What follows belongs to an exercise in optimizing a design on an open flow for a short achievable clock period and few clock cycles; a production flow would make more cautious choices.
Where RTL was checked, it was by simulation tests only, not by an equivalence proof against the original.
Some runs may be left out. An edit can pass the tests and still lose a function that they never use.
For runs 4 to 6, only the layout was checked, not whether the RTL still works.

**design/flow/config.mk**
```make
export PLATFORM = sky130hd
export DESIGN_NAME = datapath
export DESIGN_NICKNAME = datapath
export VERILOG_FILES = /design/flow/design.v
export SDC_FILE = /design/flow/constraint.sdc
export NUM_CORES = 8
export LEC_CHECK = 0
export CAP_MARGIN = 20
export CORE_MARGIN = 2
export CORE_UTILIZATION = 40
export SETUP_SLACK_MARGIN = 0.15
export SLEW_MARGIN = 20
```
**design/flow/constraint.sdc**
```tcl
create_clock -name core_clock -period 5.8 [get_ports {clock}]
set_input_delay 1.1600 -clock core_clock [delete_from_list [all_inputs] [get_ports {clock}]]
set_output_delay 1.1600 -clock core_clock [all_outputs]
set_load 0.01 [all_outputs]
```
**design/flow/design.v**
```verilog
module ALU (input [31:0] a, b,input [3:0] f, output reg [31:0] y);
  wire [31:0] BB ;
  wire [31:0] S ;
  wire   cout ;
  wire   lt ;
  assign BB = (f[3]) ? ~b : b ;
  assign {cout, S} = f[3] + a + BB ;
  assign lt = (a[31] ^ b[31]) ? a[31] : S[31] ;  
  always @ * begin
   case (f[2:0])  
    3'b000 : y = a & BB; 
    3'b001 : y = a | BB; 
    3'b010 : y = S; 
    3'b011 : y = {31'd0, lt}; 
    3'b100 : y = {31'd0, ~cout}; 
    3'b101 : y = a ^ BB ; 
    3'b110 : y = a ~^ BB;  
    default: y = 32'b0;
   endcase
  end
 endmodule
module register(input [31:0] D, input R, Clk, En, output reg [31:0] Q);  
always @(posedge Clk)
begin
	if(R==1'b1) begin
		Q <= 32'b0;
	end else if (En==1'b1) begin
		Q <= D;
	end
end
endmodule
module reg_file(input [4:0] pr1, pr2, wr, input [31:0] wd, input write, clk, reset, output [31:0] rd1, rd2);  
reg [31:0] register[31:0];
integer i;
assign rd1 = (pr1 == 5'b0) ? 32'b0 : (write == 1'b1 && wr == pr1) ? wd : register[pr1];
assign rd2 = (pr2 == 5'b0) ? 32'b0 : (write == 1'b1 && wr == pr2) ? wd : register[pr2];
always @(posedge clk)
begin
	if(reset==1'b1) begin
		for (i = 0; i < 32; i = i + 1) begin
			register[i] <= 32'b0;
		end
	end
	else if(write==1'b1 && wr != 5'b0) begin
		register[wr] <= wd;
	end
end
endmodule
module multiplier(input [31:0] a, b, input clk, reset, start, is_signed, output [63:0] s, output busy, output finish);
reg [6:0] count;
reg running;
reg [63:0] c, d, r;
assign s = r;
assign busy = running;
assign finish = running & (count == 7'd63);
always @(posedge clk)
begin
	if(reset==1'b1) begin
		running <= 1'b0;
		count <= 7'b0;
	end else if(running==1'b0) begin
		if(start==1'b1) begin
			c <= is_signed==1'b1 ? {{32{a[31]}},a} : {32'b0, a};
			d <= is_signed==1'b1 ? {{32{b[31]}},b} : {32'b0, b};
			r <= 64'b0;
			count <= 7'b0;
			running <= 1'b1;
		end
	end else begin
		if(c[0]==1'b1) r <= r + d;
		c <= c >> 1;
		d <= d << 1;
		count <= count + 7'd1;
		if(count == 7'd63) running <= 1'b0;
	end
end
endmodule
module controller(input [5:0] op,funct,
               output  memtoreg, memwrite,
               output  regdst, regwrite,
               output  jump, b_eq, b_nq,
               output  start_mult, mult_sign,
               output  [1:0] alusrc,
               output  [1:0] out_select,
               output  [3:0] aluop); 
reg [16:0] controls; 
assign {memtoreg, memwrite, regdst, regwrite, jump, b_eq, b_nq,
 start_mult, mult_sign, alusrc, out_select, aluop} = controls; 
always@(*)
case(op) 
6'b000000: begin
case(funct)
                6'b011000: controls = 17'b00000001100000111; 
                6'b011001: controls = 17'b00000001000000111; 
                6'b010000: controls = 17'b00110000000100111; 
                6'b010010: controls = 17'b00110000000110111; 
                6'b100000: controls = 17'b00110000000000010; 
                6'b100001: controls = 17'b00110000000000010; 
                6'b100010: controls = 17'b00110000000001010; 
                6'b100011: controls = 17'b00110000000001010; 
                6'b100100: controls = 17'b00110000000000000; 
                6'b100101: controls = 17'b00110000000000001; 
                6'b100110: controls = 17'b00110000000000101; 
                6'b000001: controls = 17'b00110000000000110; 
                6'b101010: controls = 17'b00110000000001011; 
                6'b101011: controls = 17'b00110000000001100; 
                default:   controls = 17'b00110000000000111;  
endcase
end
6'b001000: controls = 17'b00010000001000010;  
6'b001001: controls = 17'b00010000001000010;  
6'b001100: controls = 17'b00010000010000000;  
6'b001101: controls = 17'b00010000010000001;  
6'b001110: controls = 17'b00010000010000101;  
6'b001010: controls = 17'b00010000001001011;  
6'b001011: controls = 17'b00010000001001100;  
6'b100011: controls = 17'b10010000001000010;  
6'b101011: controls = 17'b01000000001000010;  
6'b001111: controls = 17'b00010000000010111;  
6'b000010: controls = 17'b00001000000000111;  
6'b000100: controls = 17'b00000100000000111;  
6'b000101: controls = 17'b00000010000000111;  
default:   controls = 17'b00000000000000111;  
endcase
endmodule
module hazard( 
input [4:0]rsE,rtE,rsD,rtD,
input [4:0]WriteRegM,WriteRegW,WriteRegE,
input multstall,
input BranchD,RegWriteE,RegWriteM, RegWriteW,MemtoRegE,MemtoRegM,
output flushE,stallF,stallD,stallE,ForwardAD,ForwardBD,
output reg [1:0]ForwardAE, ForwardBE);
 always @ * begin
if ((rsE != 5'b0) & (rsE== WriteRegM) & (RegWriteM == 1'b1))
                        ForwardAE = 2'b10; 
else if ((rsE != 5'b0) & (rsE== WriteRegW) & (RegWriteW == 1'b1))
                        ForwardAE = 2'b01;
else
    ForwardAE = 2'b00;
if ((rtE != 5'b0) & (rtE== WriteRegM) & (RegWriteM == 1'b1))
                        ForwardBE = 2'b10; 
else if ((rtE != 5'b0) & (rtE== WriteRegW) & (RegWriteW == 1'b1))
                        ForwardBE = 2'b01;
else
    ForwardBE = 2'b00;
end
assign ForwardAD = (rsD != 5'b0) &(rsD == WriteRegM) & RegWriteM; 
assign ForwardBD = (rtD != 5'b0) & (rtD == WriteRegM) & RegWriteM;
wire branchstall = BranchD & RegWriteE & (WriteRegE == rsD | WriteRegE == rtD) | BranchD & MemtoRegM & (WriteRegM == rsD | WriteRegM == rtD);
wire lwstall = ((rsD==rtE) | (rtD==rtE)) & MemtoRegE;
assign stallF = lwstall | branchstall | multstall;
assign stallD = stallF;
assign flushE = lwstall | branchstall;
assign stallE = multstall;
endmodule
module decodestage ( input [31:0] instr,
                     input [31:0] pcplus4f,
                     input clk, reset,
                     input enable, clear,
                     output reg[31:0] pcplus4d,
                     output reg[31:0] instrd);
always@(posedge clk)
begin
if(reset == 1'b1) begin
pcplus4d <= 32'b0;
instrd <= 32'b0;
end else if(enable == 1'b1) begin
if(clear == 1'b1) begin
pcplus4d <= 32'b0;
instrd <= 32'b0;
end else begin
pcplus4d <= pcplus4f;
instrd <= instr;
end
end
end
endmodule
module executionstage (input RegWriteD,
                      input MemtoRegD,
                      input MemWriteD,start_multD,mult_signD,
                      input [3:0] ALUControlD,
		      input [1:0] outSelectD, alusrcD,
		      input [4:0] RsD, RtD, RdD,
		      input [31:0] s_id, z_id, r_d1, r_d2,
                      input clk, reset, RegDstD,
                      input FlushE,enable,
		      output reg [31:0] s_ie, z_ie, r_e1, r_e2,
                      output reg RegWriteE,
                      output reg MemtoRegE,
                      output reg MemWriteE,start_multE,mult_signE,
		      output reg [4:0] RsE, RtE, RdE,
                      output reg [3:0] ALUControlE,
		      output reg [1:0] outSelectE, alusrcE,
                      output reg RegDstE);
always@(posedge clk)
begin
if(reset == 1'b1 || (enable == 1'b1 && FlushE == 1'b1))
begin
RegWriteE <= 1'b0;
MemtoRegE <= 1'b0;
MemWriteE <= 1'b0;
start_multE <= 1'b0;
mult_signE <= 1'b0;
ALUControlE <= 4'b0;
outSelectE <= 2'b0;
alusrcE <= 2'b0;
RegDstE <= 1'b0;
RsE <= 5'b0;
RtE <= 5'b0;
RdE <= 5'b0;
s_ie <= 32'b0;
z_ie <= 32'b0;
r_e1 <= 32'b0;
r_e2 <= 32'b0;
end
else if(enable==1'b1)
begin
 RegWriteE <= RegWriteD;
 MemtoRegE <= MemtoRegD;
 MemWriteE <= MemWriteD;
 start_multE <= start_multD;
 mult_signE <= mult_signD;
 ALUControlE <= ALUControlD;
 outSelectE <= outSelectD;
 alusrcE <= alusrcD;
 RegDstE <= RegDstD;
 RsE <= RsD;
 RtE <= RtD;
 RdE <= RdD;
 s_ie <= s_id;
 z_ie <= z_id;
 r_e1 <= r_d1;
 r_e2 <= r_d2;
end
end
endmodule
module memstage (input RegWriteE,
                 input MemtoRegE,
                 input MemWriteE,
                 input clk,enable,reset,
		 input [4:0] wr_e,
		 input [31:0] wd_e, o_e,
		 output reg [4:0] wr_m,
                 output reg RegWriteM,
                 output reg MemtoRegM,
		 output reg [31:0] wd_m, ao_m,
                 output reg MemWriteM);
always@(posedge clk)
begin
	if (reset == 1'b1) begin
		RegWriteM <= 1'b0;
		MemtoRegM <= 1'b0;
		MemWriteM <= 1'b0;
		wr_m <= 5'b0;
		wd_m <= 32'b0;
		ao_m <= 32'b0;
	end
	else begin
		RegWriteM <= RegWriteE & enable;
		MemtoRegM <= MemtoRegE & enable;
		MemWriteM <= MemWriteE & enable;
		wr_m <= wr_e;
		wd_m <= wd_e;
		ao_m <= o_e;
	end
end
endmodule
module writestage (input RegWriteM,
                   input MemtoRegM,
                   input clk,reset,
		   input [4:0] wr_m,
		   input [31:0] ao_m, rd_m,
		   output reg [4:0] wr_w,
		   output reg [31:0] ao_w, rd_w,
                   output reg RegWriteW,
                   output reg MemtoRegW);
always@(posedge clk)
begin
	if (reset == 1'b1)begin
		RegWriteW <= 1'b0;
		MemtoRegW <= 1'b0;
		wr_w <= 5'b0;
		ao_w <= 32'b0;
		rd_w <= 32'b0;
	end
	else begin
		RegWriteW <= RegWriteM;
		MemtoRegW <= MemtoRegM;
		wr_w <= wr_m;
		ao_w <= ao_m;
		rd_w <= rd_m;
	end
end
endmodule
module FourMux(input [31:0] A, B, C, D, input [1:0] Ctrl, output [31:0] sel);  
assign sel = (Ctrl[1]==1'b1) ? ((Ctrl[0]==1'b1) ? D : C) : ((Ctrl[0]==1'b1) ? B : A);
endmodule
module TwoShift(input [31:0] A, output [31:0] B);  
assign B = {A[29:0],2'b00};
endmodule
module SignExt(input [15:0] A, output [31:0] B);  
assign B = {{16{A[15]}},A};
endmodule
module ZeroExt(input [15:0] A, output [31:0] B);  
assign B = {16'b0,A};
endmodule
module datapath (input clock, reset,
		 output [31:0] imem_addr,
		 input  [31:0] imem_rdata,
		 output        dmem_we,
		 output [31:0] dmem_addr, dmem_wdata,
		 input  [31:0] dmem_rdata);
wire [31:0] pc_j, pc_f, p_c, p_pc, pc_4f, pc_4d, pc_bd, sign_id, sign_idk, zero_id, r_w, e_1, e_2, eq_1, eq_2;
wire [31:0] inst, inst_d, sign_ie, zero_ie;
wire [31:0] eq_e1, eq_e2, src_ae, wd_e, src_be, ao_e, ao_m, ao_w, wd_m, rd_m, rd_w;
wire [31:0] m_hi, m_lo, o_e;
wire [63:0] m_s;
wire [4:0] rs_d, rt_d, rd_d, rs_e, rt_e, rd_e, wr_e, wr_m, wr_w;
wire eq_r, pc_deq, pc_dne;
wire m_g, m_w, r_dst, r_wd, jump, b_eq, b_nq, start_mult, mult_sign;
wire m_ge, m_we, r_dste, r_we, start_multe, mult_signe;
wire r_wm, m_gm, m_wm, r_ww, m_gw;
wire [1:0] alusrc, out_select, alusrc_e, out_select_e;
wire [3:0] aluop, aluop_e;
wire [1:0] f_ae, f_be;
wire f_ad, f_bd, f_e, s_e, s_d, s_f;
wire m_stall, m_busy, m_finish;
reg m_done;
writestage w_stage(.RegWriteM(r_wm),.MemtoRegM(m_gm),.clk(clock),.reset(reset),.wr_m(wr_m),.wr_w(wr_w),
		   .RegWriteW(r_ww),.MemtoRegW(m_gw),.ao_m(ao_m),.rd_m(rd_m),.ao_w(ao_w),.rd_w(rd_w));
memstage m_stage(.RegWriteE(r_we),.MemtoRegE(m_ge),.MemWriteE(m_we),.clk(clock),.enable(~s_e),.wd_m(wd_m),.ao_m(ao_m),.wd_e(wd_e),.o_e(o_e),
		 .reset(reset),.wr_e(wr_e),.wr_m(wr_m),.RegWriteM(r_wm),.MemtoRegM(m_gm),.MemWriteM(m_wm));
executionstage e_stage(.RegWriteD(r_wd),.MemtoRegD(m_g),.MemWriteD(m_w),.start_multD(start_mult),.mult_signD(mult_sign),.ALUControlD(aluop),.outSelectD(out_select),
	       .RsD(rs_d),.RtD(rt_d),.RdD(rd_d),.s_id(sign_id),.z_id(zero_id),.alusrcD(alusrc),.clk(clock),.reset(reset),.RegDstD(r_dst),.FlushE(f_e),
	       .enable(~s_e),.s_ie(sign_ie),.z_ie(zero_ie),.RegWriteE(r_we),.MemtoRegE(m_ge),.MemWriteE(m_we),.start_multE(start_multe),.mult_signE(mult_signe),
	       .RsE(rs_e),.RtE(rt_e),.RdE(rd_e),.ALUControlE(aluop_e),.outSelectE(out_select_e),.alusrcE(alusrc_e),.RegDstE(r_dste),.r_d1(e_1),.r_d2(e_2),.r_e1(eq_e1),.r_e2(eq_e2));
decodestage d_stage(.instr(inst),.pcplus4f(pc_4f),.clk(clock),.reset(reset),.enable(~s_d),.clear((pc_deq|pc_dne|jump)),.pcplus4d(pc_4d),.instrd(inst_d));
register i_stage(.D(p_pc),.R(reset),.Clk(clock),.En(~s_f),.Q(pc_f));
hazard Hazard(.rsE(rs_e),.rtE(rt_e),.rsD(rs_d),.rtD(rt_d),.WriteRegM(wr_m),.WriteRegW(wr_w),.WriteRegE(wr_e),.multstall(m_stall),.BranchD((b_eq|b_nq)),
	       .RegWriteE(r_we),.RegWriteM(r_wm),.RegWriteW(r_ww),.flushE(f_e),.MemtoRegE(m_ge),.MemtoRegM(m_gm),.stallF(s_f),.stallD(s_d),.stallE(s_e),
	       .ForwardAD(f_ad),.ForwardBD(f_bd),.ForwardAE(f_ae),.ForwardBE(f_be));
controller control(.op(inst_d[31:26]),.funct(inst_d[5:0]),.memtoreg(m_g),.memwrite(m_w),.regdst(r_dst),.regwrite(r_wd),.jump(jump),
		   .b_eq(b_eq),.b_nq(b_nq),.start_mult(start_mult),.mult_sign(mult_sign),.alusrc(alusrc),.out_select(out_select),.aluop(aluop));
reg_file Register(.pr1(inst_d[25:21]),.pr2(inst_d[20:16]),.wr(wr_w),.wd(r_w),.write(r_ww),.clk(clock),.reset(reset),.rd1(e_1),.rd2(e_2));
multiplier mul(.a(src_ae),.b(wd_e),.clk(clock),.reset(reset),.start(start_multe & ~m_done),.is_signed(mult_signe),.s(m_s),.busy(m_busy),.finish(m_finish));
assign m_hi = m_s[63:32];
assign m_lo = m_s[31:0];
assign m_stall = start_multe & ~m_done;
always @(posedge clock)
begin
	if (reset == 1'b1) m_done <= 1'b0;
	else if (m_finish == 1'b1) m_done <= 1'b1;
	else if (m_stall == 1'b0) m_done <= 1'b0;
end
FourMux output_e(.A(ao_e),.B({zero_ie[15:0],16'b0}),.C(m_hi),.D(m_lo),.Ctrl(out_select_e),.sel(o_e));
ALU alunit(.a(src_ae),.b(src_be),.f(aluop_e),.y(ao_e));
FourMux out_srcb(.A(wd_e),.B(sign_ie),.C(zero_ie),.D(32'b0),.Ctrl(alusrc_e),.sel(src_be));
FourMux mux_ra(.A(eq_e1),.B(r_w),.C(ao_m),.D(32'b0),.Ctrl(f_ae),.sel(src_ae));
FourMux mux_rb(.A(eq_e2),.B(r_w),.C(ao_m),.D(32'b0),.Ctrl(f_be),.sel(wd_e));
SignExt sign_imm(.A(inst_d[15:0]),.B(sign_id));
ZeroExt zero_imm(.A(inst_d[15:0]),.B(zero_id));
TwoShift shift_imm(.A(sign_id),.B(sign_idk));
assign inst = imem_rdata;
assign imem_addr = pc_f;
assign rd_m = dmem_rdata;
assign dmem_addr = ao_m;
assign dmem_wdata = wd_m;
assign dmem_we = m_wm;
assign r_w = m_gw==1'b1 ? rd_w : ao_w;
assign wr_e = r_dste==1'b1 ? rd_e : rt_e;
assign rs_d = inst_d[25:21];
assign rt_d = inst_d[20:16];
assign rd_d = inst_d[15:11];
assign eq_1 = f_ad==1'b1 ? ao_m : e_1;
assign eq_2 = f_bd==1'b1 ? ao_m : e_2;
assign eq_r = eq_1==eq_2;
assign pc_deq = eq_r & b_eq;
assign pc_dne = ~eq_r & b_nq;
assign pc_bd = sign_idk + pc_4d;
assign pc_4f = pc_f + 32'h4;
assign p_c = (pc_deq|pc_dne)==1'b1 ? pc_bd : pc_4f;
assign pc_j = {pc_4d[31:28], inst_d[25:0],2'b00};
assign p_pc = jump==1'b1 ? pc_j : p_c;
endmodule
```
**design/flow/run.sh**
```bash
#!/bin/bash
# synth_recipe.tcl (not shown) runs the flow's synth.tcl, then flattens the netlist and writes it again
# the make line also repeats each setting of config.mk as NAME=value (left out here)
make -C /OpenROAD-flow-scripts/flow DESIGN_CONFIG=/design/flow/config.mk WORK_HOME=/design/flow/orfs CLKGATE_MAP_FILE= SYNTH_SCRIPT=/design/flow/synth_recipe.tcl finish
```
run_1/pdn.png
Drawn at 1 px/micron. Pins as bars on the die edge. Tap cells in gray.
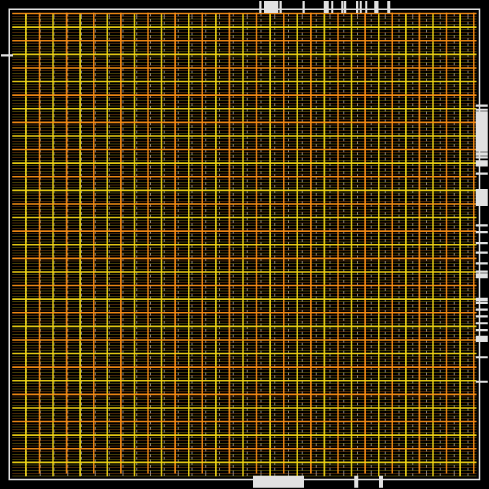
Key: VSS = yellow; VDD = orange
2838 tap cells. 171 met1 rails follow the rows.
Core ar.: 214600 sq um
horizontal die dimension: 468.7 microns
chip height: 468.7 microns

run_1/cell_classes.png
Drawn at 1 px/micron.
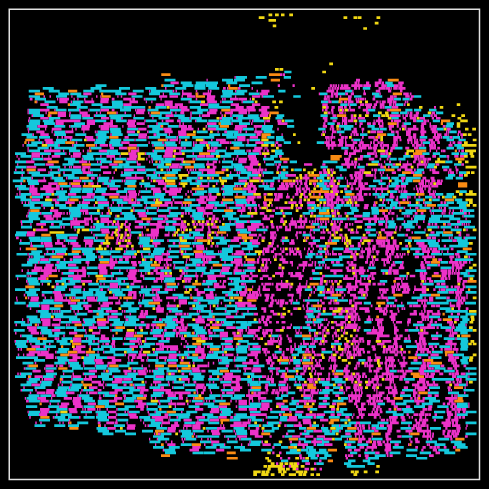
Key: clock drivers and dummy loads = orange [cells 322, share of their area 6.0%]; all other logic = magenta [cells 5242, share of their area 42%]; flip-flops = cyan [cells 1587, share of their area 46%]; other buffers and delay cells = yellow [cells 636, share of their area 6.0%]
finished layout cell area: 99610 sq um
post-layout util: 0.4641
sequential share of cell area: 0.4415
site row count: 170

==> parameters.txt, run 1 <==
Parameter                              Value

Synthesis
  Combinational family with the most area after synthesis ... multiplexers
  Commonest cells in the netlist ... sky130_fd_sc_hd__nor2_1, sky130_fd_sc_hd__edfxtp_1, sky130_fd_sc_hd__nand2_1, sky130_fd_sc_hd__mux4_2, sky130_fd_sc_hd__clkbuf_1
  Simple-gate share of the synthesized area ... 0.1311
  Netlist area before placement ... between 80000 and 90000 sq um
  Yosys top cell by area ... sky130_fd_sc_hd__edfxtp_1

Run status
  Run status ... no timing/DRC/antenna violations

Critical path
  Worst Path Max Fanout ... 19
  Critical path's slowest cell ... sky130_fd_sc_hd__nor2b_1
  End of the worst register-to-register path ... i_stage.Q[5]
  Crit. End Element ... flip-flop
  Cell count of the worst reg-to-reg path ... 19
  Startpoint kind of the worst setup timing path ... flip-flop

GRT
  Global-route track usage on met2 ... 0.4574
  Wire length of the first global-routing pass ... 452.7 mm
  Fraction of met1 tracks used by global routing ... 0.3649
  Largest net degree at the start of global routing ... 110

CTS
  Clock insertion delay at the later pin of the skew report ... 840 ps
  H-tree depth reported by CTS ... 4
  Root Buffer ... sky130_fd_sc_hd__clkbuf_16
  Number of setup buffers added after CTS ... 0

Finish
  Flip-flop count of the largest register after layout ... 1024
  Layout cells sized above 1 ... 0.2038
  Count of clock buffers in the final design ... 219
  Largest class ... sequential cells
  Sequential cell area ... 43980 sq um

Die
  Number of primary I/O pins ... 163

Drt
  Met1 Wirelength ... 119.6 mm
  Number of design rule violations left after detail routing ... 0
  Highest signal layer in the routed design ... met5

Timing
  Highest attainable clock frequency ... 181.6 MHz
  Relative slew slack ... 0.2567
  Hold violation total from the final report ... 0

Worst hold path
  Hold Path Class ... flip-flop to flip-flop
  Endpoint of the worst hold-timing path ... e_stage.r_e2[28]
  Hold path startpoint ... e_stage.r_e2[28]
Testbench counts for the RTL of run 1, summed over its fixed seeds: cycles 100,346.
run_1/clock_map.png
Drawn at 1 px/micron.
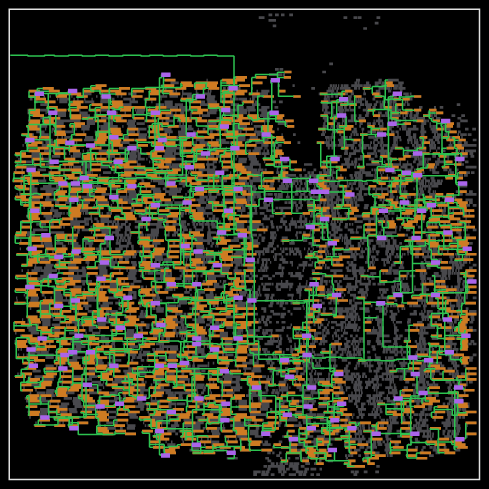
Key: clock wires = green [length 21.3 mm]; cells driving clock nets = purple [count 173]; flip-flops = orange [count 1587]
There are 174 routed clock nets. Position of the flops: widely spread.
setup skew after layout: 68.65 ps

run_1/metal_stack.png
Drawn at 1.5 px/micron.
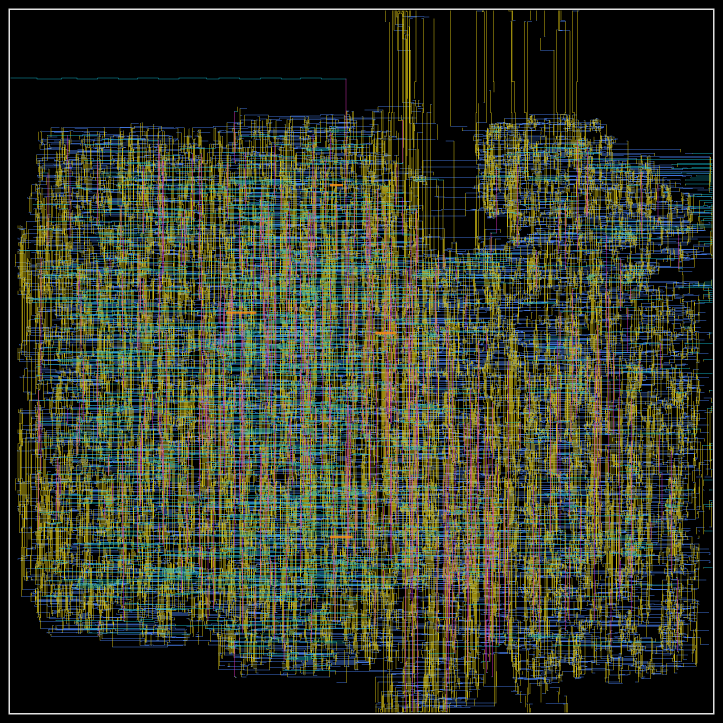
Key: met4 = magenta [wire length 16100 microns]; met1 = blue [wire length 120 mm]; met3 = cyan [wire length 33.9 mm]; met5 = orange [wire length 51.5 microns]; met2 = yellow [wire length 148 mm]
All-Layer GR Usage: 0.2828
Total Wirelength: 317.7 mm
DR vias: 65520

## run 1: cells in the final DEF (no fill, tap or decap), types with 32 or more instances in the layout
cell	Yosys	layout
sky130_fd_sc_hd__a211oi_1	44	43
sky130_fd_sc_hd__a21o_1	53	53
sky130_fd_sc_hd__a21oi_1	284	280
sky130_fd_sc_hd__a22oi_1	114	114
sky130_fd_sc_hd__a32oi_1	36	36
sky130_fd_sc_hd__and2_1	102	102
sky130_fd_sc_hd__and3_1	73	73
sky130_fd_sc_hd__buf_12	0	37
sky130_fd_sc_hd__buf_4	32	420
sky130_fd_sc_hd__clkbuf_16	0	182
sky130_fd_sc_hd__clkdlybuf4s50_1	0	161
sky130_fd_sc_hd__clkinv_1	3	38
sky130_fd_sc_hd__clkinv_2	0	32
sky130_fd_sc_hd__conb_1	1	32
sky130_fd_sc_hd__dfxtp_1	371	359
sky130_fd_sc_hd__edfxtp_1	1216	1216
sky130_fd_sc_hd__ha_1	158	158
sky130_fd_sc_hd__inv_1	143	141
sky130_fd_sc_hd__mux2_2	113	113
sky130_fd_sc_hd__mux2i_1	210	176
sky130_fd_sc_hd__mux2i_4	0	32
sky130_fd_sc_hd__mux4_2	581	581
sky130_fd_sc_hd__nand2_1	687	634
sky130_fd_sc_hd__nand2_2	1	52
sky130_fd_sc_hd__nand2b_1	35	34
sky130_fd_sc_hd__nand3_1	103	103
sky130_fd_sc_hd__nor2_1	1328	1323
sky130_fd_sc_hd__nor2b_1	95	93
sky130_fd_sc_hd__nor3_1	91	89
sky130_fd_sc_hd__o21a_1	40	40
sky130_fd_sc_hd__o21ai_0	257	245
sky130_fd_sc_hd__o21ai_1	34	42
sky130_fd_sc_hd__o22ai_1	34	34
sky130_fd_sc_hd__xnor2_1	135	134
sky130_fd_sc_hd__xor2_1	94	94
## run 1: stage by stage
| step | utilization | worst slack, ps | instance area [sq um] | hold slack [ps] | cells |
|---|---|---|---|---|---|
| 6_report | 0.4641 | 293.5 | 99610 | 452.3 | 10630 |
| 5_1_grt | 0.4641 | 70.52 | 99610 | 459.3 | 10630 |
| 4_1_cts | 0.4624 | 171.7 | 99240 | 451.9 | 10600 |
| 3_5_place_dp | 0.4356 | -0.07416 | 93480 | 445.5 | 10280 |
| 3_3_place_gp | 0.4355 | -69.42 | 93470 | 437.2 | 10280 |
| 2_1_floorplan | - | 234.7 | 86480 | 426.7 | 7449 |
run_1/cts_layout.png
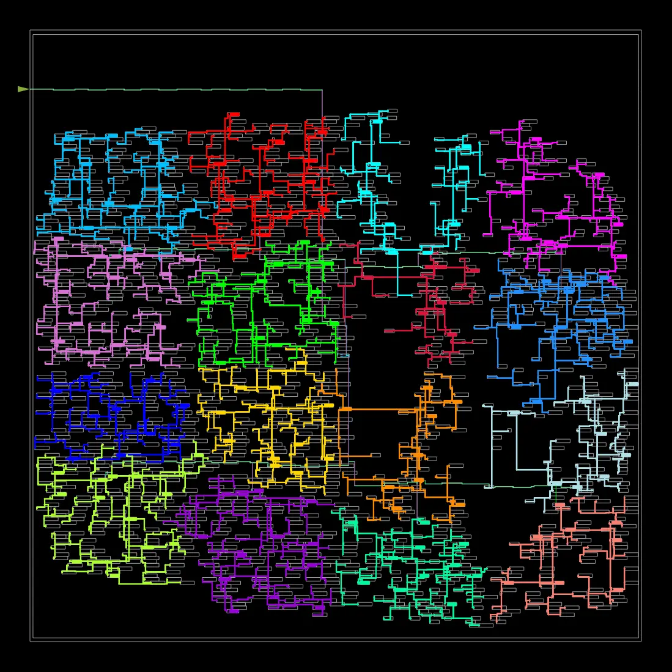

--- run 2 (changed files replaced; the others as in run 1) ---
==> design/flow/design.v <==
module mul_stage1(input [31:0] a, b, input sgn, output [383:0] rows);
wire [32:0] ax = {sgn & a[31], a};
wire [34:0] bx = {{2{sgn & b[31]}}, b, 1'b0};    
reg [63:0] pp [0:17];
reg [63:0] t [0:11];
integer i, j;
reg one, two, neg;
reg [63:0] m;
always @* begin
	pp[17] = 64'b0;
	for (i = 0; i < 17; i = i + 1) begin
		one = bx[2*i] ^ bx[2*i+1];
		two = (bx[2*i+2] & ~bx[2*i+1] & ~bx[2*i]) | (~bx[2*i+2] & bx[2*i+1] & bx[2*i]);
		neg = bx[2*i+2] & ~(bx[2*i+1] & bx[2*i]);
		m = 64'b0;
		for (j = 0; j < 64; j = j + 1)
			m[j] = (one & ((j < 33) ? ax[j] : ax[32])) | (two & ((j == 0) ? 1'b0 : (j < 34) ? ax[j-1] : ax[32]));
		m = {64{neg}} ^ m;
		pp[i] = m << (2*i);
		pp[17][2*i] = neg;
	end
	for (i = 0; i < 6; i = i + 1) begin
		t[2*i]   = pp[3*i] ^ pp[3*i+1] ^ pp[3*i+2];
		t[2*i+1] = ((pp[3*i] & pp[3*i+1]) | (pp[3*i] & pp[3*i+2]) | (pp[3*i+1] & pp[3*i+2])) << 1;
	end
	for (i = 0; i < 4; i = i + 1) begin
		pp[2*i]   = t[3*i] ^ t[3*i+1] ^ t[3*i+2];
		pp[2*i+1] = ((t[3*i] & t[3*i+1]) | (t[3*i] & t[3*i+2]) | (t[3*i+1] & t[3*i+2])) << 1;
	end
	for (i = 0; i < 2; i = i + 1) begin
		t[2*i]   = pp[3*i] ^ pp[3*i+1] ^ pp[3*i+2];
		t[2*i+1] = ((pp[3*i] & pp[3*i+1]) | (pp[3*i] & pp[3*i+2]) | (pp[3*i+1] & pp[3*i+2])) << 1;
	end
	t[4] = pp[6];
	t[5] = pp[7];
end
assign rows = {t[5], t[4], t[3], t[2], t[1], t[0]};
endmodule
module mul_stage2(input [383:0] rows, output [63:0] s, c);
reg [63:0] r [0:5];
reg [63:0] u [0:3];
integer i;
always @* begin
	for (i = 0; i < 6; i = i + 1) r[i] = rows[64*i +: 64];
	for (i = 0; i < 2; i = i + 1) begin
		u[2*i]   = r[3*i] ^ r[3*i+1] ^ r[3*i+2];
		u[2*i+1] = ((r[3*i] & r[3*i+1]) | (r[3*i] & r[3*i+2]) | (r[3*i+1] & r[3*i+2])) << 1;
	end
	r[0] = u[0] ^ u[1] ^ u[2];
	r[1] = ((u[0] & u[1]) | (u[0] & u[2]) | (u[1] & u[2])) << 1;
	r[2] = u[3];
	u[0] = r[0] ^ r[1] ^ r[2];
	u[1] = ((r[0] & r[1]) | (r[0] & r[2]) | (r[1] & r[2])) << 1;
end
assign s = u[0];
assign c = u[1];
endmodule
module datapath (input clock, reset,
		 output [31:0] imem_addr,
		 input  [31:0] imem_rdata,
		 output        dmem_we,
		 output [31:0] dmem_addr, dmem_wdata,
		 input  [31:0] dmem_rdata);
reg [31:0] pc_f;
reg        v_d;
reg [31:0] ins_d, pc4_d, alt_d;
reg        pred_d;
reg [31:0] a_e, b_e, sd_e, alt_e;
reg        fa_e, fb_e, fs_e;
reg        we_e, ld_e, st_e, beq_e, bne_e, pred_e, mul_e, msg_e;
reg [4:0]  wr_e;
reg        s_add_e, s_sub_e, s_and_e, s_or_e, s_xor_e, s_xnor_e, s_slt_e, s_sltu_e, s_hi_e, s_lo_e;
reg [31:0] res_m, sd_m;
reg        we_m, ld_m, st_m;
reg [4:0]  wr_m;
reg [31:0] ma, mb;
reg        msg, mv1;
reg [383:0] mrows;
reg [63:0] cs_s, cs_c;
reg [31:0] rf [1:31];
wire stall_d, redirect;
wire [31:0] redirect_pc;
wire [31:0] ins_f = imem_rdata;
wire [31:0] pc4_f = pc_f + 32'd4;
wire [5:0]  op_f = ins_f[31:26];
wire jmp_f = op_f == 6'b000010;
wire beq_f = op_f == 6'b000100;
wire bne_f = op_f == 6'b000101;
wire same_f = ins_f[25:21] == ins_f[20:16];
wire pred_f = (beq_f & (same_f | ins_f[15])) | (bne_f & ~same_f);
wire [31:0] btgt_f = pc4_f + {{14{ins_f[15]}}, ins_f[15:0], 2'b00};
wire [31:0] jtgt_f = {pc4_f[31:28], ins_f[25:0], 2'b00};
always @(posedge clock)
begin
	if (reset) pc_f <= 32'b0;
	else if (redirect) pc_f <= redirect_pc;
	else if (~stall_d) pc_f <= jmp_f ? jtgt_f : pred_f ? btgt_f : pc4_f;
end
always @(posedge clock)
begin
	if (reset | redirect) v_d <= 1'b0;
	else if (~stall_d) v_d <= 1'b1;
	if (~stall_d) begin
		ins_d <= ins_f;
		pc4_d <= pc4_f;
		alt_d <= pred_f ? pc4_f : btgt_f;
		pred_d <= pred_f;
	end
end
assign imem_addr = pc_f;
wire [5:0] op = ins_d[31:26];
wire [5:0] fn = ins_d[5:0];
wire [4:0] rs = ins_d[25:21];
wire [4:0] rt = ins_d[20:16];
wire [4:0] rd = ins_d[15:11];
wire rtype = op == 6'b000000;
wire f_add  = rtype & (fn == 6'h20 | fn == 6'h21);
wire f_sub  = rtype & (fn == 6'h22 | fn == 6'h23);
wire f_and  = rtype & fn == 6'h24;
wire f_or   = rtype & fn == 6'h25;
wire f_xor  = rtype & fn == 6'h26;
wire f_xnor = rtype & fn == 6'h01;
wire f_slt  = rtype & fn == 6'h2a;
wire f_sltu = rtype & fn == 6'h2b;
wire f_hi   = rtype & fn == 6'h10;
wire f_lo   = rtype & fn == 6'h12;
wire f_mul  = rtype & (fn == 6'h18 | fn == 6'h19);
wire i_add  = op == 6'h08 | op == 6'h09;
wire i_slt  = op == 6'h0a;
wire i_sltu = op == 6'h0b;
wire i_and  = op == 6'h0c;
wire i_or   = op == 6'h0d;
wire i_xor  = op == 6'h0e;
wire i_lui  = op == 6'h0f;
wire i_lw   = op == 6'h23;
wire i_sw   = op == 6'h2b;
wire i_beq  = op == 6'h04;
wire i_bne  = op == 6'h05;
wire r_alu  = f_add | f_sub | f_and | f_or | f_xor | f_xnor | f_slt | f_sltu;
wire i_alu  = i_add | i_slt | i_sltu | i_and | i_or | i_xor;
wire use_rs = r_alu | f_mul | i_alu | i_lw | i_sw | i_beq | i_bne;
wire use_rt = r_alu | f_mul | i_sw | i_beq | i_bne;
wire use_imm = i_alu | i_lui | i_lw | i_sw;
wire [4:0] wr_d = rtype ? rd : rt;
wire we_d = (r_alu | f_hi | f_lo | i_alu | i_lui | i_lw) & (wr_d != 5'b0);
wire zext = i_and | i_or | i_xor;
wire [31:0] imm_d = i_lui ? {ins_d[15:0], 16'b0} : {{16{ins_d[15] & ~zext}}, ins_d[15:0]};
wire [31:0] memval = ld_m ? dmem_rdata : res_m;
wire hit_e_rs = we_e & (wr_e == rs);
wire hit_e_rt = we_e & (wr_e == rt);
wire hit_m_rs = we_m & (wr_m == rs);
wire hit_m_rt = we_m & (wr_m == rt);
wire [31:0] rf_rs = (rs == 5'b0) ? 32'b0 : rf[rs];
wire [31:0] rf_rt = (rt == 5'b0) ? 32'b0 : rf[rt];
wire [31:0] v_rs = hit_m_rs ? memval : rf_rs;
wire [31:0] v_rt = hit_m_rt ? memval : rf_rt;
wire ld_use = ld_e & ((use_rs & hit_e_rs) | (use_rt & hit_e_rt));
wire mf_wait = (f_hi | f_lo) & (mul_e | mv1);
assign stall_d = v_d & (ld_use | mf_wait);
wire go_d = v_d & ~stall_d & ~redirect;
always @(posedge clock)
begin
	if (reset) begin
		we_e <= 1'b0; ld_e <= 1'b0; st_e <= 1'b0; beq_e <= 1'b0; bne_e <= 1'b0; mul_e <= 1'b0;
	end else begin
		we_e <= go_d & we_d;
		ld_e <= go_d & i_lw;
		st_e <= go_d & i_sw;
		beq_e <= go_d & i_beq;
		bne_e <= go_d & i_bne;
		mul_e <= go_d & f_mul;
	end
	wr_e <= wr_d;
	msg_e <= ~fn[0];
	pred_e <= pred_d;
	alt_e <= alt_d;
	a_e <= i_lui ? 32'b0 : v_rs;
	b_e <= use_imm ? imm_d : v_rt;
	sd_e <= v_rt;
	fa_e <= hit_e_rs & ~i_lui;
	fb_e <= hit_e_rt & ~use_imm;
	fs_e <= hit_e_rt;
	s_add_e  <= f_add | i_add | i_lw | i_sw;
	s_sub_e  <= f_sub | f_slt | i_slt | f_sltu | i_sltu;
	s_and_e  <= f_and | i_and;
	s_or_e   <= f_or | i_or | i_lui;
	s_xor_e  <= f_xor | i_xor;
	s_xnor_e <= f_xnor;
	s_slt_e  <= f_slt | i_slt;
	s_sltu_e <= f_sltu | i_sltu;
	s_hi_e   <= f_hi;
	s_lo_e   <= f_lo;
end
wire [31:0] a = fa_e ? res_m : a_e;
wire [31:0] b = fb_e ? res_m : b_e;
wire [32:0] sum  = {1'b0, a} + {1'b0, b};
wire [32:0] diff = {1'b0, a} + {1'b0, ~b} + 33'd1;
wire lt_s = (a[31] ^ b[31]) ? a[31] : diff[31];
wire lt_u = ~diff[32];
wire [63:0] prod = cs_s + cs_c;
wire [31:0] res_e = ({32{s_add_e}} & sum[31:0])
		  | ({32{s_sub_e & ~s_slt_e & ~s_sltu_e}} & diff[31:0])
		  | ({32{s_and_e}} & (a & b))
		  | ({32{s_or_e}} & (a | b))
		  | ({32{s_xor_e}} & (a ^ b))
		  | ({32{s_xnor_e}} & ~(a ^ b))
		  | {31'b0, (s_slt_e & lt_s) | (s_sltu_e & lt_u)}
		  | ({32{s_hi_e}} & prod[63:32])
		  | ({32{s_lo_e}} & prod[31:0]);
wire eq = a == b;
wire taken = (beq_e & eq) | (bne_e & ~eq);
assign redirect = (beq_e | bne_e) & (taken != pred_e);
assign redirect_pc = alt_e;
always @(posedge clock)
begin
	if (reset) begin
		we_m <= 1'b0; ld_m <= 1'b0; st_m <= 1'b0;
	end else begin
		we_m <= we_e;
		ld_m <= ld_e;
		st_m <= st_e;
	end
	wr_m <= wr_e;
	res_m <= res_e;
	sd_m <= fs_e ? res_m : sd_e;
end
wire [383:0] rows1;
wire [63:0] s2, c2;
mul_stage1 mst1(.a(ma), .b(mb), .sgn(msg), .rows(rows1));
mul_stage2 mst2(.rows(mrows), .s(s2), .c(c2));
reg mv2;
always @(posedge clock)
begin
	if (reset) begin
		mv1 <= 1'b0; mv2 <= 1'b0;
	end else begin
		mv1 <= mul_e;
		mv2 <= mv1;
	end
	if (mul_e) begin
		ma <= a;
		mb <= b;
		msg <= msg_e;
	end
	if (mv1) mrows <= rows1;
	if (mv2) begin
		cs_s <= s2;
		cs_c <= c2;
	end
end
assign dmem_addr = res_m;
assign dmem_wdata = sd_m;
assign dmem_we = st_m;
integer i;
always @(posedge clock)
begin
	if (reset) begin
		for (i = 1; i < 32; i = i + 1) rf[i] <= 32'b0;
	end else if (we_m) begin
		rf[wr_m] <= memval;
	end
end
endmodule
==> design/flow/config.mk <==
export PLATFORM = sky130hd
export DESIGN_NAME = datapath
export DESIGN_NICKNAME = datapath
export VERILOG_FILES = /design/flow/design.v
export SDC_FILE = /design/flow/constraint.sdc
export NUM_CORES = 8
export LEC_CHECK = 0
export CAP_MARGIN = 20
export CORE_MARGIN = 2
export CORE_UTILIZATION = 40
export SETUP_SLACK_MARGIN = 3.0
export SLEW_MARGIN = 20
run_2/cts_layout.png
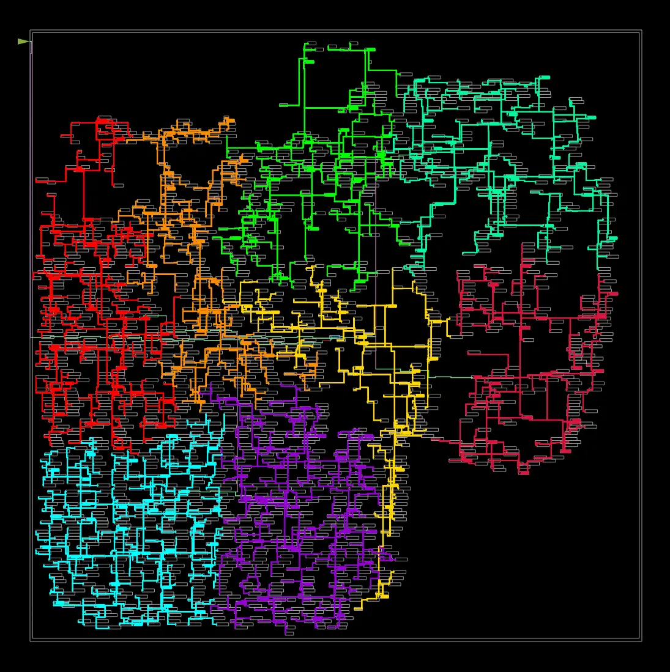
number of CTS-inserted buffers: 215
H-tree depth reported by CTS: 4
clock tree sinks: 1826
sequential cells: 1826

run_2/pdn.png
Drawn at 1 px/micron. Pins as bars on the die edge. Tap cells in gray.
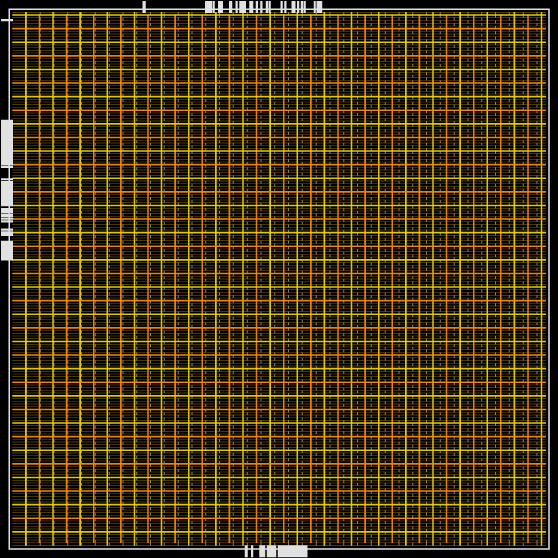
Key: VSS = yellow; VDD = orange
3762 tap cells. 39 straps on met5. 39 straps on met4. 197 met1 rails follow the rows. The core has 196 rows.
Core ar.: 284500 sq um
horizontal die dimension: 538.2 microns

==> run 2 against run 1 <==
Cell count up 30%. Via count up 32%. Register-to-register slack better by 1200 ps. Synthesized cell count up 24%. Routed wire length up 45%. Utilization up 5.1 points. Clock skew up 22 ps. Non-clock buffer count up 587. Hold slack worse by 150 ps.
==> parameters.txt, run 2 <==
Parameter                              Value

Run status
  Run status ... no timing/DRC/antenna violations

Critical path
  Critical path's slowest cell ... sky130_fd_sc_hd__dfxtp_4
  Startpoint kind of the worst setup timing path ... flip-flop
  Reg2Reg Launch Point ... fa_e
  Crit path cell chain ... mux2i_4 > ha_4 > o21ba_4 > or4_4 > a31oi_4 > a221o_1 > a221oi_4 > o211a_1 > o21ai_2 > a31oi_1 > o21bai_1 > fa_1 > a21oi_2 > o311a_1 > o21ai_1 > a21oi_1 > o211ai_1
  Crit. End Element ... flip-flop
  Worst Path Max Fanout ... 7
  Cell family with the largest share of critical-path delay ... compound AO/OA/AOI/OAI gates
  Setup CP Type ... flip-flop to flip-flop

Finish
  Flip-flop count of the largest register after layout ... 1024
  Layout cells sized above 1 ... 0.3543
  Commonest cells after routing, fill and taps aside ... sky130_fd_sc_hd__edfxtp_1, sky130_fd_sc_hd__nor2_1, sky130_fd_sc_hd__mux4_2
  Area growth from synthesis to layout ... 28.42%
  Register containing the most flip-flops in the final layout ... rf
  Post-route non-filler standard cell count ... 13770
  NumNets Final ... 10770
  Most frequent standard cell in the layout excluding fill and tap cells ... sky130_fd_sc_hd__edfxtp_1
  Biggest regs ... rf x1024, mrows x278, cs_s x64

Synthesis
  Commonest cells in the netlist ... sky130_fd_sc_hd__edfxtp_1, sky130_fd_sc_hd__nor2_1, sky130_fd_sc_hd__clkbuf_1, sky130_fd_sc_hd__mux4_2, sky130_fd_sc_hd__inv_1
  Post-synthesis sequential area ratio ... 0.4567
  Post-Synth Adder-Cell Area ... 0.1341
  Synthesized-area fraction occupied by ao, oa, aoi and oai cells ... 0.08310
  Number of synthesized flops with an enable pin ... 1555
  Simple-gate share of the synthesized area ... 0.07671
  Yosys top cell by area ... sky130_fd_sc_hd__edfxtp_1
  Async SR Flop Fraction ... 0
  Post-synthesis area per instance ... roughly 12 sq um
  Netlist area before placement ... 114100 sq um
  Combinational family with the most area after synthesis ... multiplexers

Timing
  Relative slew slack ... 0.1734
  Post-layout minimum cycle time ... approximately 4300 ps
  Total of endpoints with negative setup slack in the final report ... 0
  Highest attainable clock frequency ... roughly 230 MHz
  Setup skew after layout ... 91.09 ps
  Hold violation total from the final report ... 0
  Max-slew violation count ... 0
  Least-Margin Pin Slew ... 1216 ps

Drt
  Number of design rule violations left after detail routing ... 0
  Number of iterations in the first detailed-routing pass ... 8
  DRT antenna net count ... 0

CTS
  Root Buffer ... sky130_fd_sc_hd__clkbuf_16
  CTS tree ... built
  Clock insertion delay at the later pin of the skew report ... a little over 900 ps
  Clock-pin slew on the worst setup and hold paths ... about 60 ps

GRT
  Largest net degree at the start of global routing ... 148
  Total congestion overflow ... 0
  Number of antenna violations at the first check in global routing ... 21
  Wire length of the first global-routing pass ... ~640 mm

Die
  Number of primary I/O pins ... 163
  Site row count ... roughly 200
  Initial cell density of the core ... 0.4012

Placement
  Placed instance count ... 12560
  IO Port Bufs ... between 150 and 200

Worst hold path
  Hold Path Class ... flip-flop to flip-flop
  Hold path startpoint ... alt_d[20]
Testbench counts for the RTL of run 2, summed over its fixed seeds: cycles 55,984.
run_2/metal_stack.png
Drawn at 1 px/micron.
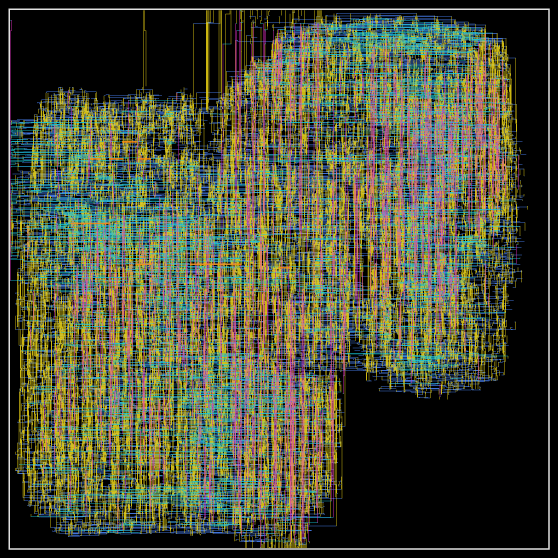
Key: met4 = magenta [wire length 36.7 mm]; met1 = blue [wire length 161 mm]; met5 = orange [wire length 160 microns]; met3 = cyan [wire length 57.6 mm]; met2 = yellow [wire length 207 mm]
Total Wirelength: 461.8 mm
DR vias: 86400
All-Layer GR Usage: 0.3109
wire per inst: 33.54 microns

run 2: changes by cell type in the layout (fill, tap and decap cells not counted), sizes merged, moves of 297 or more:
cell / change
buf: +593
fa: +570
inv: +473
a22oi: +364
xor2: +355
edfxtp: +339
nand2: -297
run 2: stage by stage:
step | util | setup WS, ps | area (sq um) | hold slack, ps
floorplan | - | 1761 | 115000 | 323.3
global placement | 0.4243 | 812.8 | 120700 | 324.7
detailed placement | 0.4250 | 771.0 | 120900 | 328.5
CTS | 0.4969 | 1515 | 141400 | 304.4
global route | 0.5152 | 1377 | 146600 | 315.1
finish | 0.5152 | 1464 | 146600 | 300.6
run 2: timing repair:
item / 4_1_cts / 5_1_grt
gates cloned: 100 / 23
buffers inserted: 486 / 195
setup endpoints to repair: 967 / 506
gates resized for setup: 1724 / 620
pin swaps: 586 / 514
run 2: metal layers:
layer  part of all wire  vias up  track usage
li1                   -    34490            -
met1               0.35    44100       0.3843
met2               0.45     6247       0.4753
met3               0.12     1543      0.09146
met4              0.080       16       0.2022
met5            0.00035        -            0
run 2: area by class of cell:
cell class	instances	area, sq um	share of cell area
Antenna cell	11	27.53	0.0001878
Clock buffer	280	5876	0.04009
Clock inverter	110	1069	0.007290
Inverter	622	2376	0.01621
Multi-Input combinational cell	5936	64450	0.4397
Sequential cell	1826	52350	0.3572
Tap cell	3762	4707	0.03211
Timing Repair Buffer	1223	15710	0.1072
run 2: worst reg2reg max path, delay by kind of cell (launching register included):
kind | cells | cell delay (ps)
multiplexers | 1 | 360
AND/OR/NAND/NOR | 1 | 440
adder cells (fa/ha/maj) | 2 | 710
AO/OA/AOI/OAI | 13 | 2150
flip-flops | 1 | 480
run 2: final timing paths:
| check | slack [ps] | depth (start not counted) | endpoint |
|---|---|---|---|
| max reg2reg | 1460 | 17 | res_m[31] |
| max | 1460 | 17 | res_m[31] |
| min reg2reg | 300 | 0 | alt_e[20] |
| min | 300 | 0 | alt_e[20] |
run 2: logic make-up after synthesis:
logic type / after synthesis
buf+inv: 1457
simple gates: 2071
xor+xnor: 685
mux: 890
compound gates: 1404
flops: 1826
fa+ha+maj: 879
run_2/clock_map.png
Drawn at 1 px/micron.
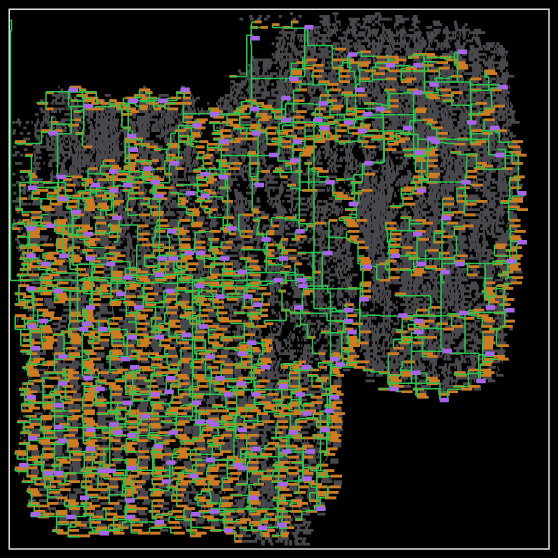

==> inputs of run 3 (changes only) <==
--- a/design/flow/config.mk
+++ b/design/flow/config.mk
@@ -8,5 +8,5 @@
 export CAP_MARGIN = 20
 export CORE_MARGIN = 2
 export CORE_UTILIZATION = 40
-export SETUP_SLACK_MARGIN = 3.0
+export SETUP_SLACK_MARGIN = 0.15
 export SLEW_MARGIN = 20
run_3/clock_map.png
Drawn at 1 px/micron.
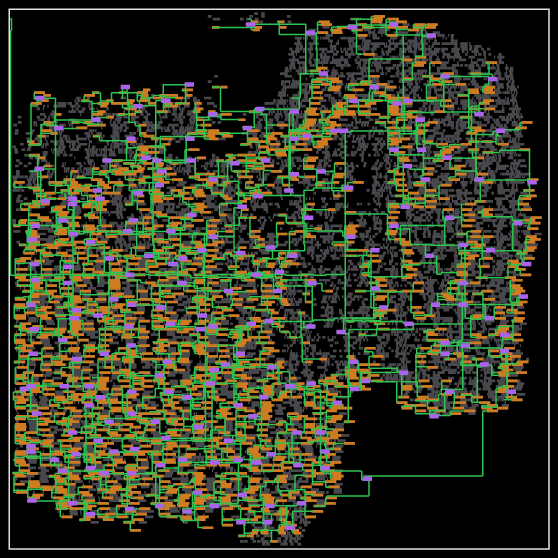
Key: clock wires = green [length 26.7 mm]; cells driving clock nets = purple [count 211]; flip-flops = orange [count 1826]
There are 212 routed clock nets. Position of the flops: widely spread.
setup skew after layout: 122.5 ps
clock insertion delay at the later pin of the skew report: 950 ps

run_3/metal_stack.png
Drawn at 1 px/micron.
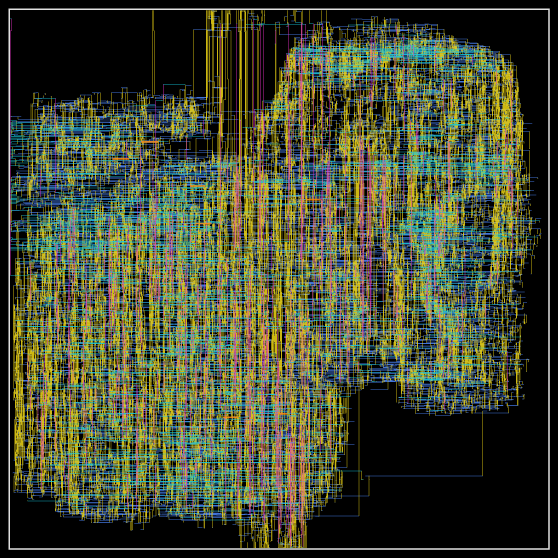
Key: met1 = blue [wire length 151 mm]; met3 = cyan [wire length 44.7 mm]; met5 = orange [wire length 91.1 microns]; met2 = yellow [wire length 186 mm]; met4 = magenta [wire length 21.0 mm]
DR vias: 79950
Total Wirelength: 402.9 mm
All-Layer GR Usage: 0.2756
wire per inst: 31.02 microns

==> run 3 against run 2 <==
Still clean on timing, DRC and antenna. Cell area fell by 13%. Hold slack gained 36 ps.
==> parameters.txt, run 3 <==
Parameter                              Value

Critical path
  Count of cell instances traversed by the critical path ... 14
  Crit. End Element ... flip-flop
  End of the worst register-to-register path ... pc_f[30]
  Crit path cell chain ... buf_4 > buf_4 > mux2i_1 > ha_1 > nor3_1 > nand3_1 > nor4_4 > buf_4 > mux2_2 > mux2i_4 > nand2_1 > a2111oi_0 > o31ai_1 > o211a_1
  Cell count of the worst reg-to-reg path ... 14
  Critical path's slowest cell ... sky130_fd_sc_hd__nor3_1
  Cell family with the largest share of critical-path delay ... simple AND/OR/NAND/NOR gates
  Reg2Reg Launch Point ... fa_e
  Worst Path Max Fanout ... 14
  Setup CP Type ... flip-flop to flip-flop
  Crit path capture ... pc_f[30]

Finish
  Most frequent standard cell in the layout excluding fill and tap cells ... sky130_fd_sc_hd__edfxtp_1
  Post-route non-filler standard cell count ... 12990
  Flip-flop count of the largest register after layout ... 1024
  Finished layout cell area ... around 130000 sq um
  Biggest regs ... rf x1024, mrows x278, cs_s x64
  Layout cells sized above 1 ... 0.1557
  Commonest cells after routing, fill and taps aside ... sky130_fd_sc_hd__edfxtp_1, sky130_fd_sc_hd__nor2_1, sky130_fd_sc_hd__mux4_2
  Area used by multi-input combinational logic ... 57260 sq um

Die
  Site row count ... 196
  Number of primary I/O pins ... 163
  Core ar. ... 284500 sq um

Synthesis
  Number of synthesized flops with an enable pin ... between 1500 and 2000
  Commonest cells in the netlist ... sky130_fd_sc_hd__edfxtp_1, sky130_fd_sc_hd__nor2_1, sky130_fd_sc_hd__clkbuf_1, sky130_fd_sc_hd__mux4_2, sky130_fd_sc_hd__inv_1
  Post-synthesis sequential area ratio ... 0.4567

Drt
  DRT antenna net count ... 0

Timing
  Least-Margin Pin Slew ... 1209 ps
  Highest attainable clock frequency ... 187.3 MHz
  Minimum setup slack in the final design ... approximately 460 ps
  Post-layout minimum cycle time ... 5340 ps

CTS
  H-tree depth reported by CTS ... 4
  Clock-pin slew on the worst setup and hold paths ... 60 ps
  CTS tree ... built

Placement
  IO Port Bufs ... 162

Worst hold path
  Depth of the worst hold-timing path ... 0

GRT
  Number of antenna violations at the first check in global routing ... 26

Run status
  Run status ... no timing/DRC/antenna violations
run_3/cts_layout.png
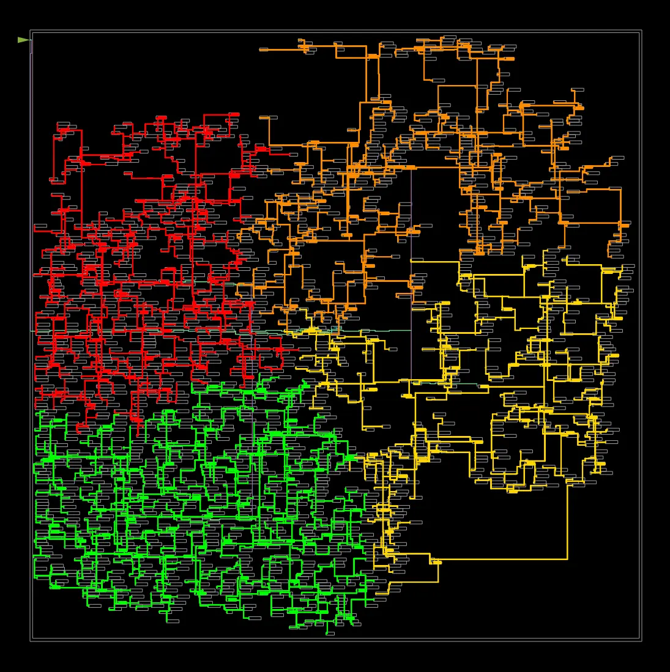
Root Buffer: sky130_fd_sc_hd__clkbuf_16
number of CTS-inserted buffers: 211

==> run 3: cell types whose count changed in the layout (fill, tap and decap cells not counted), moves of 116 or more <==
cell | previous run | this run
sky130_fd_sc_hd__fa_2 | 184 | 0
sky130_fd_sc_hd__buf_16 | 126 | 10
sky130_fd_sc_hd__buf_12 | 191 | 23
sky130_fd_sc_hd__a22oi_1 | 268 | 480
sky130_fd_sc_hd__buf_4 | 530 | 248
sky130_fd_sc_hd__fa_1 | 389 | 573
sky130_fd_sc_hd__inv_2 | 139 | 2
sky130_fd_sc_hd__a22oi_2 | 212 | 0
sky130_fd_sc_hd__buf_6 | 157 | 1
sky130_fd_sc_hd__inv_1 | 471 | 617
==> run 3: per-layer routing <==
metal  global-route usage  share of wire  routed length [microns]  up-vias
met5                    0        0.00023                       91        -
met4               0.1267          0.052                    20990       14
met3              0.06483           0.11                    44660      986
met2               0.4357           0.46                   186300     4981
met1               0.3601           0.37                   150800    41100
li1                     -              -                        -    32870
==> run 3: area by class of cell <==
type | instances | share of cell area
Tap cell | 3762 | 0.03685
Sequential cell | 1826 | 0.4084
Inverter | 622 | 0.01828
Clock buffer | 284 | 0.04572
Multi-Input combinational cell | 5929 | 0.4483
Timing Repair Buffer | 449 | 0.03390
Antenna cell | 9 | 0.0001763
Clock inverter | 106 | 0.008336
==> run 3: logic make-up (layout without fill, tap and decap cells) <==
family	Yosys count	after routing	share of synthesized area
flip-flops	1826	1826	0.4567
multiplexers	890	890	0.1488
buffers and inverters	1457	1461	0.04815
adder cells (fa/ha/maj)	879	879	0.1341
AND/OR/NAND/NOR	2071	2071	0.07671
XOR/XNOR	685	685	0.05257
AO/OA/AOI/OAI	1404	1404	0.08310
other	0	9	0
==> run 3: repair_timing <==
action / 4_1_cts / 5_1_grt
buffers inserted: 0 / 0
cloned: 0 / 0
resized for setup: 1 / 2
endpoints found under the setup margin: 10 / 13
run_3/cell_classes.png
Drawn at 1 px/micron.
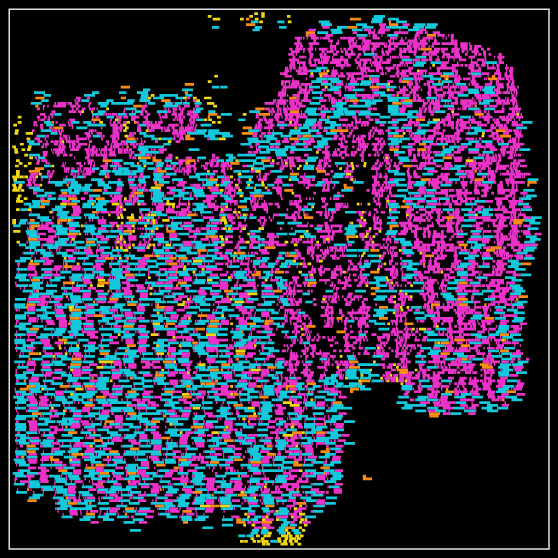

## Run 4: files that changed since run 3, shown whole
==> design/flow/design.v <==
module csa64(input [63:0] x, y, z, output [63:0] s, c);
assign s = x ^ y ^ z;
assign c = ((x & y) | (x & z) | (y & z)) << 1;
endmodule
module booth_enc(input [31:0] b, input sgn, output [50:0] dig);
wire [34:0] bx = {{2{sgn & b[31]}}, b, 1'b0};
genvar i;
generate
	for (i = 0; i < 17; i = i + 1) begin : d
		assign dig[3*i]   = bx[2*i] ^ bx[2*i+1];
		assign dig[3*i+1] = (bx[2*i+2] & ~bx[2*i+1] & ~bx[2*i]) | (~bx[2*i+2] & bx[2*i+1] & bx[2*i]);
		assign dig[3*i+2] = bx[2*i+2] & ~(bx[2*i+1] & bx[2*i]);
	end
endgenerate
endmodule
module mul_pp(input [31:0] a, input sgn, input [50:0] dig, output [511:0] rows);
wire [32:0] ax = {sgn & a[31], a};
reg [64*18-1:0] pp;
integer i, j;
reg one, two, neg;
reg [63:0] m;
always @* begin
	pp = {64*18{1'b0}};
	for (i = 0; i < 17; i = i + 1) begin
		one = dig[3*i];
		two = dig[3*i+1];
		neg = dig[3*i+2];
		m = 64'b0;
		for (j = 0; j < 64; j = j + 1)
			m[j] = (one & ((j < 33) ? ax[j] : ax[32])) | (two & ((j == 0) ? 1'b0 : (j < 34) ? ax[j-1] : ax[32]));
		m = {64{neg}} ^ m;
		pp[64*i +: 64] = m << (2*i);
		pp[64*17 + 2*i] = neg;
	end
end
wire [64*12-1:0] t;
genvar k;
generate
	for (k = 0; k < 6; k = k + 1) begin : l1
		csa64 c(.x(pp[64*(3*k) +: 64]), .y(pp[64*(3*k+1) +: 64]), .z(pp[64*(3*k+2) +: 64]), .s(t[64*(2*k) +: 64]), .c(t[64*(2*k+1) +: 64]));
	end
	for (k = 0; k < 4; k = k + 1) begin : l2
		csa64 c(.x(t[64*(3*k) +: 64]), .y(t[64*(3*k+1) +: 64]), .z(t[64*(3*k+2) +: 64]), .s(rows[128*k +: 64]), .c(rows[128*k+64 +: 64]));
	end
endgenerate
endmodule
module mul_red(input [511:0] rows, output [191:0] out);
wire [63:0] u0, u1, u2, u3, u4, u5, v0, v1, v2, v3;
csa64 c0(.x(rows[0 +: 64]), .y(rows[64 +: 64]), .z(rows[128 +: 64]), .s(u0), .c(u1));
csa64 c1(.x(rows[192 +: 64]), .y(rows[256 +: 64]), .z(rows[320 +: 64]), .s(u2), .c(u3));
assign u4 = rows[384 +: 64];
assign u5 = rows[448 +: 64];
csa64 c2(.x(u0), .y(u1), .z(u2), .s(v0), .c(v1));
csa64 c3(.x(u3), .y(u4), .z(u5), .s(v2), .c(v3));
wire [63:0] w0, w1;
csa64 c4(.x(v0), .y(v1), .z(v2), .s(w0), .c(w1));
assign out = {v3, w1, w0};
endmodule
module mul_fin(input [191:0] rows, output [32:0] lo, output [31:0] hi0, hi1);
wire [63:0] s, c;
csa64 c0(.x(rows[0 +: 64]), .y(rows[64 +: 64]), .z(rows[128 +: 64]), .s(s), .c(c));
assign lo = {1'b0, s[31:0]} + {1'b0, c[31:0]};
assign hi0 = s[63:32] + c[63:32];
wire [32:0] hi1x = {s[63:32], 1'b1} + {c[63:32], 1'b1};
assign hi1 = hi1x[32:1];
endmodule
module datapath (input clock, reset,
		 output [31:0] imem_addr,
		 input  [31:0] imem_rdata,
		 output        dmem_we,
		 output [31:0] dmem_addr, dmem_wdata,
		 input  [31:0] dmem_rdata);
reg [31:0] pc_f;
reg        v_d, pred_d;
reg [31:0] ins_d, pc4_d, btgt_d;
reg [31:0] a_e, b_e, sd_e, alt_e;
reg        sld_e, lta_e, ltb_e;
reg        we_e, ld_e, st_e, br_e, brl_e, bne_e, pred_e, mul_e, msg_e;
reg [4:0]  wr_e;
reg        arith_e, sub_e, xp_e, xg_e, xt_e, xn_e, sls_e, slu_e, sl_e, rsel_e, mhi_e, mlo_e;
reg [31:0] res_m, sd_m;
reg        we_m, ld_m, st_m;
reg [4:0]  wr_m;
reg        bl_m, bne_l, pred_l;
reg [31:0] alt_l, cmpa_l, cmpb_l;
reg [31:0] ma, hi0, hi1;
reg [32:0] lo;
reg [50:0] mdig;
reg        msg, mv1, mv2, mv3;
reg [511:0] mrows8;
reg [191:0] mrows3;
reg [31:0] rf [1:31];
wire stall_d, redirect, redirect_m;
wire [31:0] redirect_pc;
wire [31:0] ins_f = imem_rdata;
wire [31:0] pc4_f = pc_f + 32'd4;
wire [15:0] pcl_f = pc_f[17:2];
wire [5:0]  op_f = ins_f[31:26];
wire jmp_f = op_f == 6'b000010;
wire beq_f = op_f == 6'b000100;
wire bne_f = op_f == 6'b000101;
wire same_f = ins_f[25:21] == ins_f[20:16];
wire pred_f = (beq_f & (same_f | ins_f[15])) | (bne_f & ~same_f);
wire [17:0] blo_x = {1'b0, pcl_f, 1'b1} + {1'b0, ins_f[15:0], 1'b1};
wire [16:0] blo_f = blo_x[17:1];
wire [13:0] bhi = pc_f[31:18];
reg  [13:0] bhi_inc, bhi_dec;
integer q;
always @* begin
	for (q = 0; q < 14; q = q + 1) begin
		bhi_inc[q] = bhi[q] ^ ((bhi & ((14'd1 << q) - 14'd1)) == ((14'd1 << q) - 14'd1));
		bhi_dec[q] = bhi[q] ^ ((bhi & ((14'd1 << q) - 14'd1)) == 14'd0);
	end
end
wire [13:0] bhi_f = (blo_f[16] == ins_f[15]) ? bhi : blo_f[16] ? bhi_inc : bhi_dec;
wire [31:0] btgt_f = {bhi_f, blo_f[15:0], 2'b00};
wire [31:0] jtgt_f = {pc4_f[31:28], ins_f[25:0], 2'b00};
wire [31:0] npc_f = jmp_f ? jtgt_f : pred_f ? btgt_f : pc4_f;
always @(posedge clock)
begin
	if (reset) pc_f <= 32'b0;
	else if (redirect) pc_f <= redirect_pc;
	else if (~stall_d) pc_f <= npc_f;
end
always @(posedge clock)
begin
	if (reset | redirect) v_d <= 1'b0;
	else if (~stall_d) v_d <= 1'b1;
	if (~stall_d) begin
		ins_d <= ins_f;
		pc4_d <= pc4_f;
		btgt_d <= btgt_f;
		pred_d <= pred_f;
	end
end
assign imem_addr = pc_f;
wire [5:0] op = ins_d[31:26];
wire [5:0] fn = ins_d[5:0];
wire [4:0] rs = ins_d[25:21];
wire [4:0] rt = ins_d[20:16];
wire [4:0] rd = ins_d[15:11];
wire rtype = op == 6'b000000;
wire f_add  = rtype & (fn == 6'h20 | fn == 6'h21);
wire f_sub  = rtype & (fn == 6'h22 | fn == 6'h23);
wire f_and  = rtype & fn == 6'h24;
wire f_or   = rtype & fn == 6'h25;
wire f_xor  = rtype & fn == 6'h26;
wire f_xnor = rtype & fn == 6'h01;
wire f_slt  = rtype & fn == 6'h2a;
wire f_sltu = rtype & fn == 6'h2b;
wire f_hi   = rtype & fn == 6'h10;
wire f_lo   = rtype & fn == 6'h12;
wire f_mul  = rtype & (fn == 6'h18 | fn == 6'h19);
wire i_add  = op == 6'h08 | op == 6'h09;
wire i_slt  = op == 6'h0a;
wire i_sltu = op == 6'h0b;
wire i_and  = op == 6'h0c;
wire i_or   = op == 6'h0d;
wire i_xor  = op == 6'h0e;
wire i_lui  = op == 6'h0f;
wire i_lw   = op == 6'h23;
wire i_sw   = op == 6'h2b;
wire i_beq  = op == 6'h04;
wire i_bne  = op == 6'h05;
wire i_br   = i_beq | i_bne;
wire r_alu  = f_add | f_sub | f_and | f_or | f_xor | f_xnor | f_slt | f_sltu;
wire i_alu  = i_add | i_slt | i_sltu | i_and | i_or | i_xor;
wire use_imm = i_alu | i_lui | i_lw | i_sw;
wire sub_d  = f_sub | f_slt | f_sltu | i_slt | i_sltu;
wire [4:0] wr_d = rtype ? rd : rt;
wire we_d = (r_alu | f_hi | f_lo | i_alu | i_lui | i_lw) & (wr_d != 5'b0);
wire zext = i_and | i_or | i_xor;
wire [31:0] imm_d = i_lui ? {ins_d[15:0], 16'b0} : {{16{ins_d[15] & ~zext}}, ins_d[15:0]};
wire [31:0] memval = ld_m ? dmem_rdata : res_m;
wire hit_e_rs = we_e & (wr_e == rs);
wire hit_e_rt = we_e & (wr_e == rt);
wire hit_m_rs = we_m & (wr_m == rs);
wire hit_m_rt = we_m & (wr_m == rt);
wire [31:0] rf_rs = (rs == 5'b0) ? 32'b0 : rf[rs];
wire [31:0] rf_rt = (rt == 5'b0) ? 32'b0 : rf[rt];
wire [31:0] v_rs = hit_m_rs ? memval : rf_rs;
wire [31:0] v_rt = hit_m_rt ? memval : rf_rt;
wire [31:0] v_b = use_imm ? imm_d : v_rt;
wire ld_use = ld_e & ((hit_e_rs & (r_alu | f_mul | i_alu | i_lw | i_sw)) | (hit_e_rt & (r_alu | f_mul)));
wire mf_wait = (f_hi | f_lo) & (mul_e | mv1 | mv2);
assign stall_d = v_d & (ld_use | mf_wait);
wire go_d = v_d & ~stall_d & ~redirect;
wire fb_d = hit_e_rt & ~use_imm;
wire [31:0] res_e;
wire [31:0] fa_v = hit_e_rs ? res_e : v_rs;
wire [31:0] fb_v = fb_d ? res_e : v_b;
always @(posedge clock)
begin
	if (reset) begin
		we_e <= 1'b0; ld_e <= 1'b0; st_e <= 1'b0; br_e <= 1'b0; mul_e <= 1'b0;
	end else begin
		we_e <= go_d & we_d;
		ld_e <= go_d & i_lw;
		st_e <= go_d & i_sw;
		br_e <= go_d & i_br;
		mul_e <= go_d & f_mul;
	end
	wr_e <= wr_d;
	bne_e <= i_bne;
	msg_e <= ~fn[0];
	pred_e <= pred_d;
	alt_e <= pred_d ? pc4_d : btgt_d;
	a_e <= i_lui ? 32'b0 : fa_v;
	b_e <= sub_d ? ~fb_v : fb_v;
	sd_e <= hit_e_rt ? res_e : v_rt;
	sld_e <= hit_e_rt & ld_e;
	lta_e <= hit_e_rs & ld_e;
	ltb_e <= hit_e_rt & ld_e;
	brl_e <= ld_e & (hit_e_rs | hit_e_rt);
	arith_e <= f_add | i_add | i_lw | i_sw | sub_d;
	sub_e <= sub_d;
	xp_e <= f_add | i_add | i_lw | i_sw | sub_d | f_xor | i_xor;
	xg_e <= f_and | i_and;
	xt_e <= f_or | i_or | i_lui;
	xn_e <= f_xnor;
	sls_e <= f_slt | i_slt;
	slu_e <= f_sltu | i_sltu;
	sl_e <= f_slt | i_slt | f_sltu | i_sltu;
	rsel_e <= ~(f_slt | i_slt | f_sltu | i_sltu | f_hi | f_lo);
	mhi_e <= f_hi;
	mlo_e <= f_lo;
end
wire [31:0] a = a_e;
wire [31:0] b = b_e;
wire [31:0] g0 = a & b;
wire [31:0] t0 = a | b;
wire [31:0] p0 = a ^ b;
wire [31:0] x = ({32{xp_e}} & p0) | ({32{xg_e}} & g0) | ({32{xt_e}} & t0) | ({32{xn_e}} & ~p0);
reg [31:0] g, p, gn, pn;
integer i, l;
always @* begin
	g = g0; p = t0;
	g[0] = g0[0] | (t0[0] & sub_e);
	for (l = 1; l < 32; l = l * 2) begin
		gn = g; pn = p;
		for (i = l; i < 32; i = i + 1) begin
			gn[i] = g[i] | (p[i] & g[i-l]);
			pn[i] = p[i] & p[i-l];
		end
		g = gn; p = pn;
	end
end
wire [31:0] c = {g[30:0], sub_e};
wire [31:0] r = x ^ (c & {32{arith_e}});
wire lt_s = (a[31] ^ b[31]) ? r[31] : a[31];
wire lt_u = ~g[31];
wire lt = (sls_e & lt_s) | (slu_e & lt_u);
wire [31:0] hi = lo[32] ? hi1 : hi0;
assign res_e = ({32{rsel_e}} & r) | ({32{mhi_e}} & hi) | ({32{mlo_e}} & lo[31:0]) | {31'b0, sl_e & lt};
wire eq = a_e == b_e;
wire taken_e = bne_e ^ eq;
wire redirect_e = br_e & ~brl_e & (taken_e != pred_e);
wire eq_l = cmpa_l == cmpb_l;
assign redirect_m = bl_m & ((bne_l ^ eq_l) != pred_l);
assign redirect = redirect_m | redirect_e;
assign redirect_pc = redirect_m ? alt_l : alt_e;
always @(posedge clock)
begin
	if (reset) begin
		we_m <= 1'b0; ld_m <= 1'b0; st_m <= 1'b0; bl_m <= 1'b0;
	end else begin
		we_m <= we_e & ~redirect_m;
		ld_m <= ld_e & ~redirect_m;
		st_m <= st_e & ~redirect_m;
		bl_m <= br_e & brl_e & ~redirect_m;
	end
	wr_m <= wr_e;
	res_m <= res_e;
	sd_m <= sld_e ? dmem_rdata : sd_e;
	bne_l <= bne_e;
	pred_l <= pred_e;
	alt_l <= alt_e;
	cmpa_l <= lta_e ? dmem_rdata : a_e;
	cmpb_l <= ltb_e ? dmem_rdata : b_e;
end
wire [50:0] dig;
wire [511:0] rows8;
wire [191:0] rows3;
wire [32:0] plo;
wire [31:0] phi0, phi1;
booth_enc menc(.b(b_e), .sgn(msg_e), .dig(dig));
mul_pp  mpp(.a(ma), .sgn(msg), .dig(mdig), .rows(rows8));
mul_red mrd(.rows(mrows8), .out(rows3));
mul_fin mfn(.rows(mrows3), .lo(plo), .hi0(phi0), .hi1(phi1));
always @(posedge clock)
begin
	if (reset) begin
		mv1 <= 1'b0; mv2 <= 1'b0; mv3 <= 1'b0;
	end else begin
		mv1 <= mul_e & ~redirect_m;
		mv2 <= mv1;
		mv3 <= mv2;
	end
	if (mul_e) begin
		ma <= a_e;
		mdig <= dig;
		msg <= msg_e;
	end
	if (mv1) mrows8 <= rows8;
	if (mv2) mrows3 <= rows3;
	if (mv3) begin
		lo <= plo;
		hi0 <= phi0;
		hi1 <= phi1;
	end
end
assign dmem_addr = res_m;
assign dmem_wdata = sd_m;
assign dmem_we = st_m;
integer k;
always @(posedge clock)
begin
	if (reset) begin
		for (k = 1; k < 32; k = k + 1) rf[k] <= 32'b0;
	end else if (we_m) begin
		rf[wr_m] <= memval;
	end
end
endmodule
==> design/flow/config.mk <==
export PLATFORM = sky130hd
export DESIGN_NAME = datapath
export DESIGN_NICKNAME = datapath
export VERILOG_FILES = /design/flow/design.v
export SDC_FILE = /design/flow/constraint.sdc
export NUM_CORES = 8
export LEC_CHECK = 0
export CAP_MARGIN = 20
export CORE_MARGIN = 2
export CORE_UTILIZATION = 40
export SETUP_SLACK_MARGIN = 3.0
export SLEW_MARGIN = 20
run_4/cell_classes.png
Drawn at 1 px/micron.
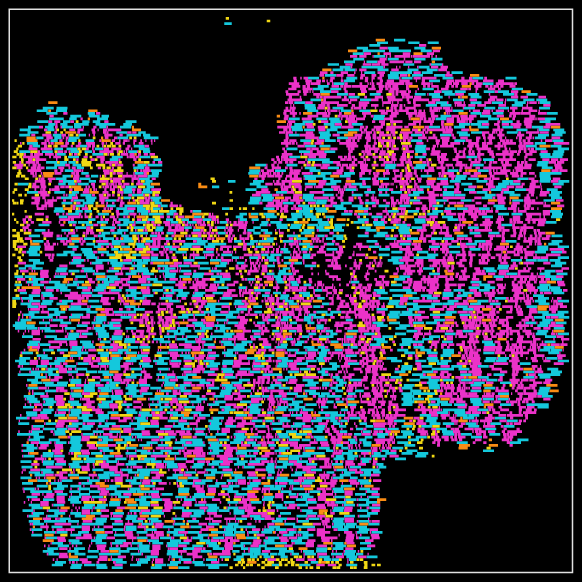
Key: other buffers and delay cells = yellow [cells 1062, share of their area 7.5%]; all other logic = magenta [cells 6656, share of their area 45%]; clock drivers and dummy loads = orange [cells 451, share of their area 5.6%]; flip-flops = cyan [cells 2172, share of their area 42%]
post-layout util: 0.4917
sequential share of cell area: 0.4067
Core ar.: 309100 sq um

run_4/cts_layout.png
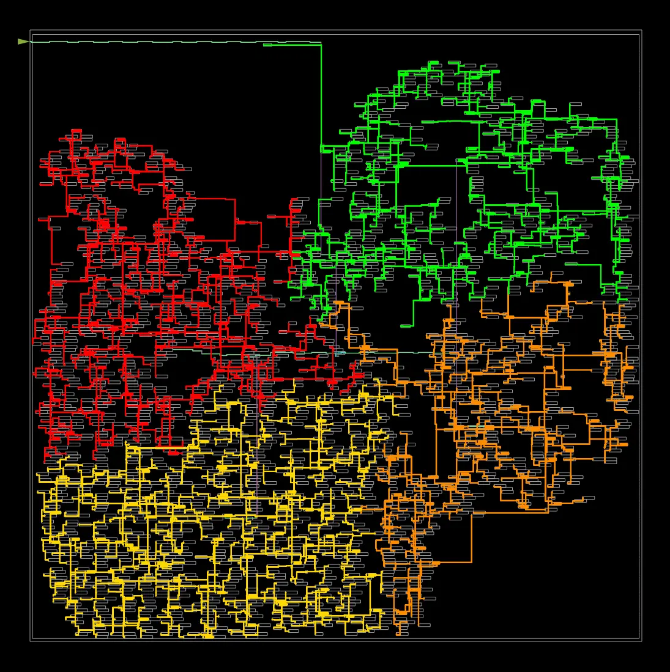
sequential cells: 2172
clock tree sinks: 2172

run_4/pdn.png
Pins as bars on the die edge. Tap cells in gray.
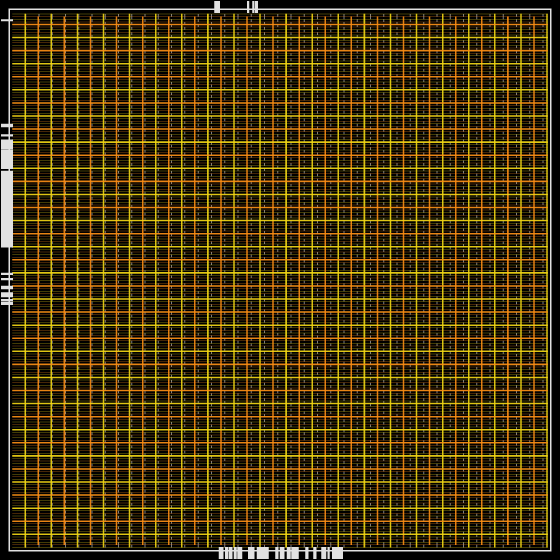
Key: VSS = yellow; VDD = orange
40 straps on met5. The core has 204 rows. 4120 tap cells. 41 straps on met4.
chip height: 561.8 microns
horizontal die dimension: 561.8 microns

==> run 4 against run 3 <==
Synthesized cell count up 5.1%. First-iteration DRC count rose by 35%. Critical path type unchanged. Critical endpoint is now b_e[23].
==> parameters.txt, run 4 <==
Parameter                              Value

Finish
  Commonest cells after routing, fill and taps aside ... sky130_fd_sc_hd__edfxtp_1, sky130_fd_sc_hd__nor2_1, sky130_fd_sc_hd__buf_4
  Biggest regs ... rf x1024, mrows8 x336, mrows3 x164
  Post-route non-filler standard cell count ... ~14000
  Layout cells sized above 1 ... 0.2976
  Finished layout cell area ... 152000 sq um
  NumNets Final ... 11030
  Flip-flop count of the largest register after layout ... 1024
  Register containing the most flip-flops in the final layout ... rf
  Area growth from synthesis to layout ... 22.13%
  Most frequent standard cell in the layout excluding fill and tap cells ... sky130_fd_sc_hd__edfxtp_1
  Sequential cell area ... 61810 sq um

Die
  Number of primary I/O pins ... 163
  Initial cell density of the core ... 0.4026

Synthesis
  Post-synthesis area per instance ... about 13 sq um
  Post-synthesis sequential area ratio ... 0.4941
  Number of synthesized flops with an enable pin ... 1799

Critical path
  Crit path cell chain ... inv_2 > ha_4 > or4_4 > nor3_4 > buf_4 > o31a_1 > nor3_4 > o211ai_1 > xnor2_1 > a222oi_1 > buf_4 > a311o_1 > a311oi_2
  Worst Path Max Fanout ... 4
  Setup CP Type ... flip-flop to flip-flop
  Startpoint kind of the worst setup timing path ... flip-flop
  Cell family with the largest share of critical-path delay ... compound AO/OA/AOI/OAI gates
  Reg2Reg Launch Point ... b_e[9]
  Cell count of the worst reg-to-reg path ... 13
  Critical path's slowest cell ... sky130_fd_sc_hd__or4_4
  Crit. End Element ... flip-flop

GRT
  Total congestion overflow ... 0
  Largest net degree at the start of global routing ... 84

Placement
  Setup slack after placement ... 1156 ps
  IO Port Bufs ... 162
  Placed Instance Area ... 131200 sq um
  Placed instance count ... roughly 13000

CTS
  H-tree depth reported by CTS ... 4
  Number of CTS-inserted buffers ... ~240
  Clock insertion delay at the later pin of the skew report ... 1020 ps

Worst hold path
  Hold path startpoint ... alt_e[24]
  Hold Path Class ... flip-flop to flip-flop
  Depth of the worst hold-timing path ... 0
  Endpoint of the worst hold-timing path ... alt_l[24]

Drt
  Wire per inst ... 33.89 microns
  DR vias ... just over 90000
  Number of design rule violations left after detail routing ... 0
  Total Wirelength ... 490.7 mm
  Number of iterations in the first detailed-routing pass ... 7

Timing
  Highest attainable clock frequency ... 304.3 MHz
  Hold_ws ... 292.9 ps
  Relative slew slack ... 0.1931
  Hold violation total from the final report ... 0
  Post-layout minimum cycle time ... roughly 3300 ps
  Minimum setup slack in the final design ... 2513 ps
  Least-Margin Pin Slew ... 1202 ps
  Max-slew violation count ... 0

Run status
  Run status ... no timing/DRC/antenna violations
-- run 4: changes by cell type after synthesis, moves of 74 or more --
cell and change:
sky130_fd_sc_hd__xnor2_1 +214, sky130_fd_sc_hd__a21oi_1 -95, sky130_fd_sc_hd__o21ai_0 +92, sky130_fd_sc_hd__mux2i_1 -106, sky130_fd_sc_hd__dfxtp_1 +102, sky130_fd_sc_hd__edfxtp_1 +244, sky130_fd_sc_hd__nand2_1 +74, sky130_fd_sc_hd__inv_1 -79
-- run 4: how the worst max path moves through the flow --
stage                  startpoint  endpoint  depth (start not counted)
floorplan                     mv1  pc_f[25]                          5
global placement    imem_rdata[0]  pc_f[29]                         14
detailed placement  imem_rdata[0]  pc_f[29]                         14
CTS                     flip-flop   b_e[11]                         11
global route               b_e[8]   b_e[23]                         13
finish                     b_e[9]   b_e[23]                         13
-- run 4: final cells by class --
type | count | share of cell area
multi-input combinational | 6114 | 0.4190
sequential | 2172 | 0.4067
timing repair buffer | 1062 | 0.07237
clock buffer | 312 | 0.04396
tap | 4120 | 0.03391
inverter | 542 | 0.01394
clock inverter | 139 | 0.009845
antenna | 20 | 0.0003293
-- run 4: cell families (layout without fill, tap and decap cells) --
family                     count (synthesis)  in the layout  share of synthesized area
DFF                                     2172           2172                     0.4941
other                                      1             21                 0.00003013
adders and majority gates                834            834                     0.1183
muxes                                    813            815                     0.1288
and+or+nand+nor                         2078           2078                    0.07004
AOI/OAI and AO/OA                       1553           1555                    0.08577
buffers and inverters                   1402           2055                    0.04446
xor gates and xnor gates                 831            831                    0.05848
-- run 4: metal layers --
layer | GRT usage | part of all wire | vias up
li1 | - | - | 36210
met1 | 0.3851 | 0.35 | 46520
met2 | 0.4536 | 0.44 | 7250
met3 | 0.09242 | 0.13 | 1654
met4 | 0.1818 | 0.072 | 10
met5 | 0 | 0.00050 | -
-- run 4: timing repair --
action,in CTS,in global routing
resized for setup,1365,559
buffers inserted,357,174
pin swaps,231,302
cloned,31,14
endpoints found under the setup margin,1065,506
run_4/clock_map.png
Drawn at 1 px/micron.
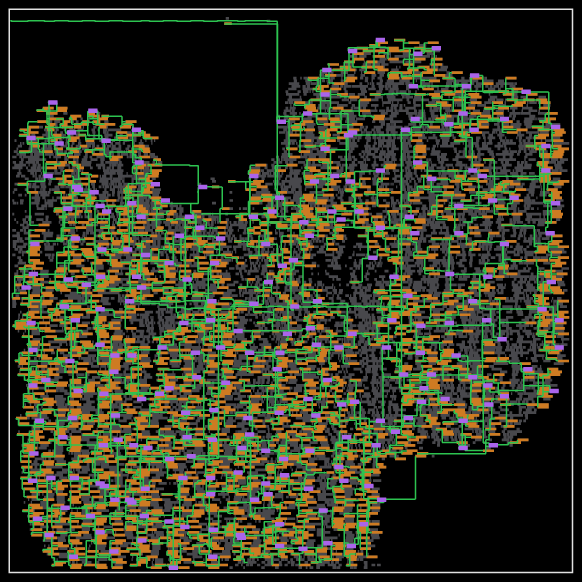

==> inputs of run 5 (changes only) <==
--- a/design/flow/design.v
+++ b/design/flow/design.v
@@ -72,12 +72,13 @@
 		 input  [31:0] dmem_rdata);
 reg [31:0] pc_f;
 reg        v_d, pred_d;
-reg [31:0] ins_d, pc4_d, btgt_d;
+reg [31:0] ins_d, pc4_d, btgt_d, rsv_d, rtv_d;
+reg        he_rs, he_rt, hm_rs, hm_rt;	 
 reg [31:0] a_e, b_e, sd_e, alt_e;
 reg        sld_e, lta_e, ltb_e;
 reg        we_e, ld_e, st_e, br_e, brl_e, bne_e, pred_e, mul_e, msg_e;
 reg [4:0]  wr_e;
-reg        arith_e, sub_e, xp_e, xg_e, xt_e, xn_e, sls_e, slu_e, sl_e, rsel_e, mhi_e, mlo_e;
+reg        arith_e, sub_e, xp_e, xg_e, xt_e, xn_e, sls_e, slu_e, mhi_e, mlo_e;
 reg [31:0] res_m, sd_m;
 reg        we_m, ld_m, st_m;
 reg [4:0]  wr_m;
@@ -92,16 +93,18 @@
 reg [31:0] rf [1:31];
 wire stall_d, redirect, redirect_m;
 wire [31:0] redirect_pc;
+wire [31:0] memval = ld_m ? dmem_rdata : res_m;
 wire [31:0] ins_f = imem_rdata;
+wire [4:0]  rs_f = ins_f[25:21];
+wire [4:0]  rt_f = ins_f[20:16];
 wire [31:0] pc4_f = pc_f + 32'd4;
-wire [15:0] pcl_f = pc_f[17:2];
 wire [5:0]  op_f = ins_f[31:26];
 wire jmp_f = op_f == 6'b000010;
 wire beq_f = op_f == 6'b000100;
 wire bne_f = op_f == 6'b000101;
-wire same_f = ins_f[25:21] == ins_f[20:16];
+wire same_f = rs_f == rt_f;
 wire pred_f = (beq_f & (same_f | ins_f[15])) | (bne_f & ~same_f);
-wire [17:0] blo_x = {1'b0, pcl_f, 1'b1} + {1'b0, ins_f[15:0], 1'b1};
+wire [17:0] blo_x = {1'b0, pc_f[17:2], 1'b1} + {1'b0, ins_f[15:0], 1'b1};
 wire [16:0] blo_f = blo_x[17:1];
 wire [13:0] bhi = pc_f[31:18];
 reg  [13:0] bhi_inc, bhi_dec;
@@ -119,21 +122,14 @@
 always @(posedge clock)
 begin
 	if (reset) pc_f <= 32'b0;
-	else if (redirect) pc_f <= redirect_pc;
-	else if (~stall_d) pc_f <= npc_f;
-end
-always @(posedge clock)
-begin
-	if (reset | redirect) v_d <= 1'b0;
-	else if (~stall_d) v_d <= 1'b1;
-	if (~stall_d) begin
-		ins_d <= ins_f;
-		pc4_d <= pc4_f;
-		btgt_d <= btgt_f;
-		pred_d <= pred_f;
-	end
+	else if (redirect | stall_d) pc_f <= redirect ? redirect_pc : pc_f;
+	else pc_f <= npc_f;
 end
 assign imem_addr = pc_f;
+wire [31:0] rf_rs = (rs_f == 5'b0) ? 32'b0 : rf[rs_f];
+wire [31:0] rf_rt = (rt_f == 5'b0) ? 32'b0 : rf[rt_f];
+wire [31:0] rsv_f = (we_m & (wr_m == rs_f)) ? memval : rf_rs;
+wire [31:0] rtv_f = (we_m & (wr_m == rt_f)) ? memval : rf_rt;
 wire [5:0] op = ins_d[31:26];
 wire [5:0] fn = ins_d[5:0];
 wire [4:0] rs = ins_d[25:21];
@@ -171,24 +167,42 @@
 wire we_d = (r_alu | f_hi | f_lo | i_alu | i_lui | i_lw) & (wr_d != 5'b0);
 wire zext = i_and | i_or | i_xor;
 wire [31:0] imm_d = i_lui ? {ins_d[15:0], 16'b0} : {{16{ins_d[15] & ~zext}}, ins_d[15:0]};
-wire [31:0] memval = ld_m ? dmem_rdata : res_m;
-wire hit_e_rs = we_e & (wr_e == rs);
-wire hit_e_rt = we_e & (wr_e == rt);
-wire hit_m_rs = we_m & (wr_m == rs);
-wire hit_m_rt = we_m & (wr_m == rt);
-wire [31:0] rf_rs = (rs == 5'b0) ? 32'b0 : rf[rs];
-wire [31:0] rf_rt = (rt == 5'b0) ? 32'b0 : rf[rt];
-wire [31:0] v_rs = hit_m_rs ? memval : rf_rs;
-wire [31:0] v_rt = hit_m_rt ? memval : rf_rt;
-wire [31:0] v_b = use_imm ? imm_d : v_rt;
+wire hit_e_rs = he_rs & we_e;
+wire hit_e_rt = he_rt & we_e;
+wire [31:0] v_rs = (hm_rs & we_m) ? memval : rsv_d;
+wire [31:0] v_rt = (hm_rt & we_m) ? memval : rtv_d;
 wire ld_use = ld_e & ((hit_e_rs & (r_alu | f_mul | i_alu | i_lw | i_sw)) | (hit_e_rt & (r_alu | f_mul)));
 wire mf_wait = (f_hi | f_lo) & (mul_e | mv1 | mv2);
 assign stall_d = v_d & (ld_use | mf_wait);
 wire go_d = v_d & ~stall_d & ~redirect;
-wire fb_d = hit_e_rt & ~use_imm;
+always @(posedge clock)
+begin
+	if (reset | redirect) v_d <= 1'b0;
+	else if (~stall_d) v_d <= 1'b1;
+	if (stall_d) begin
+		rsv_d <= v_rs;
+		rtv_d <= v_rt;
+		hm_rs <= wr_e == rs;
+		hm_rt <= wr_e == rt;
+	end else begin
+		ins_d <= ins_f;
+		pc4_d <= pc4_f;
+		btgt_d <= btgt_f;
+		pred_d <= pred_f;
+		rsv_d <= rsv_f;
+		rtv_d <= rtv_f;
+		he_rs <= wr_d == rs_f;
+		he_rt <= wr_d == rt_f;
+		hm_rs <= wr_e == rs_f;
+		hm_rt <= wr_e == rt_f;
+	end
+end
 wire [31:0] res_e;
-wire [31:0] fa_v = hit_e_rs ? res_e : v_rs;
-wire [31:0] fb_v = fb_d ? res_e : v_b;
+wire fb_d = hit_e_rt & ~use_imm;
+wire [31:0] v_b = use_imm ? imm_d : v_rt;
+wire [31:0] bpre = sub_d ? ~v_b : v_b;
+wire fbp = fb_d & ~sub_d;
+wire fbn = fb_d & sub_d;
 always @(posedge clock)
 begin
 	if (reset) begin
@@ -205,32 +219,32 @@
 	msg_e <= ~fn[0];
 	pred_e <= pred_d;
 	alt_e <= pred_d ? pc4_d : btgt_d;
-	a_e <= i_lui ? 32'b0 : fa_v;
-	b_e <= sub_d ? ~fb_v : fb_v;
+	a_e <= i_lui ? 32'b0 : hit_e_rs ? res_e : v_rs;
+	b_e <= fbp ? res_e : fbn ? ~res_e : bpre;
 	sd_e <= hit_e_rt ? res_e : v_rt;
 	sld_e <= hit_e_rt & ld_e;
 	lta_e <= hit_e_rs & ld_e;
 	ltb_e <= hit_e_rt & ld_e;
 	brl_e <= ld_e & (hit_e_rs | hit_e_rt);
-	arith_e <= f_add | i_add | i_lw | i_sw | sub_d;
+	arith_e <= f_add | i_add | i_lw | i_sw | f_sub;
 	sub_e <= sub_d;
-	xp_e <= f_add | i_add | i_lw | i_sw | sub_d | f_xor | i_xor;
+	xp_e <= f_add | i_add | i_lw | i_sw | f_sub | f_xor | i_xor;
 	xg_e <= f_and | i_and;
 	xt_e <= f_or | i_or | i_lui;
 	xn_e <= f_xnor;
 	sls_e <= f_slt | i_slt;
 	slu_e <= f_sltu | i_sltu;
-	sl_e <= f_slt | i_slt | f_sltu | i_sltu;
-	rsel_e <= ~(f_slt | i_slt | f_sltu | i_sltu | f_hi | f_lo);
 	mhi_e <= f_hi;
 	mlo_e <= f_lo;
 end
 wire [31:0] a = a_e;
-wire [31:0] b = b_e;
+wire [31:0] b = b_e;	 
 wire [31:0] g0 = a & b;
 wire [31:0] t0 = a | b;
 wire [31:0] p0 = a ^ b;
-wire [31:0] x = ({32{xp_e}} & p0) | ({32{xg_e}} & g0) | ({32{xt_e}} & t0) | ({32{xn_e}} & ~p0);
+wire [31:0] hi = lo[32] ? hi1 : hi0;
+wire [31:0] x = ({32{xp_e}} & p0) | ({32{xg_e}} & g0) | ({32{xt_e}} & t0) | ({32{xn_e}} & ~p0)
+	      | ({32{mhi_e}} & hi) | ({32{mlo_e}} & lo[31:0]);
 reg [31:0] g, p, gn, pn;
 integer i, l;
 always @* begin
@@ -247,11 +261,8 @@
 end
 wire [31:0] c = {g[30:0], sub_e};
 wire [31:0] r = x ^ (c & {32{arith_e}});
-wire lt_s = (a[31] ^ b[31]) ? r[31] : a[31];
-wire lt_u = ~g[31];
-wire lt = (sls_e & lt_s) | (slu_e & lt_u);
-wire [31:0] hi = lo[32] ? hi1 : hi0;
-assign res_e = ({32{rsel_e}} & r) | ({32{mhi_e}} & hi) | ({32{mlo_e}} & lo[31:0]) | {31'b0, sl_e & lt};
+wire lt = (sls_e & (p0[31] ? ~g[30] : a[31])) | (slu_e & ~g[31]);
+assign res_e = {r[31:1], r[0] | lt};
 wire eq = a_e == b_e;
 wire taken_e = bne_e ^ eq;
 wire redirect_e = br_e & ~brl_e & (taken_e != pred_e);
run_5/clock_map.png
Drawn at 1 px/micron.
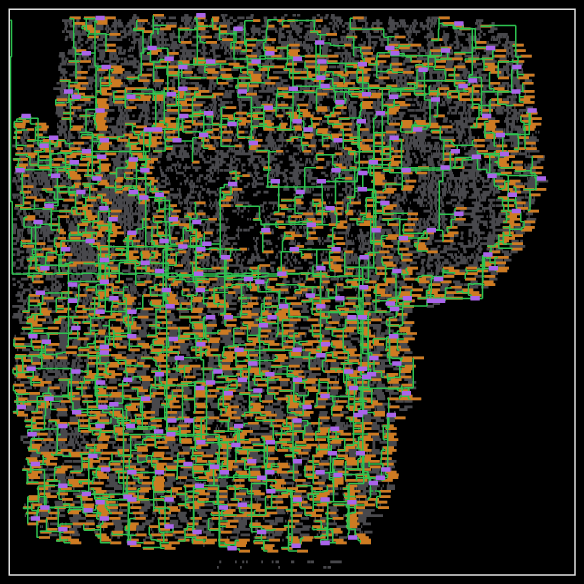
Key: cells driving clock nets = purple [count 262]; clock wires = green [length 30.9 mm]; flip-flops = orange [count 2228]
There are 263 routed clock nets.
setup skew after layout: 104.7 ps
clock insertion delay at the later pin of the skew report: 920 ps

run_5/metal_stack.png
Drawn at 1 px/micron.
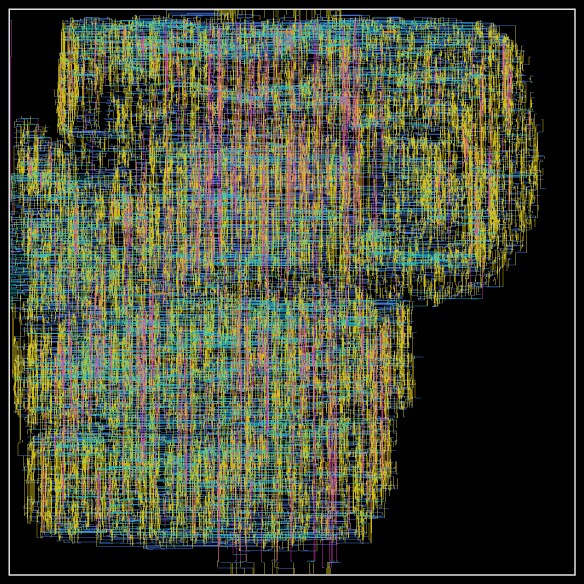
Key: met1 = blue [wire length 178 mm]; met3 = cyan [wire length 58.0 mm]; met4 = magenta [wire length 31.1 mm]; met5 = orange [wire length 72.7 microns]; met2 = yellow [wire length 207 mm]
Total Wirelength: 473.5 mm
wire per inst: 32.95 microns
DR vias: 89160
All-Layer GR Usage: 0.2892

run_5/cell_classes.png
Drawn at 1 px/micron.
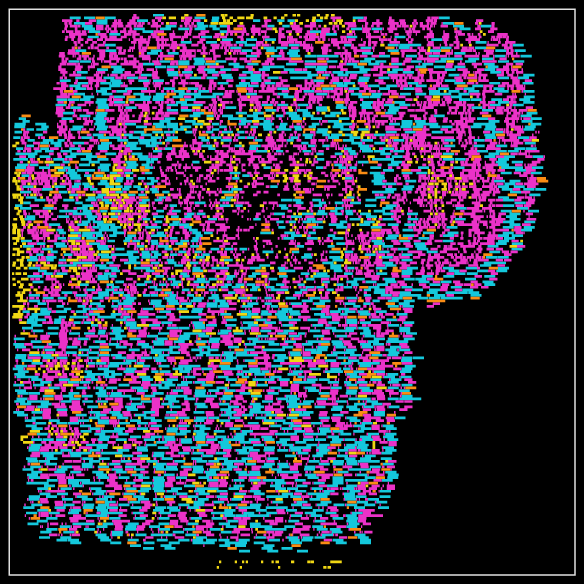
Key: clock drivers and dummy loads = orange [cells 476, share of their area 5.9%]; all other logic = magenta [cells 6608, share of their area 44%]; other buffers and delay cells = yellow [cells 910, share of their area 6.5%]; flip-flops = cyan [cells 2228, share of their area 43%]
site row count: 205
sequential share of cell area: 0.4178

==> run 5 against run 4 <==
Clock-buffer cell count is 26 higher. Maximum frequency decreased by 2.8%. Register-to-register slack lost 90 ps. Die area is 0.86% higher. Via count decreased by 2.7%. Synthesized area up 0.87%. Cell area shrank 0.71%.
==> parameters.txt, run 5 <==
Parameter                              Value

Finish
  Register containing the most flip-flops in the final layout ... rf
  NumNets Final ... 10910
  Biggest regs ... rf x1024, mrows8 x336, mrows3 x164
  Area growth from synthesis to layout ... 20.22%
  Commonest cells after routing, fill and taps aside ... sky130_fd_sc_hd__edfxtp_1, sky130_fd_sc_hd__nor2_1, sky130_fd_sc_hd__mux4_2
  Post-route non-filler standard cell count ... 14370
  Flip-flop count of the largest register after layout ... between 1000 and 1500
  Layout cells sized above 1 ... 0.2784
  Finished layout cell area ... 150900 sq um
  Most frequent standard cell in the layout excluding fill and tap cells ... sky130_fd_sc_hd__edfxtp_1

Die
  Core ar. ... 312200 sq um
  Horizontal die dimension ... 564.2 microns
  Number of primary I/O pins ... 163
  Chip height ... roughly 560 microns

Placement
  Placed instance count ... 13430
  IO Port Bufs ... 162

CTS
  Clock tree sinks ... between 2000 and 2500
  Number of gates resized after CTS ... 1240
  Number of CTS-inserted buffers ... 262
  Root Buffer ... sky130_fd_sc_hd__clkbuf_16
  Number of buffers on the longest clock path ... 4
  Number of setup buffers added after CTS ... roughly 250
  Clock-pin slew on the worst setup and hold paths ... 60 ps
  CTS tree ... built
  H-tree depth reported by CTS ... 5

Drt
  Total met2 wirelength after detailed routing ... 206.6 mm
  Number of iterations in the first detailed-routing pass ... 7
  Routed met3 length ... 58.00 mm
  Highest signal layer in the routed design ... met5
  Number of design rule violations left after detail routing ... 0
  Met1 Wirelength ... approximately 180 mm

GRT
  Met3 Track Usage GR ... 0.06729
  Fraction of met1 tracks used by global routing ... 0.3918
  Total congestion overflow ... 0
  Layer carrying the most global-route usage ... met2
  Global-route track usage on met2 ... 0.4277
  Number of antenna violations at the first check in global routing ... 16
  Wire length of the first global-routing pass ... 659.3 mm

Synthesis
  Async SR Flop Fraction ... 0
  Netlist area before placement ... 125500 sq um
  Post-synthesis area per instance ... about 13 sq um
  Yosys top cell by area ... sky130_fd_sc_hd__edfxtp_1
  Post-synthesis sequential area ratio ... 0.4989
  Number of synthesized flops with an enable pin ... 1801

Worst hold path
  Hold Path Class ... flip-flop to flip-flop

Timing
  Post-layout minimum cycle time ... 3380 ps
  Total of endpoints with negative setup slack in the final report ... 0
  Relative slew slack ... 0.2063
  Max-slew violation count ... 0
  Highest attainable clock frequency ... 295.8 MHz
  Least-Margin Pin Slew ... 1178 ps
  Hold violation total from the final report ... 0

Critical path
  Startpoint kind of the worst setup timing path ... flip-flop
  Crit. End Element ... flip-flop
  Setup CP Type ... flip-flop to flip-flop
  Worst Path Max Fanout ... 6

Run status
  Run status ... no timing/DRC/antenna violations
run 5: final timing paths:
check | start | endpoint | slack [ps] | cells after the start
max | b_e[7] | b_e[24] | 2420 | 15
min | alt_e[26] | alt_l[26] | 340 | 0
max reg2reg | b_e[7] | b_e[24] | 2420 | 15
min reg2reg | alt_e[26] | alt_l[26] | 340 | 0
run 5: kinds of logic after synthesis:
group	after synthesis	synth area share
buf+inv	1402	0.04268
other cells	1	0.00002987
fa+ha+maj	834	0.1173
simple gates	2018	0.06707
xor+xnor	861	0.06007
mux	865	0.1341
compound gates	1497	0.07981
flops	2228	0.4989
run 5: area by class of cell:
class                           instances  area [sq um]
Clock inverter                        138          1365
Sequential cell                      2228         63050
Clock buffer                          338          7217
Fill cell                           26770        161200
Tap cell                             4140          5180
Multi-Input combinational cell       6082         62530
Inverter                              526          2052
Antenna cell                            7         17.52
Timing Repair Buffer                  910          9513
run 5: metrics by stage:
stage | utilization | hold WS [ps] | setup slack (ps)
2_1_floorplan | - | 324.6 | 1519
3_3_place_gp | 0.4236 | 333.2 | 600.8
3_5_place_dp | 0.4238 | 337.1 | 904.1
4_1_cts | 0.4726 | 344.6 | 2456
5_1_grt | 0.4834 | 356.4 | 2356
6_report | 0.4835 | 340.8 | 2420
run 5: worst max-delay path, cell delays in order (launching register included):
cell and delay, ps:
sky130_fd_sc_hd__dfxtp_4 360, sky130_fd_sc_hd__inv_4 40, sky130_fd_sc_hd__ha_4 160, sky130_fd_sc_hd__or4_4 570
sky130_fd_sc_hd__nor4_4 190, sky130_fd_sc_hd__o31ai_4 130, sky130_fd_sc_hd__a211o_4 400, sky130_fd_sc_hd__buf_4 150
sky130_fd_sc_hd__buf_6 110, sky130_fd_sc_hd__a21oi_4 140, sky130_fd_sc_hd__o21ai_2 80, sky130_fd_sc_hd__xnor2_1 150
sky130_fd_sc_hd__buf_4 160, sky130_fd_sc_hd__mux2i_4 230, sky130_fd_sc_hd__o221ai_2 160, sky130_fd_sc_hd__xnor2_1 250
run_5/cts_layout.png
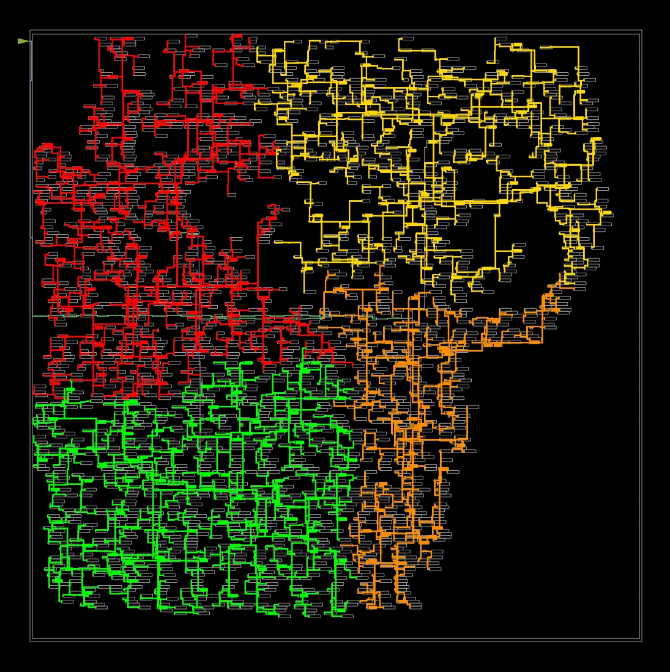

==> inputs of run 6 (changes only) <==
==> design/flow/flow/run.sh (new file) <==
#!/bin/bash
# Layout flow: the standard flow, with synthesis mapping the logic through ABC with a
# delay-oriented script (flow/speed.abc) in place of the default one. Everything else,
# including the registers that synthesis produces, is the standard flow's.
set -euo pipefail
here=$(pwd)
bash standard.sh SYNTH_SCRIPT=$here/flow/synth.tcl finish > $here/standard.log 2>&1
==> design/flow/flow/speed.abc (new file) <==
&get -n
&st
&dch
&nf
&put
buffer -c
topo
stime -c
upsize -c
dnsize -c
==> design/flow/flow/synth.tcl (new file) <==
# The standard flow's synthesis script, with the ABC mapping script replaced by flow/speed.abc
set ::speed_abc [file join [file dirname [file normalize [info script]]] speed.abc]
proc abc {args} {
  set i [lsearch $args -script]
  lset args [expr {$i + 1}] $::speed_abc
  yosys abc {*}$args
}
source [file join [file dirname [file dirname [file normalize [info script]]]] synth_recipe.tcl]
==> design/flow/standard.sh (new file) <==
#!/bin/bash
# synth_recipe.tcl (not shown) runs the flow's synth.tcl, then flattens the netlist and writes it again
# the make line also repeats each setting of config.mk as NAME=value (left out here)
make -C /OpenROAD-flow-scripts/flow DESIGN_CONFIG=/design/flow/config.mk WORK_HOME=/design/flow/orfs CLKGATE_MAP_FILE= SYNTH_SCRIPT=/design/flow/synth_recipe.tcl "${@:-finish}"
removed: design/flow/run.sh
run_6/cts_layout.png
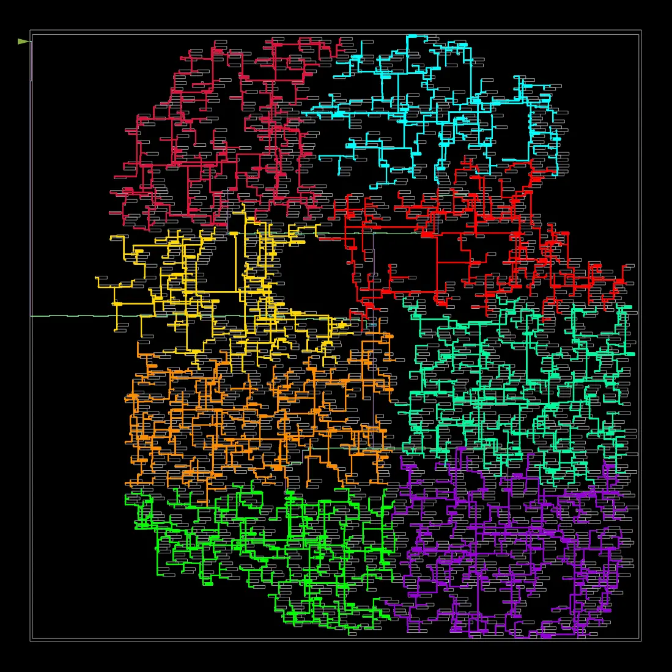
number of CTS-inserted buffers: 243
sequential cells: 2228
clock tree sinks: 2228

run_6/pdn.png
Pins as bars on the die edge. Tap cells in gray.
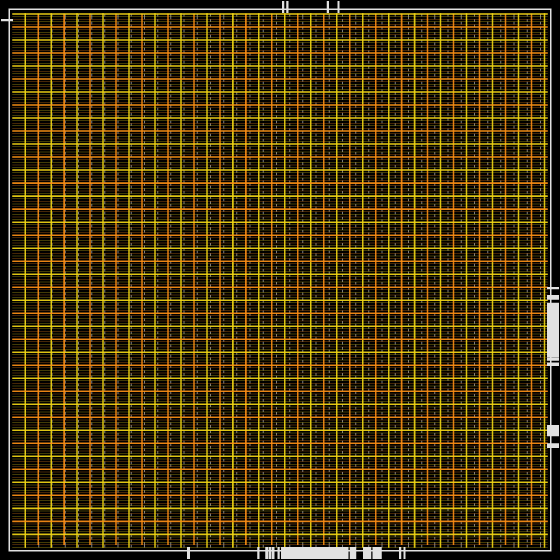
Key: VSS = yellow; VDD = orange
4140 tap cells. The core has 205 rows.
Core ar.: 312200 sq um

==> run 6 against run 5 <==
Highest routed layer unchanged. Synthesized area grew 0.10%. Cell area is essentially flat. Setup slack gained 220 ps. Critical endpoint is now pc_f[1].
==> parameters.txt, run 6 <==
Parameter                              Value

Run status
  Run status ... no timing/DRC/antenna violations

Finish
  Post-route non-filler standard cell count ... 14850
  Biggest regs ... rf x1024, mrows8 x336, mrows3 x164
  Area growth from synthesis to layout ... 20.08%
  Most frequent standard cell in the layout excluding fill and tap cells ... sky130_fd_sc_hd__edfxtp_1

Drt
  Wire per inst ... 33.61 microns
  Number of iterations in the first detailed-routing pass ... 8
  DRT antenna net count ... 0

GRT
  Layer carrying the most global-route usage ... met2
  Global-route track usage on met2 ... 0.4511
  Number of antenna violations at the first check in global routing ... 42
  Largest net degree at the start of global routing ... 179

Critical path
  Launching element of the worst setup path ... ins_d[4]
  Setup CP Type ... flip-flop to flip-flop
  Combined buffer and inverter count along the critical path ... 5
  Most common cell type on the critical path ... sky130_fd_sc_hd__buf_12
  Reg2Reg Launch Point ... ins_d[4]
  Cell family with the largest share of critical-path delay ... simple AND/OR/NAND/NOR gates

Die
  Horizontal die dimension ... 564.5 microns
  Number of primary I/O pins ... 163
  Site row count ... around 200
  Initial cell density of the core ... 0.4026

Worst hold path
  Hold path startpoint ... alt_e[0]
  Hold Path Class ... flip-flop to flip-flop

Timing
  Least-Margin Pin Slew ... 1292 ps
  Highest attainable clock frequency ... 316.1 MHz
  Hold violation total from the final report ... 0

CTS
  Clock-pin slew on the worst setup and hold paths ... 70 ps
  H-tree depth reported by CTS ... 4

Synthesis
  Post-synthesis area per instance ... 12.29 sq um
  Commonest cells in the netlist ... sky130_fd_sc_hd__edfxtp_1, sky130_fd_sc_hd__nor2_1, sky130_fd_sc_hd__clkbuf_1, sky130_fd_sc_hd__fa_1, sky130_fd_sc_hd__a22oi_1
run_6/clock_map.png
Drawn at 1 px/micron.
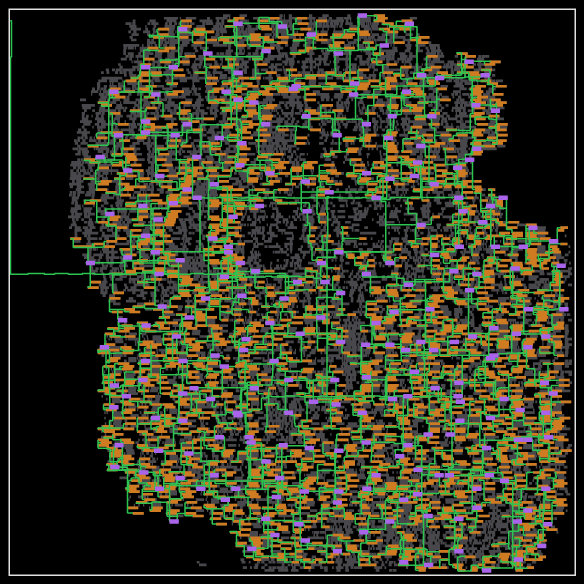
Key: clock wires = green [length 30.4 mm]; flip-flops = orange [count 2228]; cells driving clock nets = purple [count 243]
There are 244 routed clock nets. Position of the flops: widely spread.
clock insertion delay at the later pin of the skew report: 980 ps
setup skew after layout: 133.7 ps

-- run 6: changes by cell type after synthesis, sizes merged, moves of 31 or more --
cell	before	now
nor2	1282	1546
o21ai	266	528
mux4	640	512
mux2	135	46
o32ai	10	58
a211oi	17	63
nand3	78	32
a21oi	343	380
a21o	49	16
a22oi	515	546
-- run 6: per-layer routing --
metal / vias up / part of all wire
li1: 37530 / -
met1: 47990 / 0.37
met2: 7203 / 0.43
met3: 1458 / 0.13
met4: 34 / 0.067
met5: - / 0.00048
-- run 6: metrics by stage --
| step | utilization | setup slack, ps |
|---|---|---|
| floorplan | - | 1769 |
| CTS | 0.4734 | 2674 |
| global placement | 0.4246 | 979.7 |
| finish | 0.4834 | 2636 |
| detailed placement | 0.4246 | 1079 |
| global route | 0.4833 | 2533 |
-- run 6: cell families (layout without fill, tap and decap cells) --
logic type	count (synthesis)	after routing	synth area share
and+or+nand+nor	2240	2243	0.07323
DFF	2228	2228	0.4984
AOI/OAI and AO/OA	1976	1976	0.1049
buffers and inverters	1459	1903	0.04482
xor gates and xnor gates	852	852	0.05938
adders and majority gates	834	834	0.1172
muxes	635	637	0.1020
other	1	33	0.00002984
-- run 6: area by class of cell --
type | count | area, sq um
Clock inverter | 127 | 1479
Sequential cell | 2228 | 62970
Timing Repair Buffer | 910 | 9301
Multi-Input combinational cell | 6543 | 62920
Inverter | 536 | 2096
Tap cell | 4140 | 5180
Clock buffer | 325 | 6779
Antenna cell | 32 | 80.08
Fill cell | 27010 | 161300
Timing Repair inverter | 5 | 96.34
-- run 6: final timing paths --
kind	endpoint	slack [ps]	cells past startpoint
max reg2reg	pc_f[1]	2640	14
max	pc_f[1]	2640	14
min reg2reg	alt_l[0]	350	0
min	alt_l[0]	350	0
-- run 6: repair_timing --
item                                    4_1_cts  5_1_grt
endpoints found under the setup margin     1261      626
resized for setup                          1263      447
pin swaps                                   176      182
cloned                                       38        7
setup buffers                               238      108
run_6/metal_stack.png
Drawn at 1 px/micron.
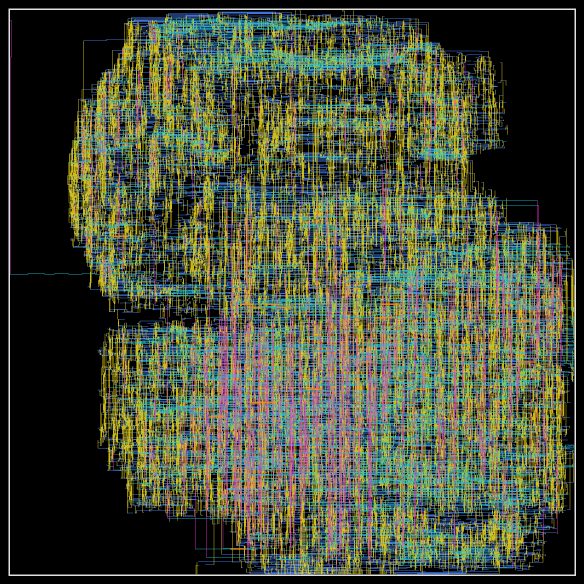

==> inputs of run 7 (changes only) <==
--- a/design/flow/design.v
+++ b/design/flow/design.v
@@ -74,6 +74,7 @@
 reg        v_d, pred_d;
 reg [31:0] ins_d, pc4_d, btgt_d, rsv_d, rtv_d;
 reg        he_rs, he_rt, hm_rs, hm_rt;	 
+reg        mf_d, ldst_d;
 reg [31:0] a_e, b_e, sd_e, alt_e;
 reg        sld_e, lta_e, ltb_e;
 reg        we_e, ld_e, st_e, br_e, brl_e, bne_e, pred_e, mul_e, msg_e;
@@ -84,6 +85,9 @@
 reg [4:0]  wr_m;
 reg        bl_m, bne_l, pred_l;
 reg [31:0] alt_l, cmpa_l, cmpb_l;
+reg [31:0] wd_w;
+reg        we_w;
+reg [4:0]  wr_w;
 reg [31:0] ma, hi0, hi1;
 reg [32:0] lo;
 reg [50:0] mdig;
@@ -126,10 +130,22 @@
 	else pc_f <= npc_f;
 end
 assign imem_addr = pc_f;
+wire rt0_f = op_f == 6'b000000;
+wire [5:0] fn_f = ins_f[5:0];
+wire ralu_f = rt0_f & (fn_f == 6'h20 | fn_f == 6'h21 | fn_f == 6'h22 | fn_f == 6'h23 | fn_f == 6'h24 |
+		       fn_f == 6'h25 | fn_f == 6'h26 | fn_f == 6'h01 | fn_f == 6'h2a | fn_f == 6'h2b);
+wire mul_f = rt0_f & (fn_f == 6'h18 | fn_f == 6'h19);
+wire ialu_f = op_f == 6'h08 | op_f == 6'h09 | op_f == 6'h0a | op_f == 6'h0b | op_f == 6'h0c |
+	      op_f == 6'h0d | op_f == 6'h0e;
+wire urs_f = ralu_f | mul_f | ialu_f | op_f == 6'h23 | op_f == 6'h2b;
+wire urt_f = ralu_f | mul_f;
+wire mf_f = rt0_f & (fn_f == 6'h10 | fn_f == 6'h12);
 wire [31:0] rf_rs = (rs_f == 5'b0) ? 32'b0 : rf[rs_f];
 wire [31:0] rf_rt = (rt_f == 5'b0) ? 32'b0 : rf[rt_f];
-wire [31:0] rsv_f = (we_m & (wr_m == rs_f)) ? memval : rf_rs;
-wire [31:0] rtv_f = (we_m & (wr_m == rt_f)) ? memval : rf_rt;
+wire [31:0] rsw_f = (we_w & (wr_w == rs_f)) ? wd_w : rf_rs;
+wire [31:0] rtw_f = (we_w & (wr_w == rt_f)) ? wd_w : rf_rt;
+wire [31:0] rsv_f = (we_m & (wr_m == rs_f)) ? memval : rsw_f;
+wire [31:0] rtv_f = (we_m & (wr_m == rt_f)) ? memval : rtw_f;
 wire [5:0] op = ins_d[31:26];
 wire [5:0] fn = ins_d[5:0];
 wire [4:0] rs = ins_d[25:21];
@@ -171,14 +187,15 @@
 wire hit_e_rt = he_rt & we_e;
 wire [31:0] v_rs = (hm_rs & we_m) ? memval : rsv_d;
 wire [31:0] v_rt = (hm_rt & we_m) ? memval : rtv_d;
-wire ld_use = ld_e & ((hit_e_rs & (r_alu | f_mul | i_alu | i_lw | i_sw)) | (hit_e_rt & (r_alu | f_mul)));
-wire mf_wait = (f_hi | f_lo) & (mul_e | mv1 | mv2);
+wire ld_use = ldst_d & we_e;
+wire mf_wait = mf_d & (mul_e | mv1 | mv2);
 assign stall_d = v_d & (ld_use | mf_wait);
 wire go_d = v_d & ~stall_d & ~redirect;
 always @(posedge clock)
 begin
 	if (reset | redirect) v_d <= 1'b0;
 	else if (~stall_d) v_d <= 1'b1;
+	ldst_d <= ~stall_d & v_d & i_lw & ((wr_d == rs_f & urs_f) | (wr_d == rt_f & urt_f));
 	if (stall_d) begin
 		rsv_d <= v_rs;
 		rtv_d <= v_rt;
@@ -191,6 +208,7 @@
 		pred_d <= pred_f;
 		rsv_d <= rsv_f;
 		rtv_d <= rtv_f;
+		mf_d <= mf_f;
 		he_rs <= wr_d == rs_f;
 		he_rt <= wr_d == rt_f;
 		hm_rs <= wr_e == rs_f;
@@ -323,13 +341,20 @@
 assign dmem_addr = res_m;
 assign dmem_wdata = sd_m;
 assign dmem_we = st_m;
+always @(posedge clock)
+begin
+	if (reset) we_w <= 1'b0;
+	else we_w <= we_m;
+	wr_w <= wr_m;
+	wd_w <= memval;
+end
 integer k;
 always @(posedge clock)
 begin
 	if (reset) begin
 		for (k = 1; k < 32; k = k + 1) rf[k] <= 32'b0;
-	end else if (we_m) begin
-		rf[wr_m] <= memval;
+	end else if (we_w) begin
+		rf[wr_w] <= wd_w;
 	end
 end
 endmodule
==> design/flow/config.mk (replaced) <==
export PLATFORM = sky130hd
export DESIGN_NAME = datapath
export DESIGN_NICKNAME = datapath
export VERILOG_FILES = /design/flow/design.v
export SDC_FILE = /design/flow/constraint.sdc
export NUM_CORES = 8
export LEC_CHECK = 0
export CAP_MARGIN = 25
export CORE_MARGIN = 2
export CORE_UTILIZATION = 60
export PLACE_DENSITY = 0.68
export SETUP_SLACK_MARGIN = 3.2
export SLEW_MARGIN = 20
run_7/metal_stack.png
Drawn at 1.5 px/micron.
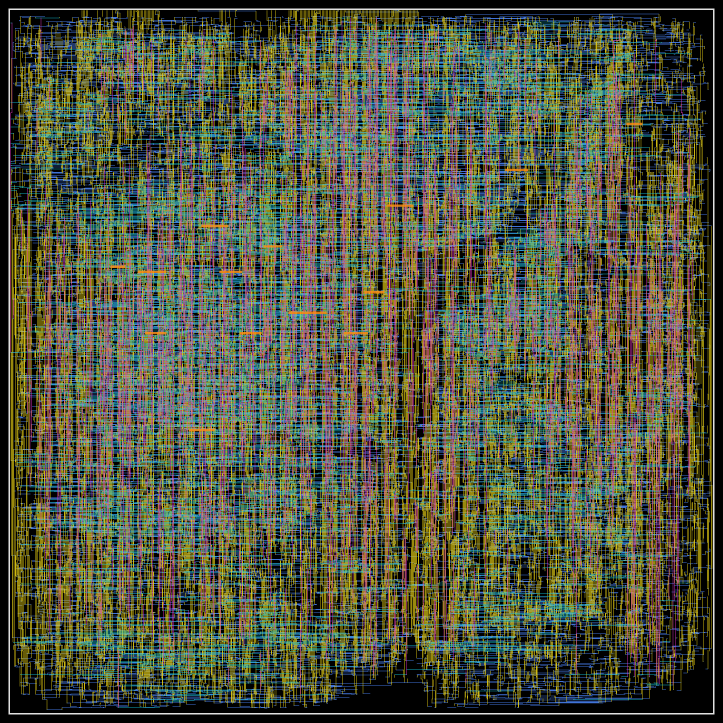
Key: met1 = blue [wire length 166 mm]; met3 = cyan [wire length 73.1 mm]; met5 = orange [wire length 199 microns]; met2 = yellow [wire length 227 mm]; met4 = magenta [wire length 51.7 mm]
DR vias: 99350
All-Layer GR Usage: 0.4588
Total Wirelength: 518.5 mm
wire per inst: 37.24 microns

run_7/clock_map.png
Drawn at 1 px/micron.
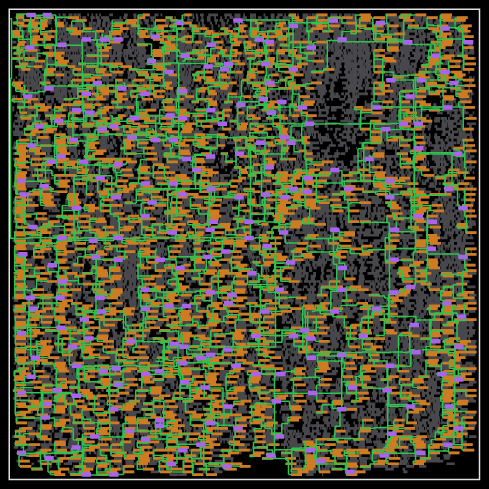
Key: cells driving clock nets = purple [count 239]; flip-flops = orange [count 2268]; clock wires = green [length 28.6 mm]
Position of the flops: widely spread.
clock insertion delay at the later pin of the skew report: 920 ps
setup skew after layout: 42.22 ps

run_7/pdn.png
Drawn at 1 px/micron. Pins as bars on the die edge. Tap cells in gray.
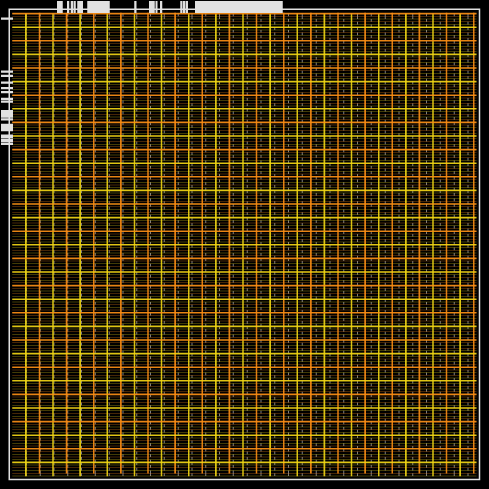
Key: VSS = yellow; VDD = orange
34 straps on met4. The core has 170 rows. 163 signal pins sit on the boundary. 171 met1 rails follow the rows. 2838 tap cells.
Core ar.: 214600 sq um
chip height: 468.7 microns
horizontal die dimension: 468.7 microns

==> run 7 against run 6 <==
Cell count is 6.2% lower. Hold slack worse by 1.1 ps. Clock skew is 91 ps lower. Critical path type unchanged.
==> parameters.txt, run 7 <==
Parameter                              Value

CTS
  Clock tree sinks ... 2268
  Number of CTS-inserted buffers ... 239
  Clock-pin slew on the worst setup and hold paths ... 60 ps
  Number of gates resized after CTS ... 1831
  Number of setup buffers added after CTS ... 360
  Root Buffer ... sky130_fd_sc_hd__clkbuf_16

Placement
  IO Port Bufs ... 162
  Setup slack after placement ... 1219 ps

GRT
  Wire length of the first global-routing pass ... 710.7 mm
  Number of antenna violations at the first check in global routing ... 34

Finish
  Finished layout cell area ... 157900 sq um
  Area growth from synthesis to layout ... 21.85%
  Register containing the most flip-flops in the final layout ... rf

Synthesis
  Number of synthesized flops with an enable pin ... roughly 1800
  Post-Synth Adder-Cell Area ... 0.1137
  Area share of xor/xnor cells in the synthesized design ... 0.05867
  Post-synthesis area per instance ... 12.46 sq um

Critical path
  Cell count of the worst reg-to-reg path ... 12
  Critical path's slowest cell ... sky130_fd_sc_hd__edfxtp_1
  Combined buffer and inverter count along the critical path ... 7
  Startpoint kind of the worst setup timing path ... flip-flop
  Reg2Reg Launch Point ... ma[31]
  Largest incremental delay on the critical path ... between 500 and 600 ps
  Worst Path Max Fanout ... 6
  Most common cell type on the critical path ... sky130_fd_sc_hd__buf_12

Worst hold path
  Endpoint of the worst hold-timing path ... alt_l[21]
  Depth of the worst hold-timing path ... 0
  Hold path startpoint ... alt_e[21]

Drt
  Number of design rule violations left after detail routing ... 0
  Number of iterations in the first detailed-routing pass ... 11
  DRT antenna net count ... 0

Timing
  Minimum setup slack in the final design ... 2684 ps
  Max-slew violation count ... 0
  Least-Margin Pin Slew ... approximately 1200 ps

Run status
  Run status ... no timing/DRC/antenna violations

Die
  Number of primary I/O pins ... 163
  Initial cell density of the core ... 0.6037
Testbench counts for the RTL of run 7, summed over its fixed seeds: cycles 54,880.
run 7: worst max path at each step:
stage,startpoint,endpoint,slack (ps),depth (start not counted)
4_1_cts,b_e[8],pc_f[18],2810,14
5_1_grt,cmpb_l[26],pc_f[30],2690,13
3_3_place_gp,ma[31],mrows8[37],1000,9
2_1_floorplan,mv1,pc_f[14],1950,10
3_5_place_dp,imem_rdata[21],pc_f[11],1220,12
6_report,ma[31],mrows8[63],2680,12
run 7: area by class of cell:
type,count,area [sq um],share of cell area
Antenna cell,25,62.56,0.0003963
Clock buffer,318,6744,0.04272
Clock inverter,135,1479,0.009368
Inverter,539,2205,0.01396
Multi-Input combinational cell,6657,67450,0.4272
Sequential cell,2268,63860,0.4045
Tap cell,2838,3551,0.02249
Timing Repair Buffer,1144,12510,0.07923
Timing Repair inverter,2,16.27,0.0001030
run 7: through the flow:
stage / hold slack, ps / std cells / utilization
2_1_floorplan: 324.1 / 10400 / -
3_3_place_gp: 327.7 / 12780 / 0.6252
3_5_place_dp: 331.9 / 12790 / 0.6262
4_1_cts: 347.3 / 13650 / 0.7101
5_1_grt: 352.0 / 13900 / 0.7353
6_report: 345.0 / 13930 / 0.7356
run 7: cells by family (layout without fill, tap and decap cells):
| group | count (synthesis) | after routing |
|---|---|---|
| adders and majority gates | 834 | 834 |
| AOI/OAI and AO/OA | 2114 | 2115 |
| other | 1 | 26 |
| buffers and inverters | 1489 | 2138 |
| muxes | 645 | 645 |
| and+or+nand+nor | 2181 | 2194 |
| xor gates and xnor gates | 868 | 868 |
| DFF | 2268 | 2268 |
run 7: worst reg2reg max path: cells and delay by family (launching register included):
family / cells / cell delay, ps
compound gates: 1 / 90
buf+inv: 7 / 850
flops: 1 / 540
simple gates: 1 / 170
fa+ha+maj: 2 / 1000
xor+xnor: 1 / 220
run 7: routing by layer:
metal  vias up  wire length [microns]  GRT usage
met5         -                    198          0
met4        28                  51690     0.3561
met3      2519                  73140     0.1416
met2      9077                 227400     0.6865
met1     49170                 166100     0.5569
li1      38560                      -          -

==> afterwards: timing with drivers on the ports <==
The results above use ideal ports. As a check the final layouts listed here were re-extracted and re-timed, cells and wires unchanged. Step 1 assumes that a clkbuf_16 drives the clock port and a buf_2 every other input. Step 2 moves the port delays by t, midway between the first and last clock arrival at a register: inputs arrive t later, outputs are due t later. That takes back most of the time a late clock gives input paths. Three values: ideal, step 1, step 2; two values: the first two.
| run | t, ns | setup slack, ns | worst data-port slew with drivers (ns) |
|---|---|---|---|
| run 1 | 0.896 | 0.293 / 0.293 / 0.293 | 0.11 |
| run 2 | 0.979 | 1.464 / 1.464 / 1.165 | 0.15 |
| run 3 | 0.999 | 0.460 / 0.460 / 0.460 | 0.26 |
| run 4 | 1.052 | 2.513 / 2.513 / 1.729 | 0.21 |
| run 5 | 0.974 | 2.420 / 2.420 / 1.668 | 0.48 |
| run 6 | 1.014 | 2.636 / 2.636 / 1.703 | 0.15 |
| run 7 | 1.005 | 2.684 / 2.684 / 1.732 | 0.34 |
After both steps setup and hold are still met in every run listed. For run 7, which loses most, drivers alone change the setup slack by 0.000 ns; drivers and shift together by -0.952 ns.
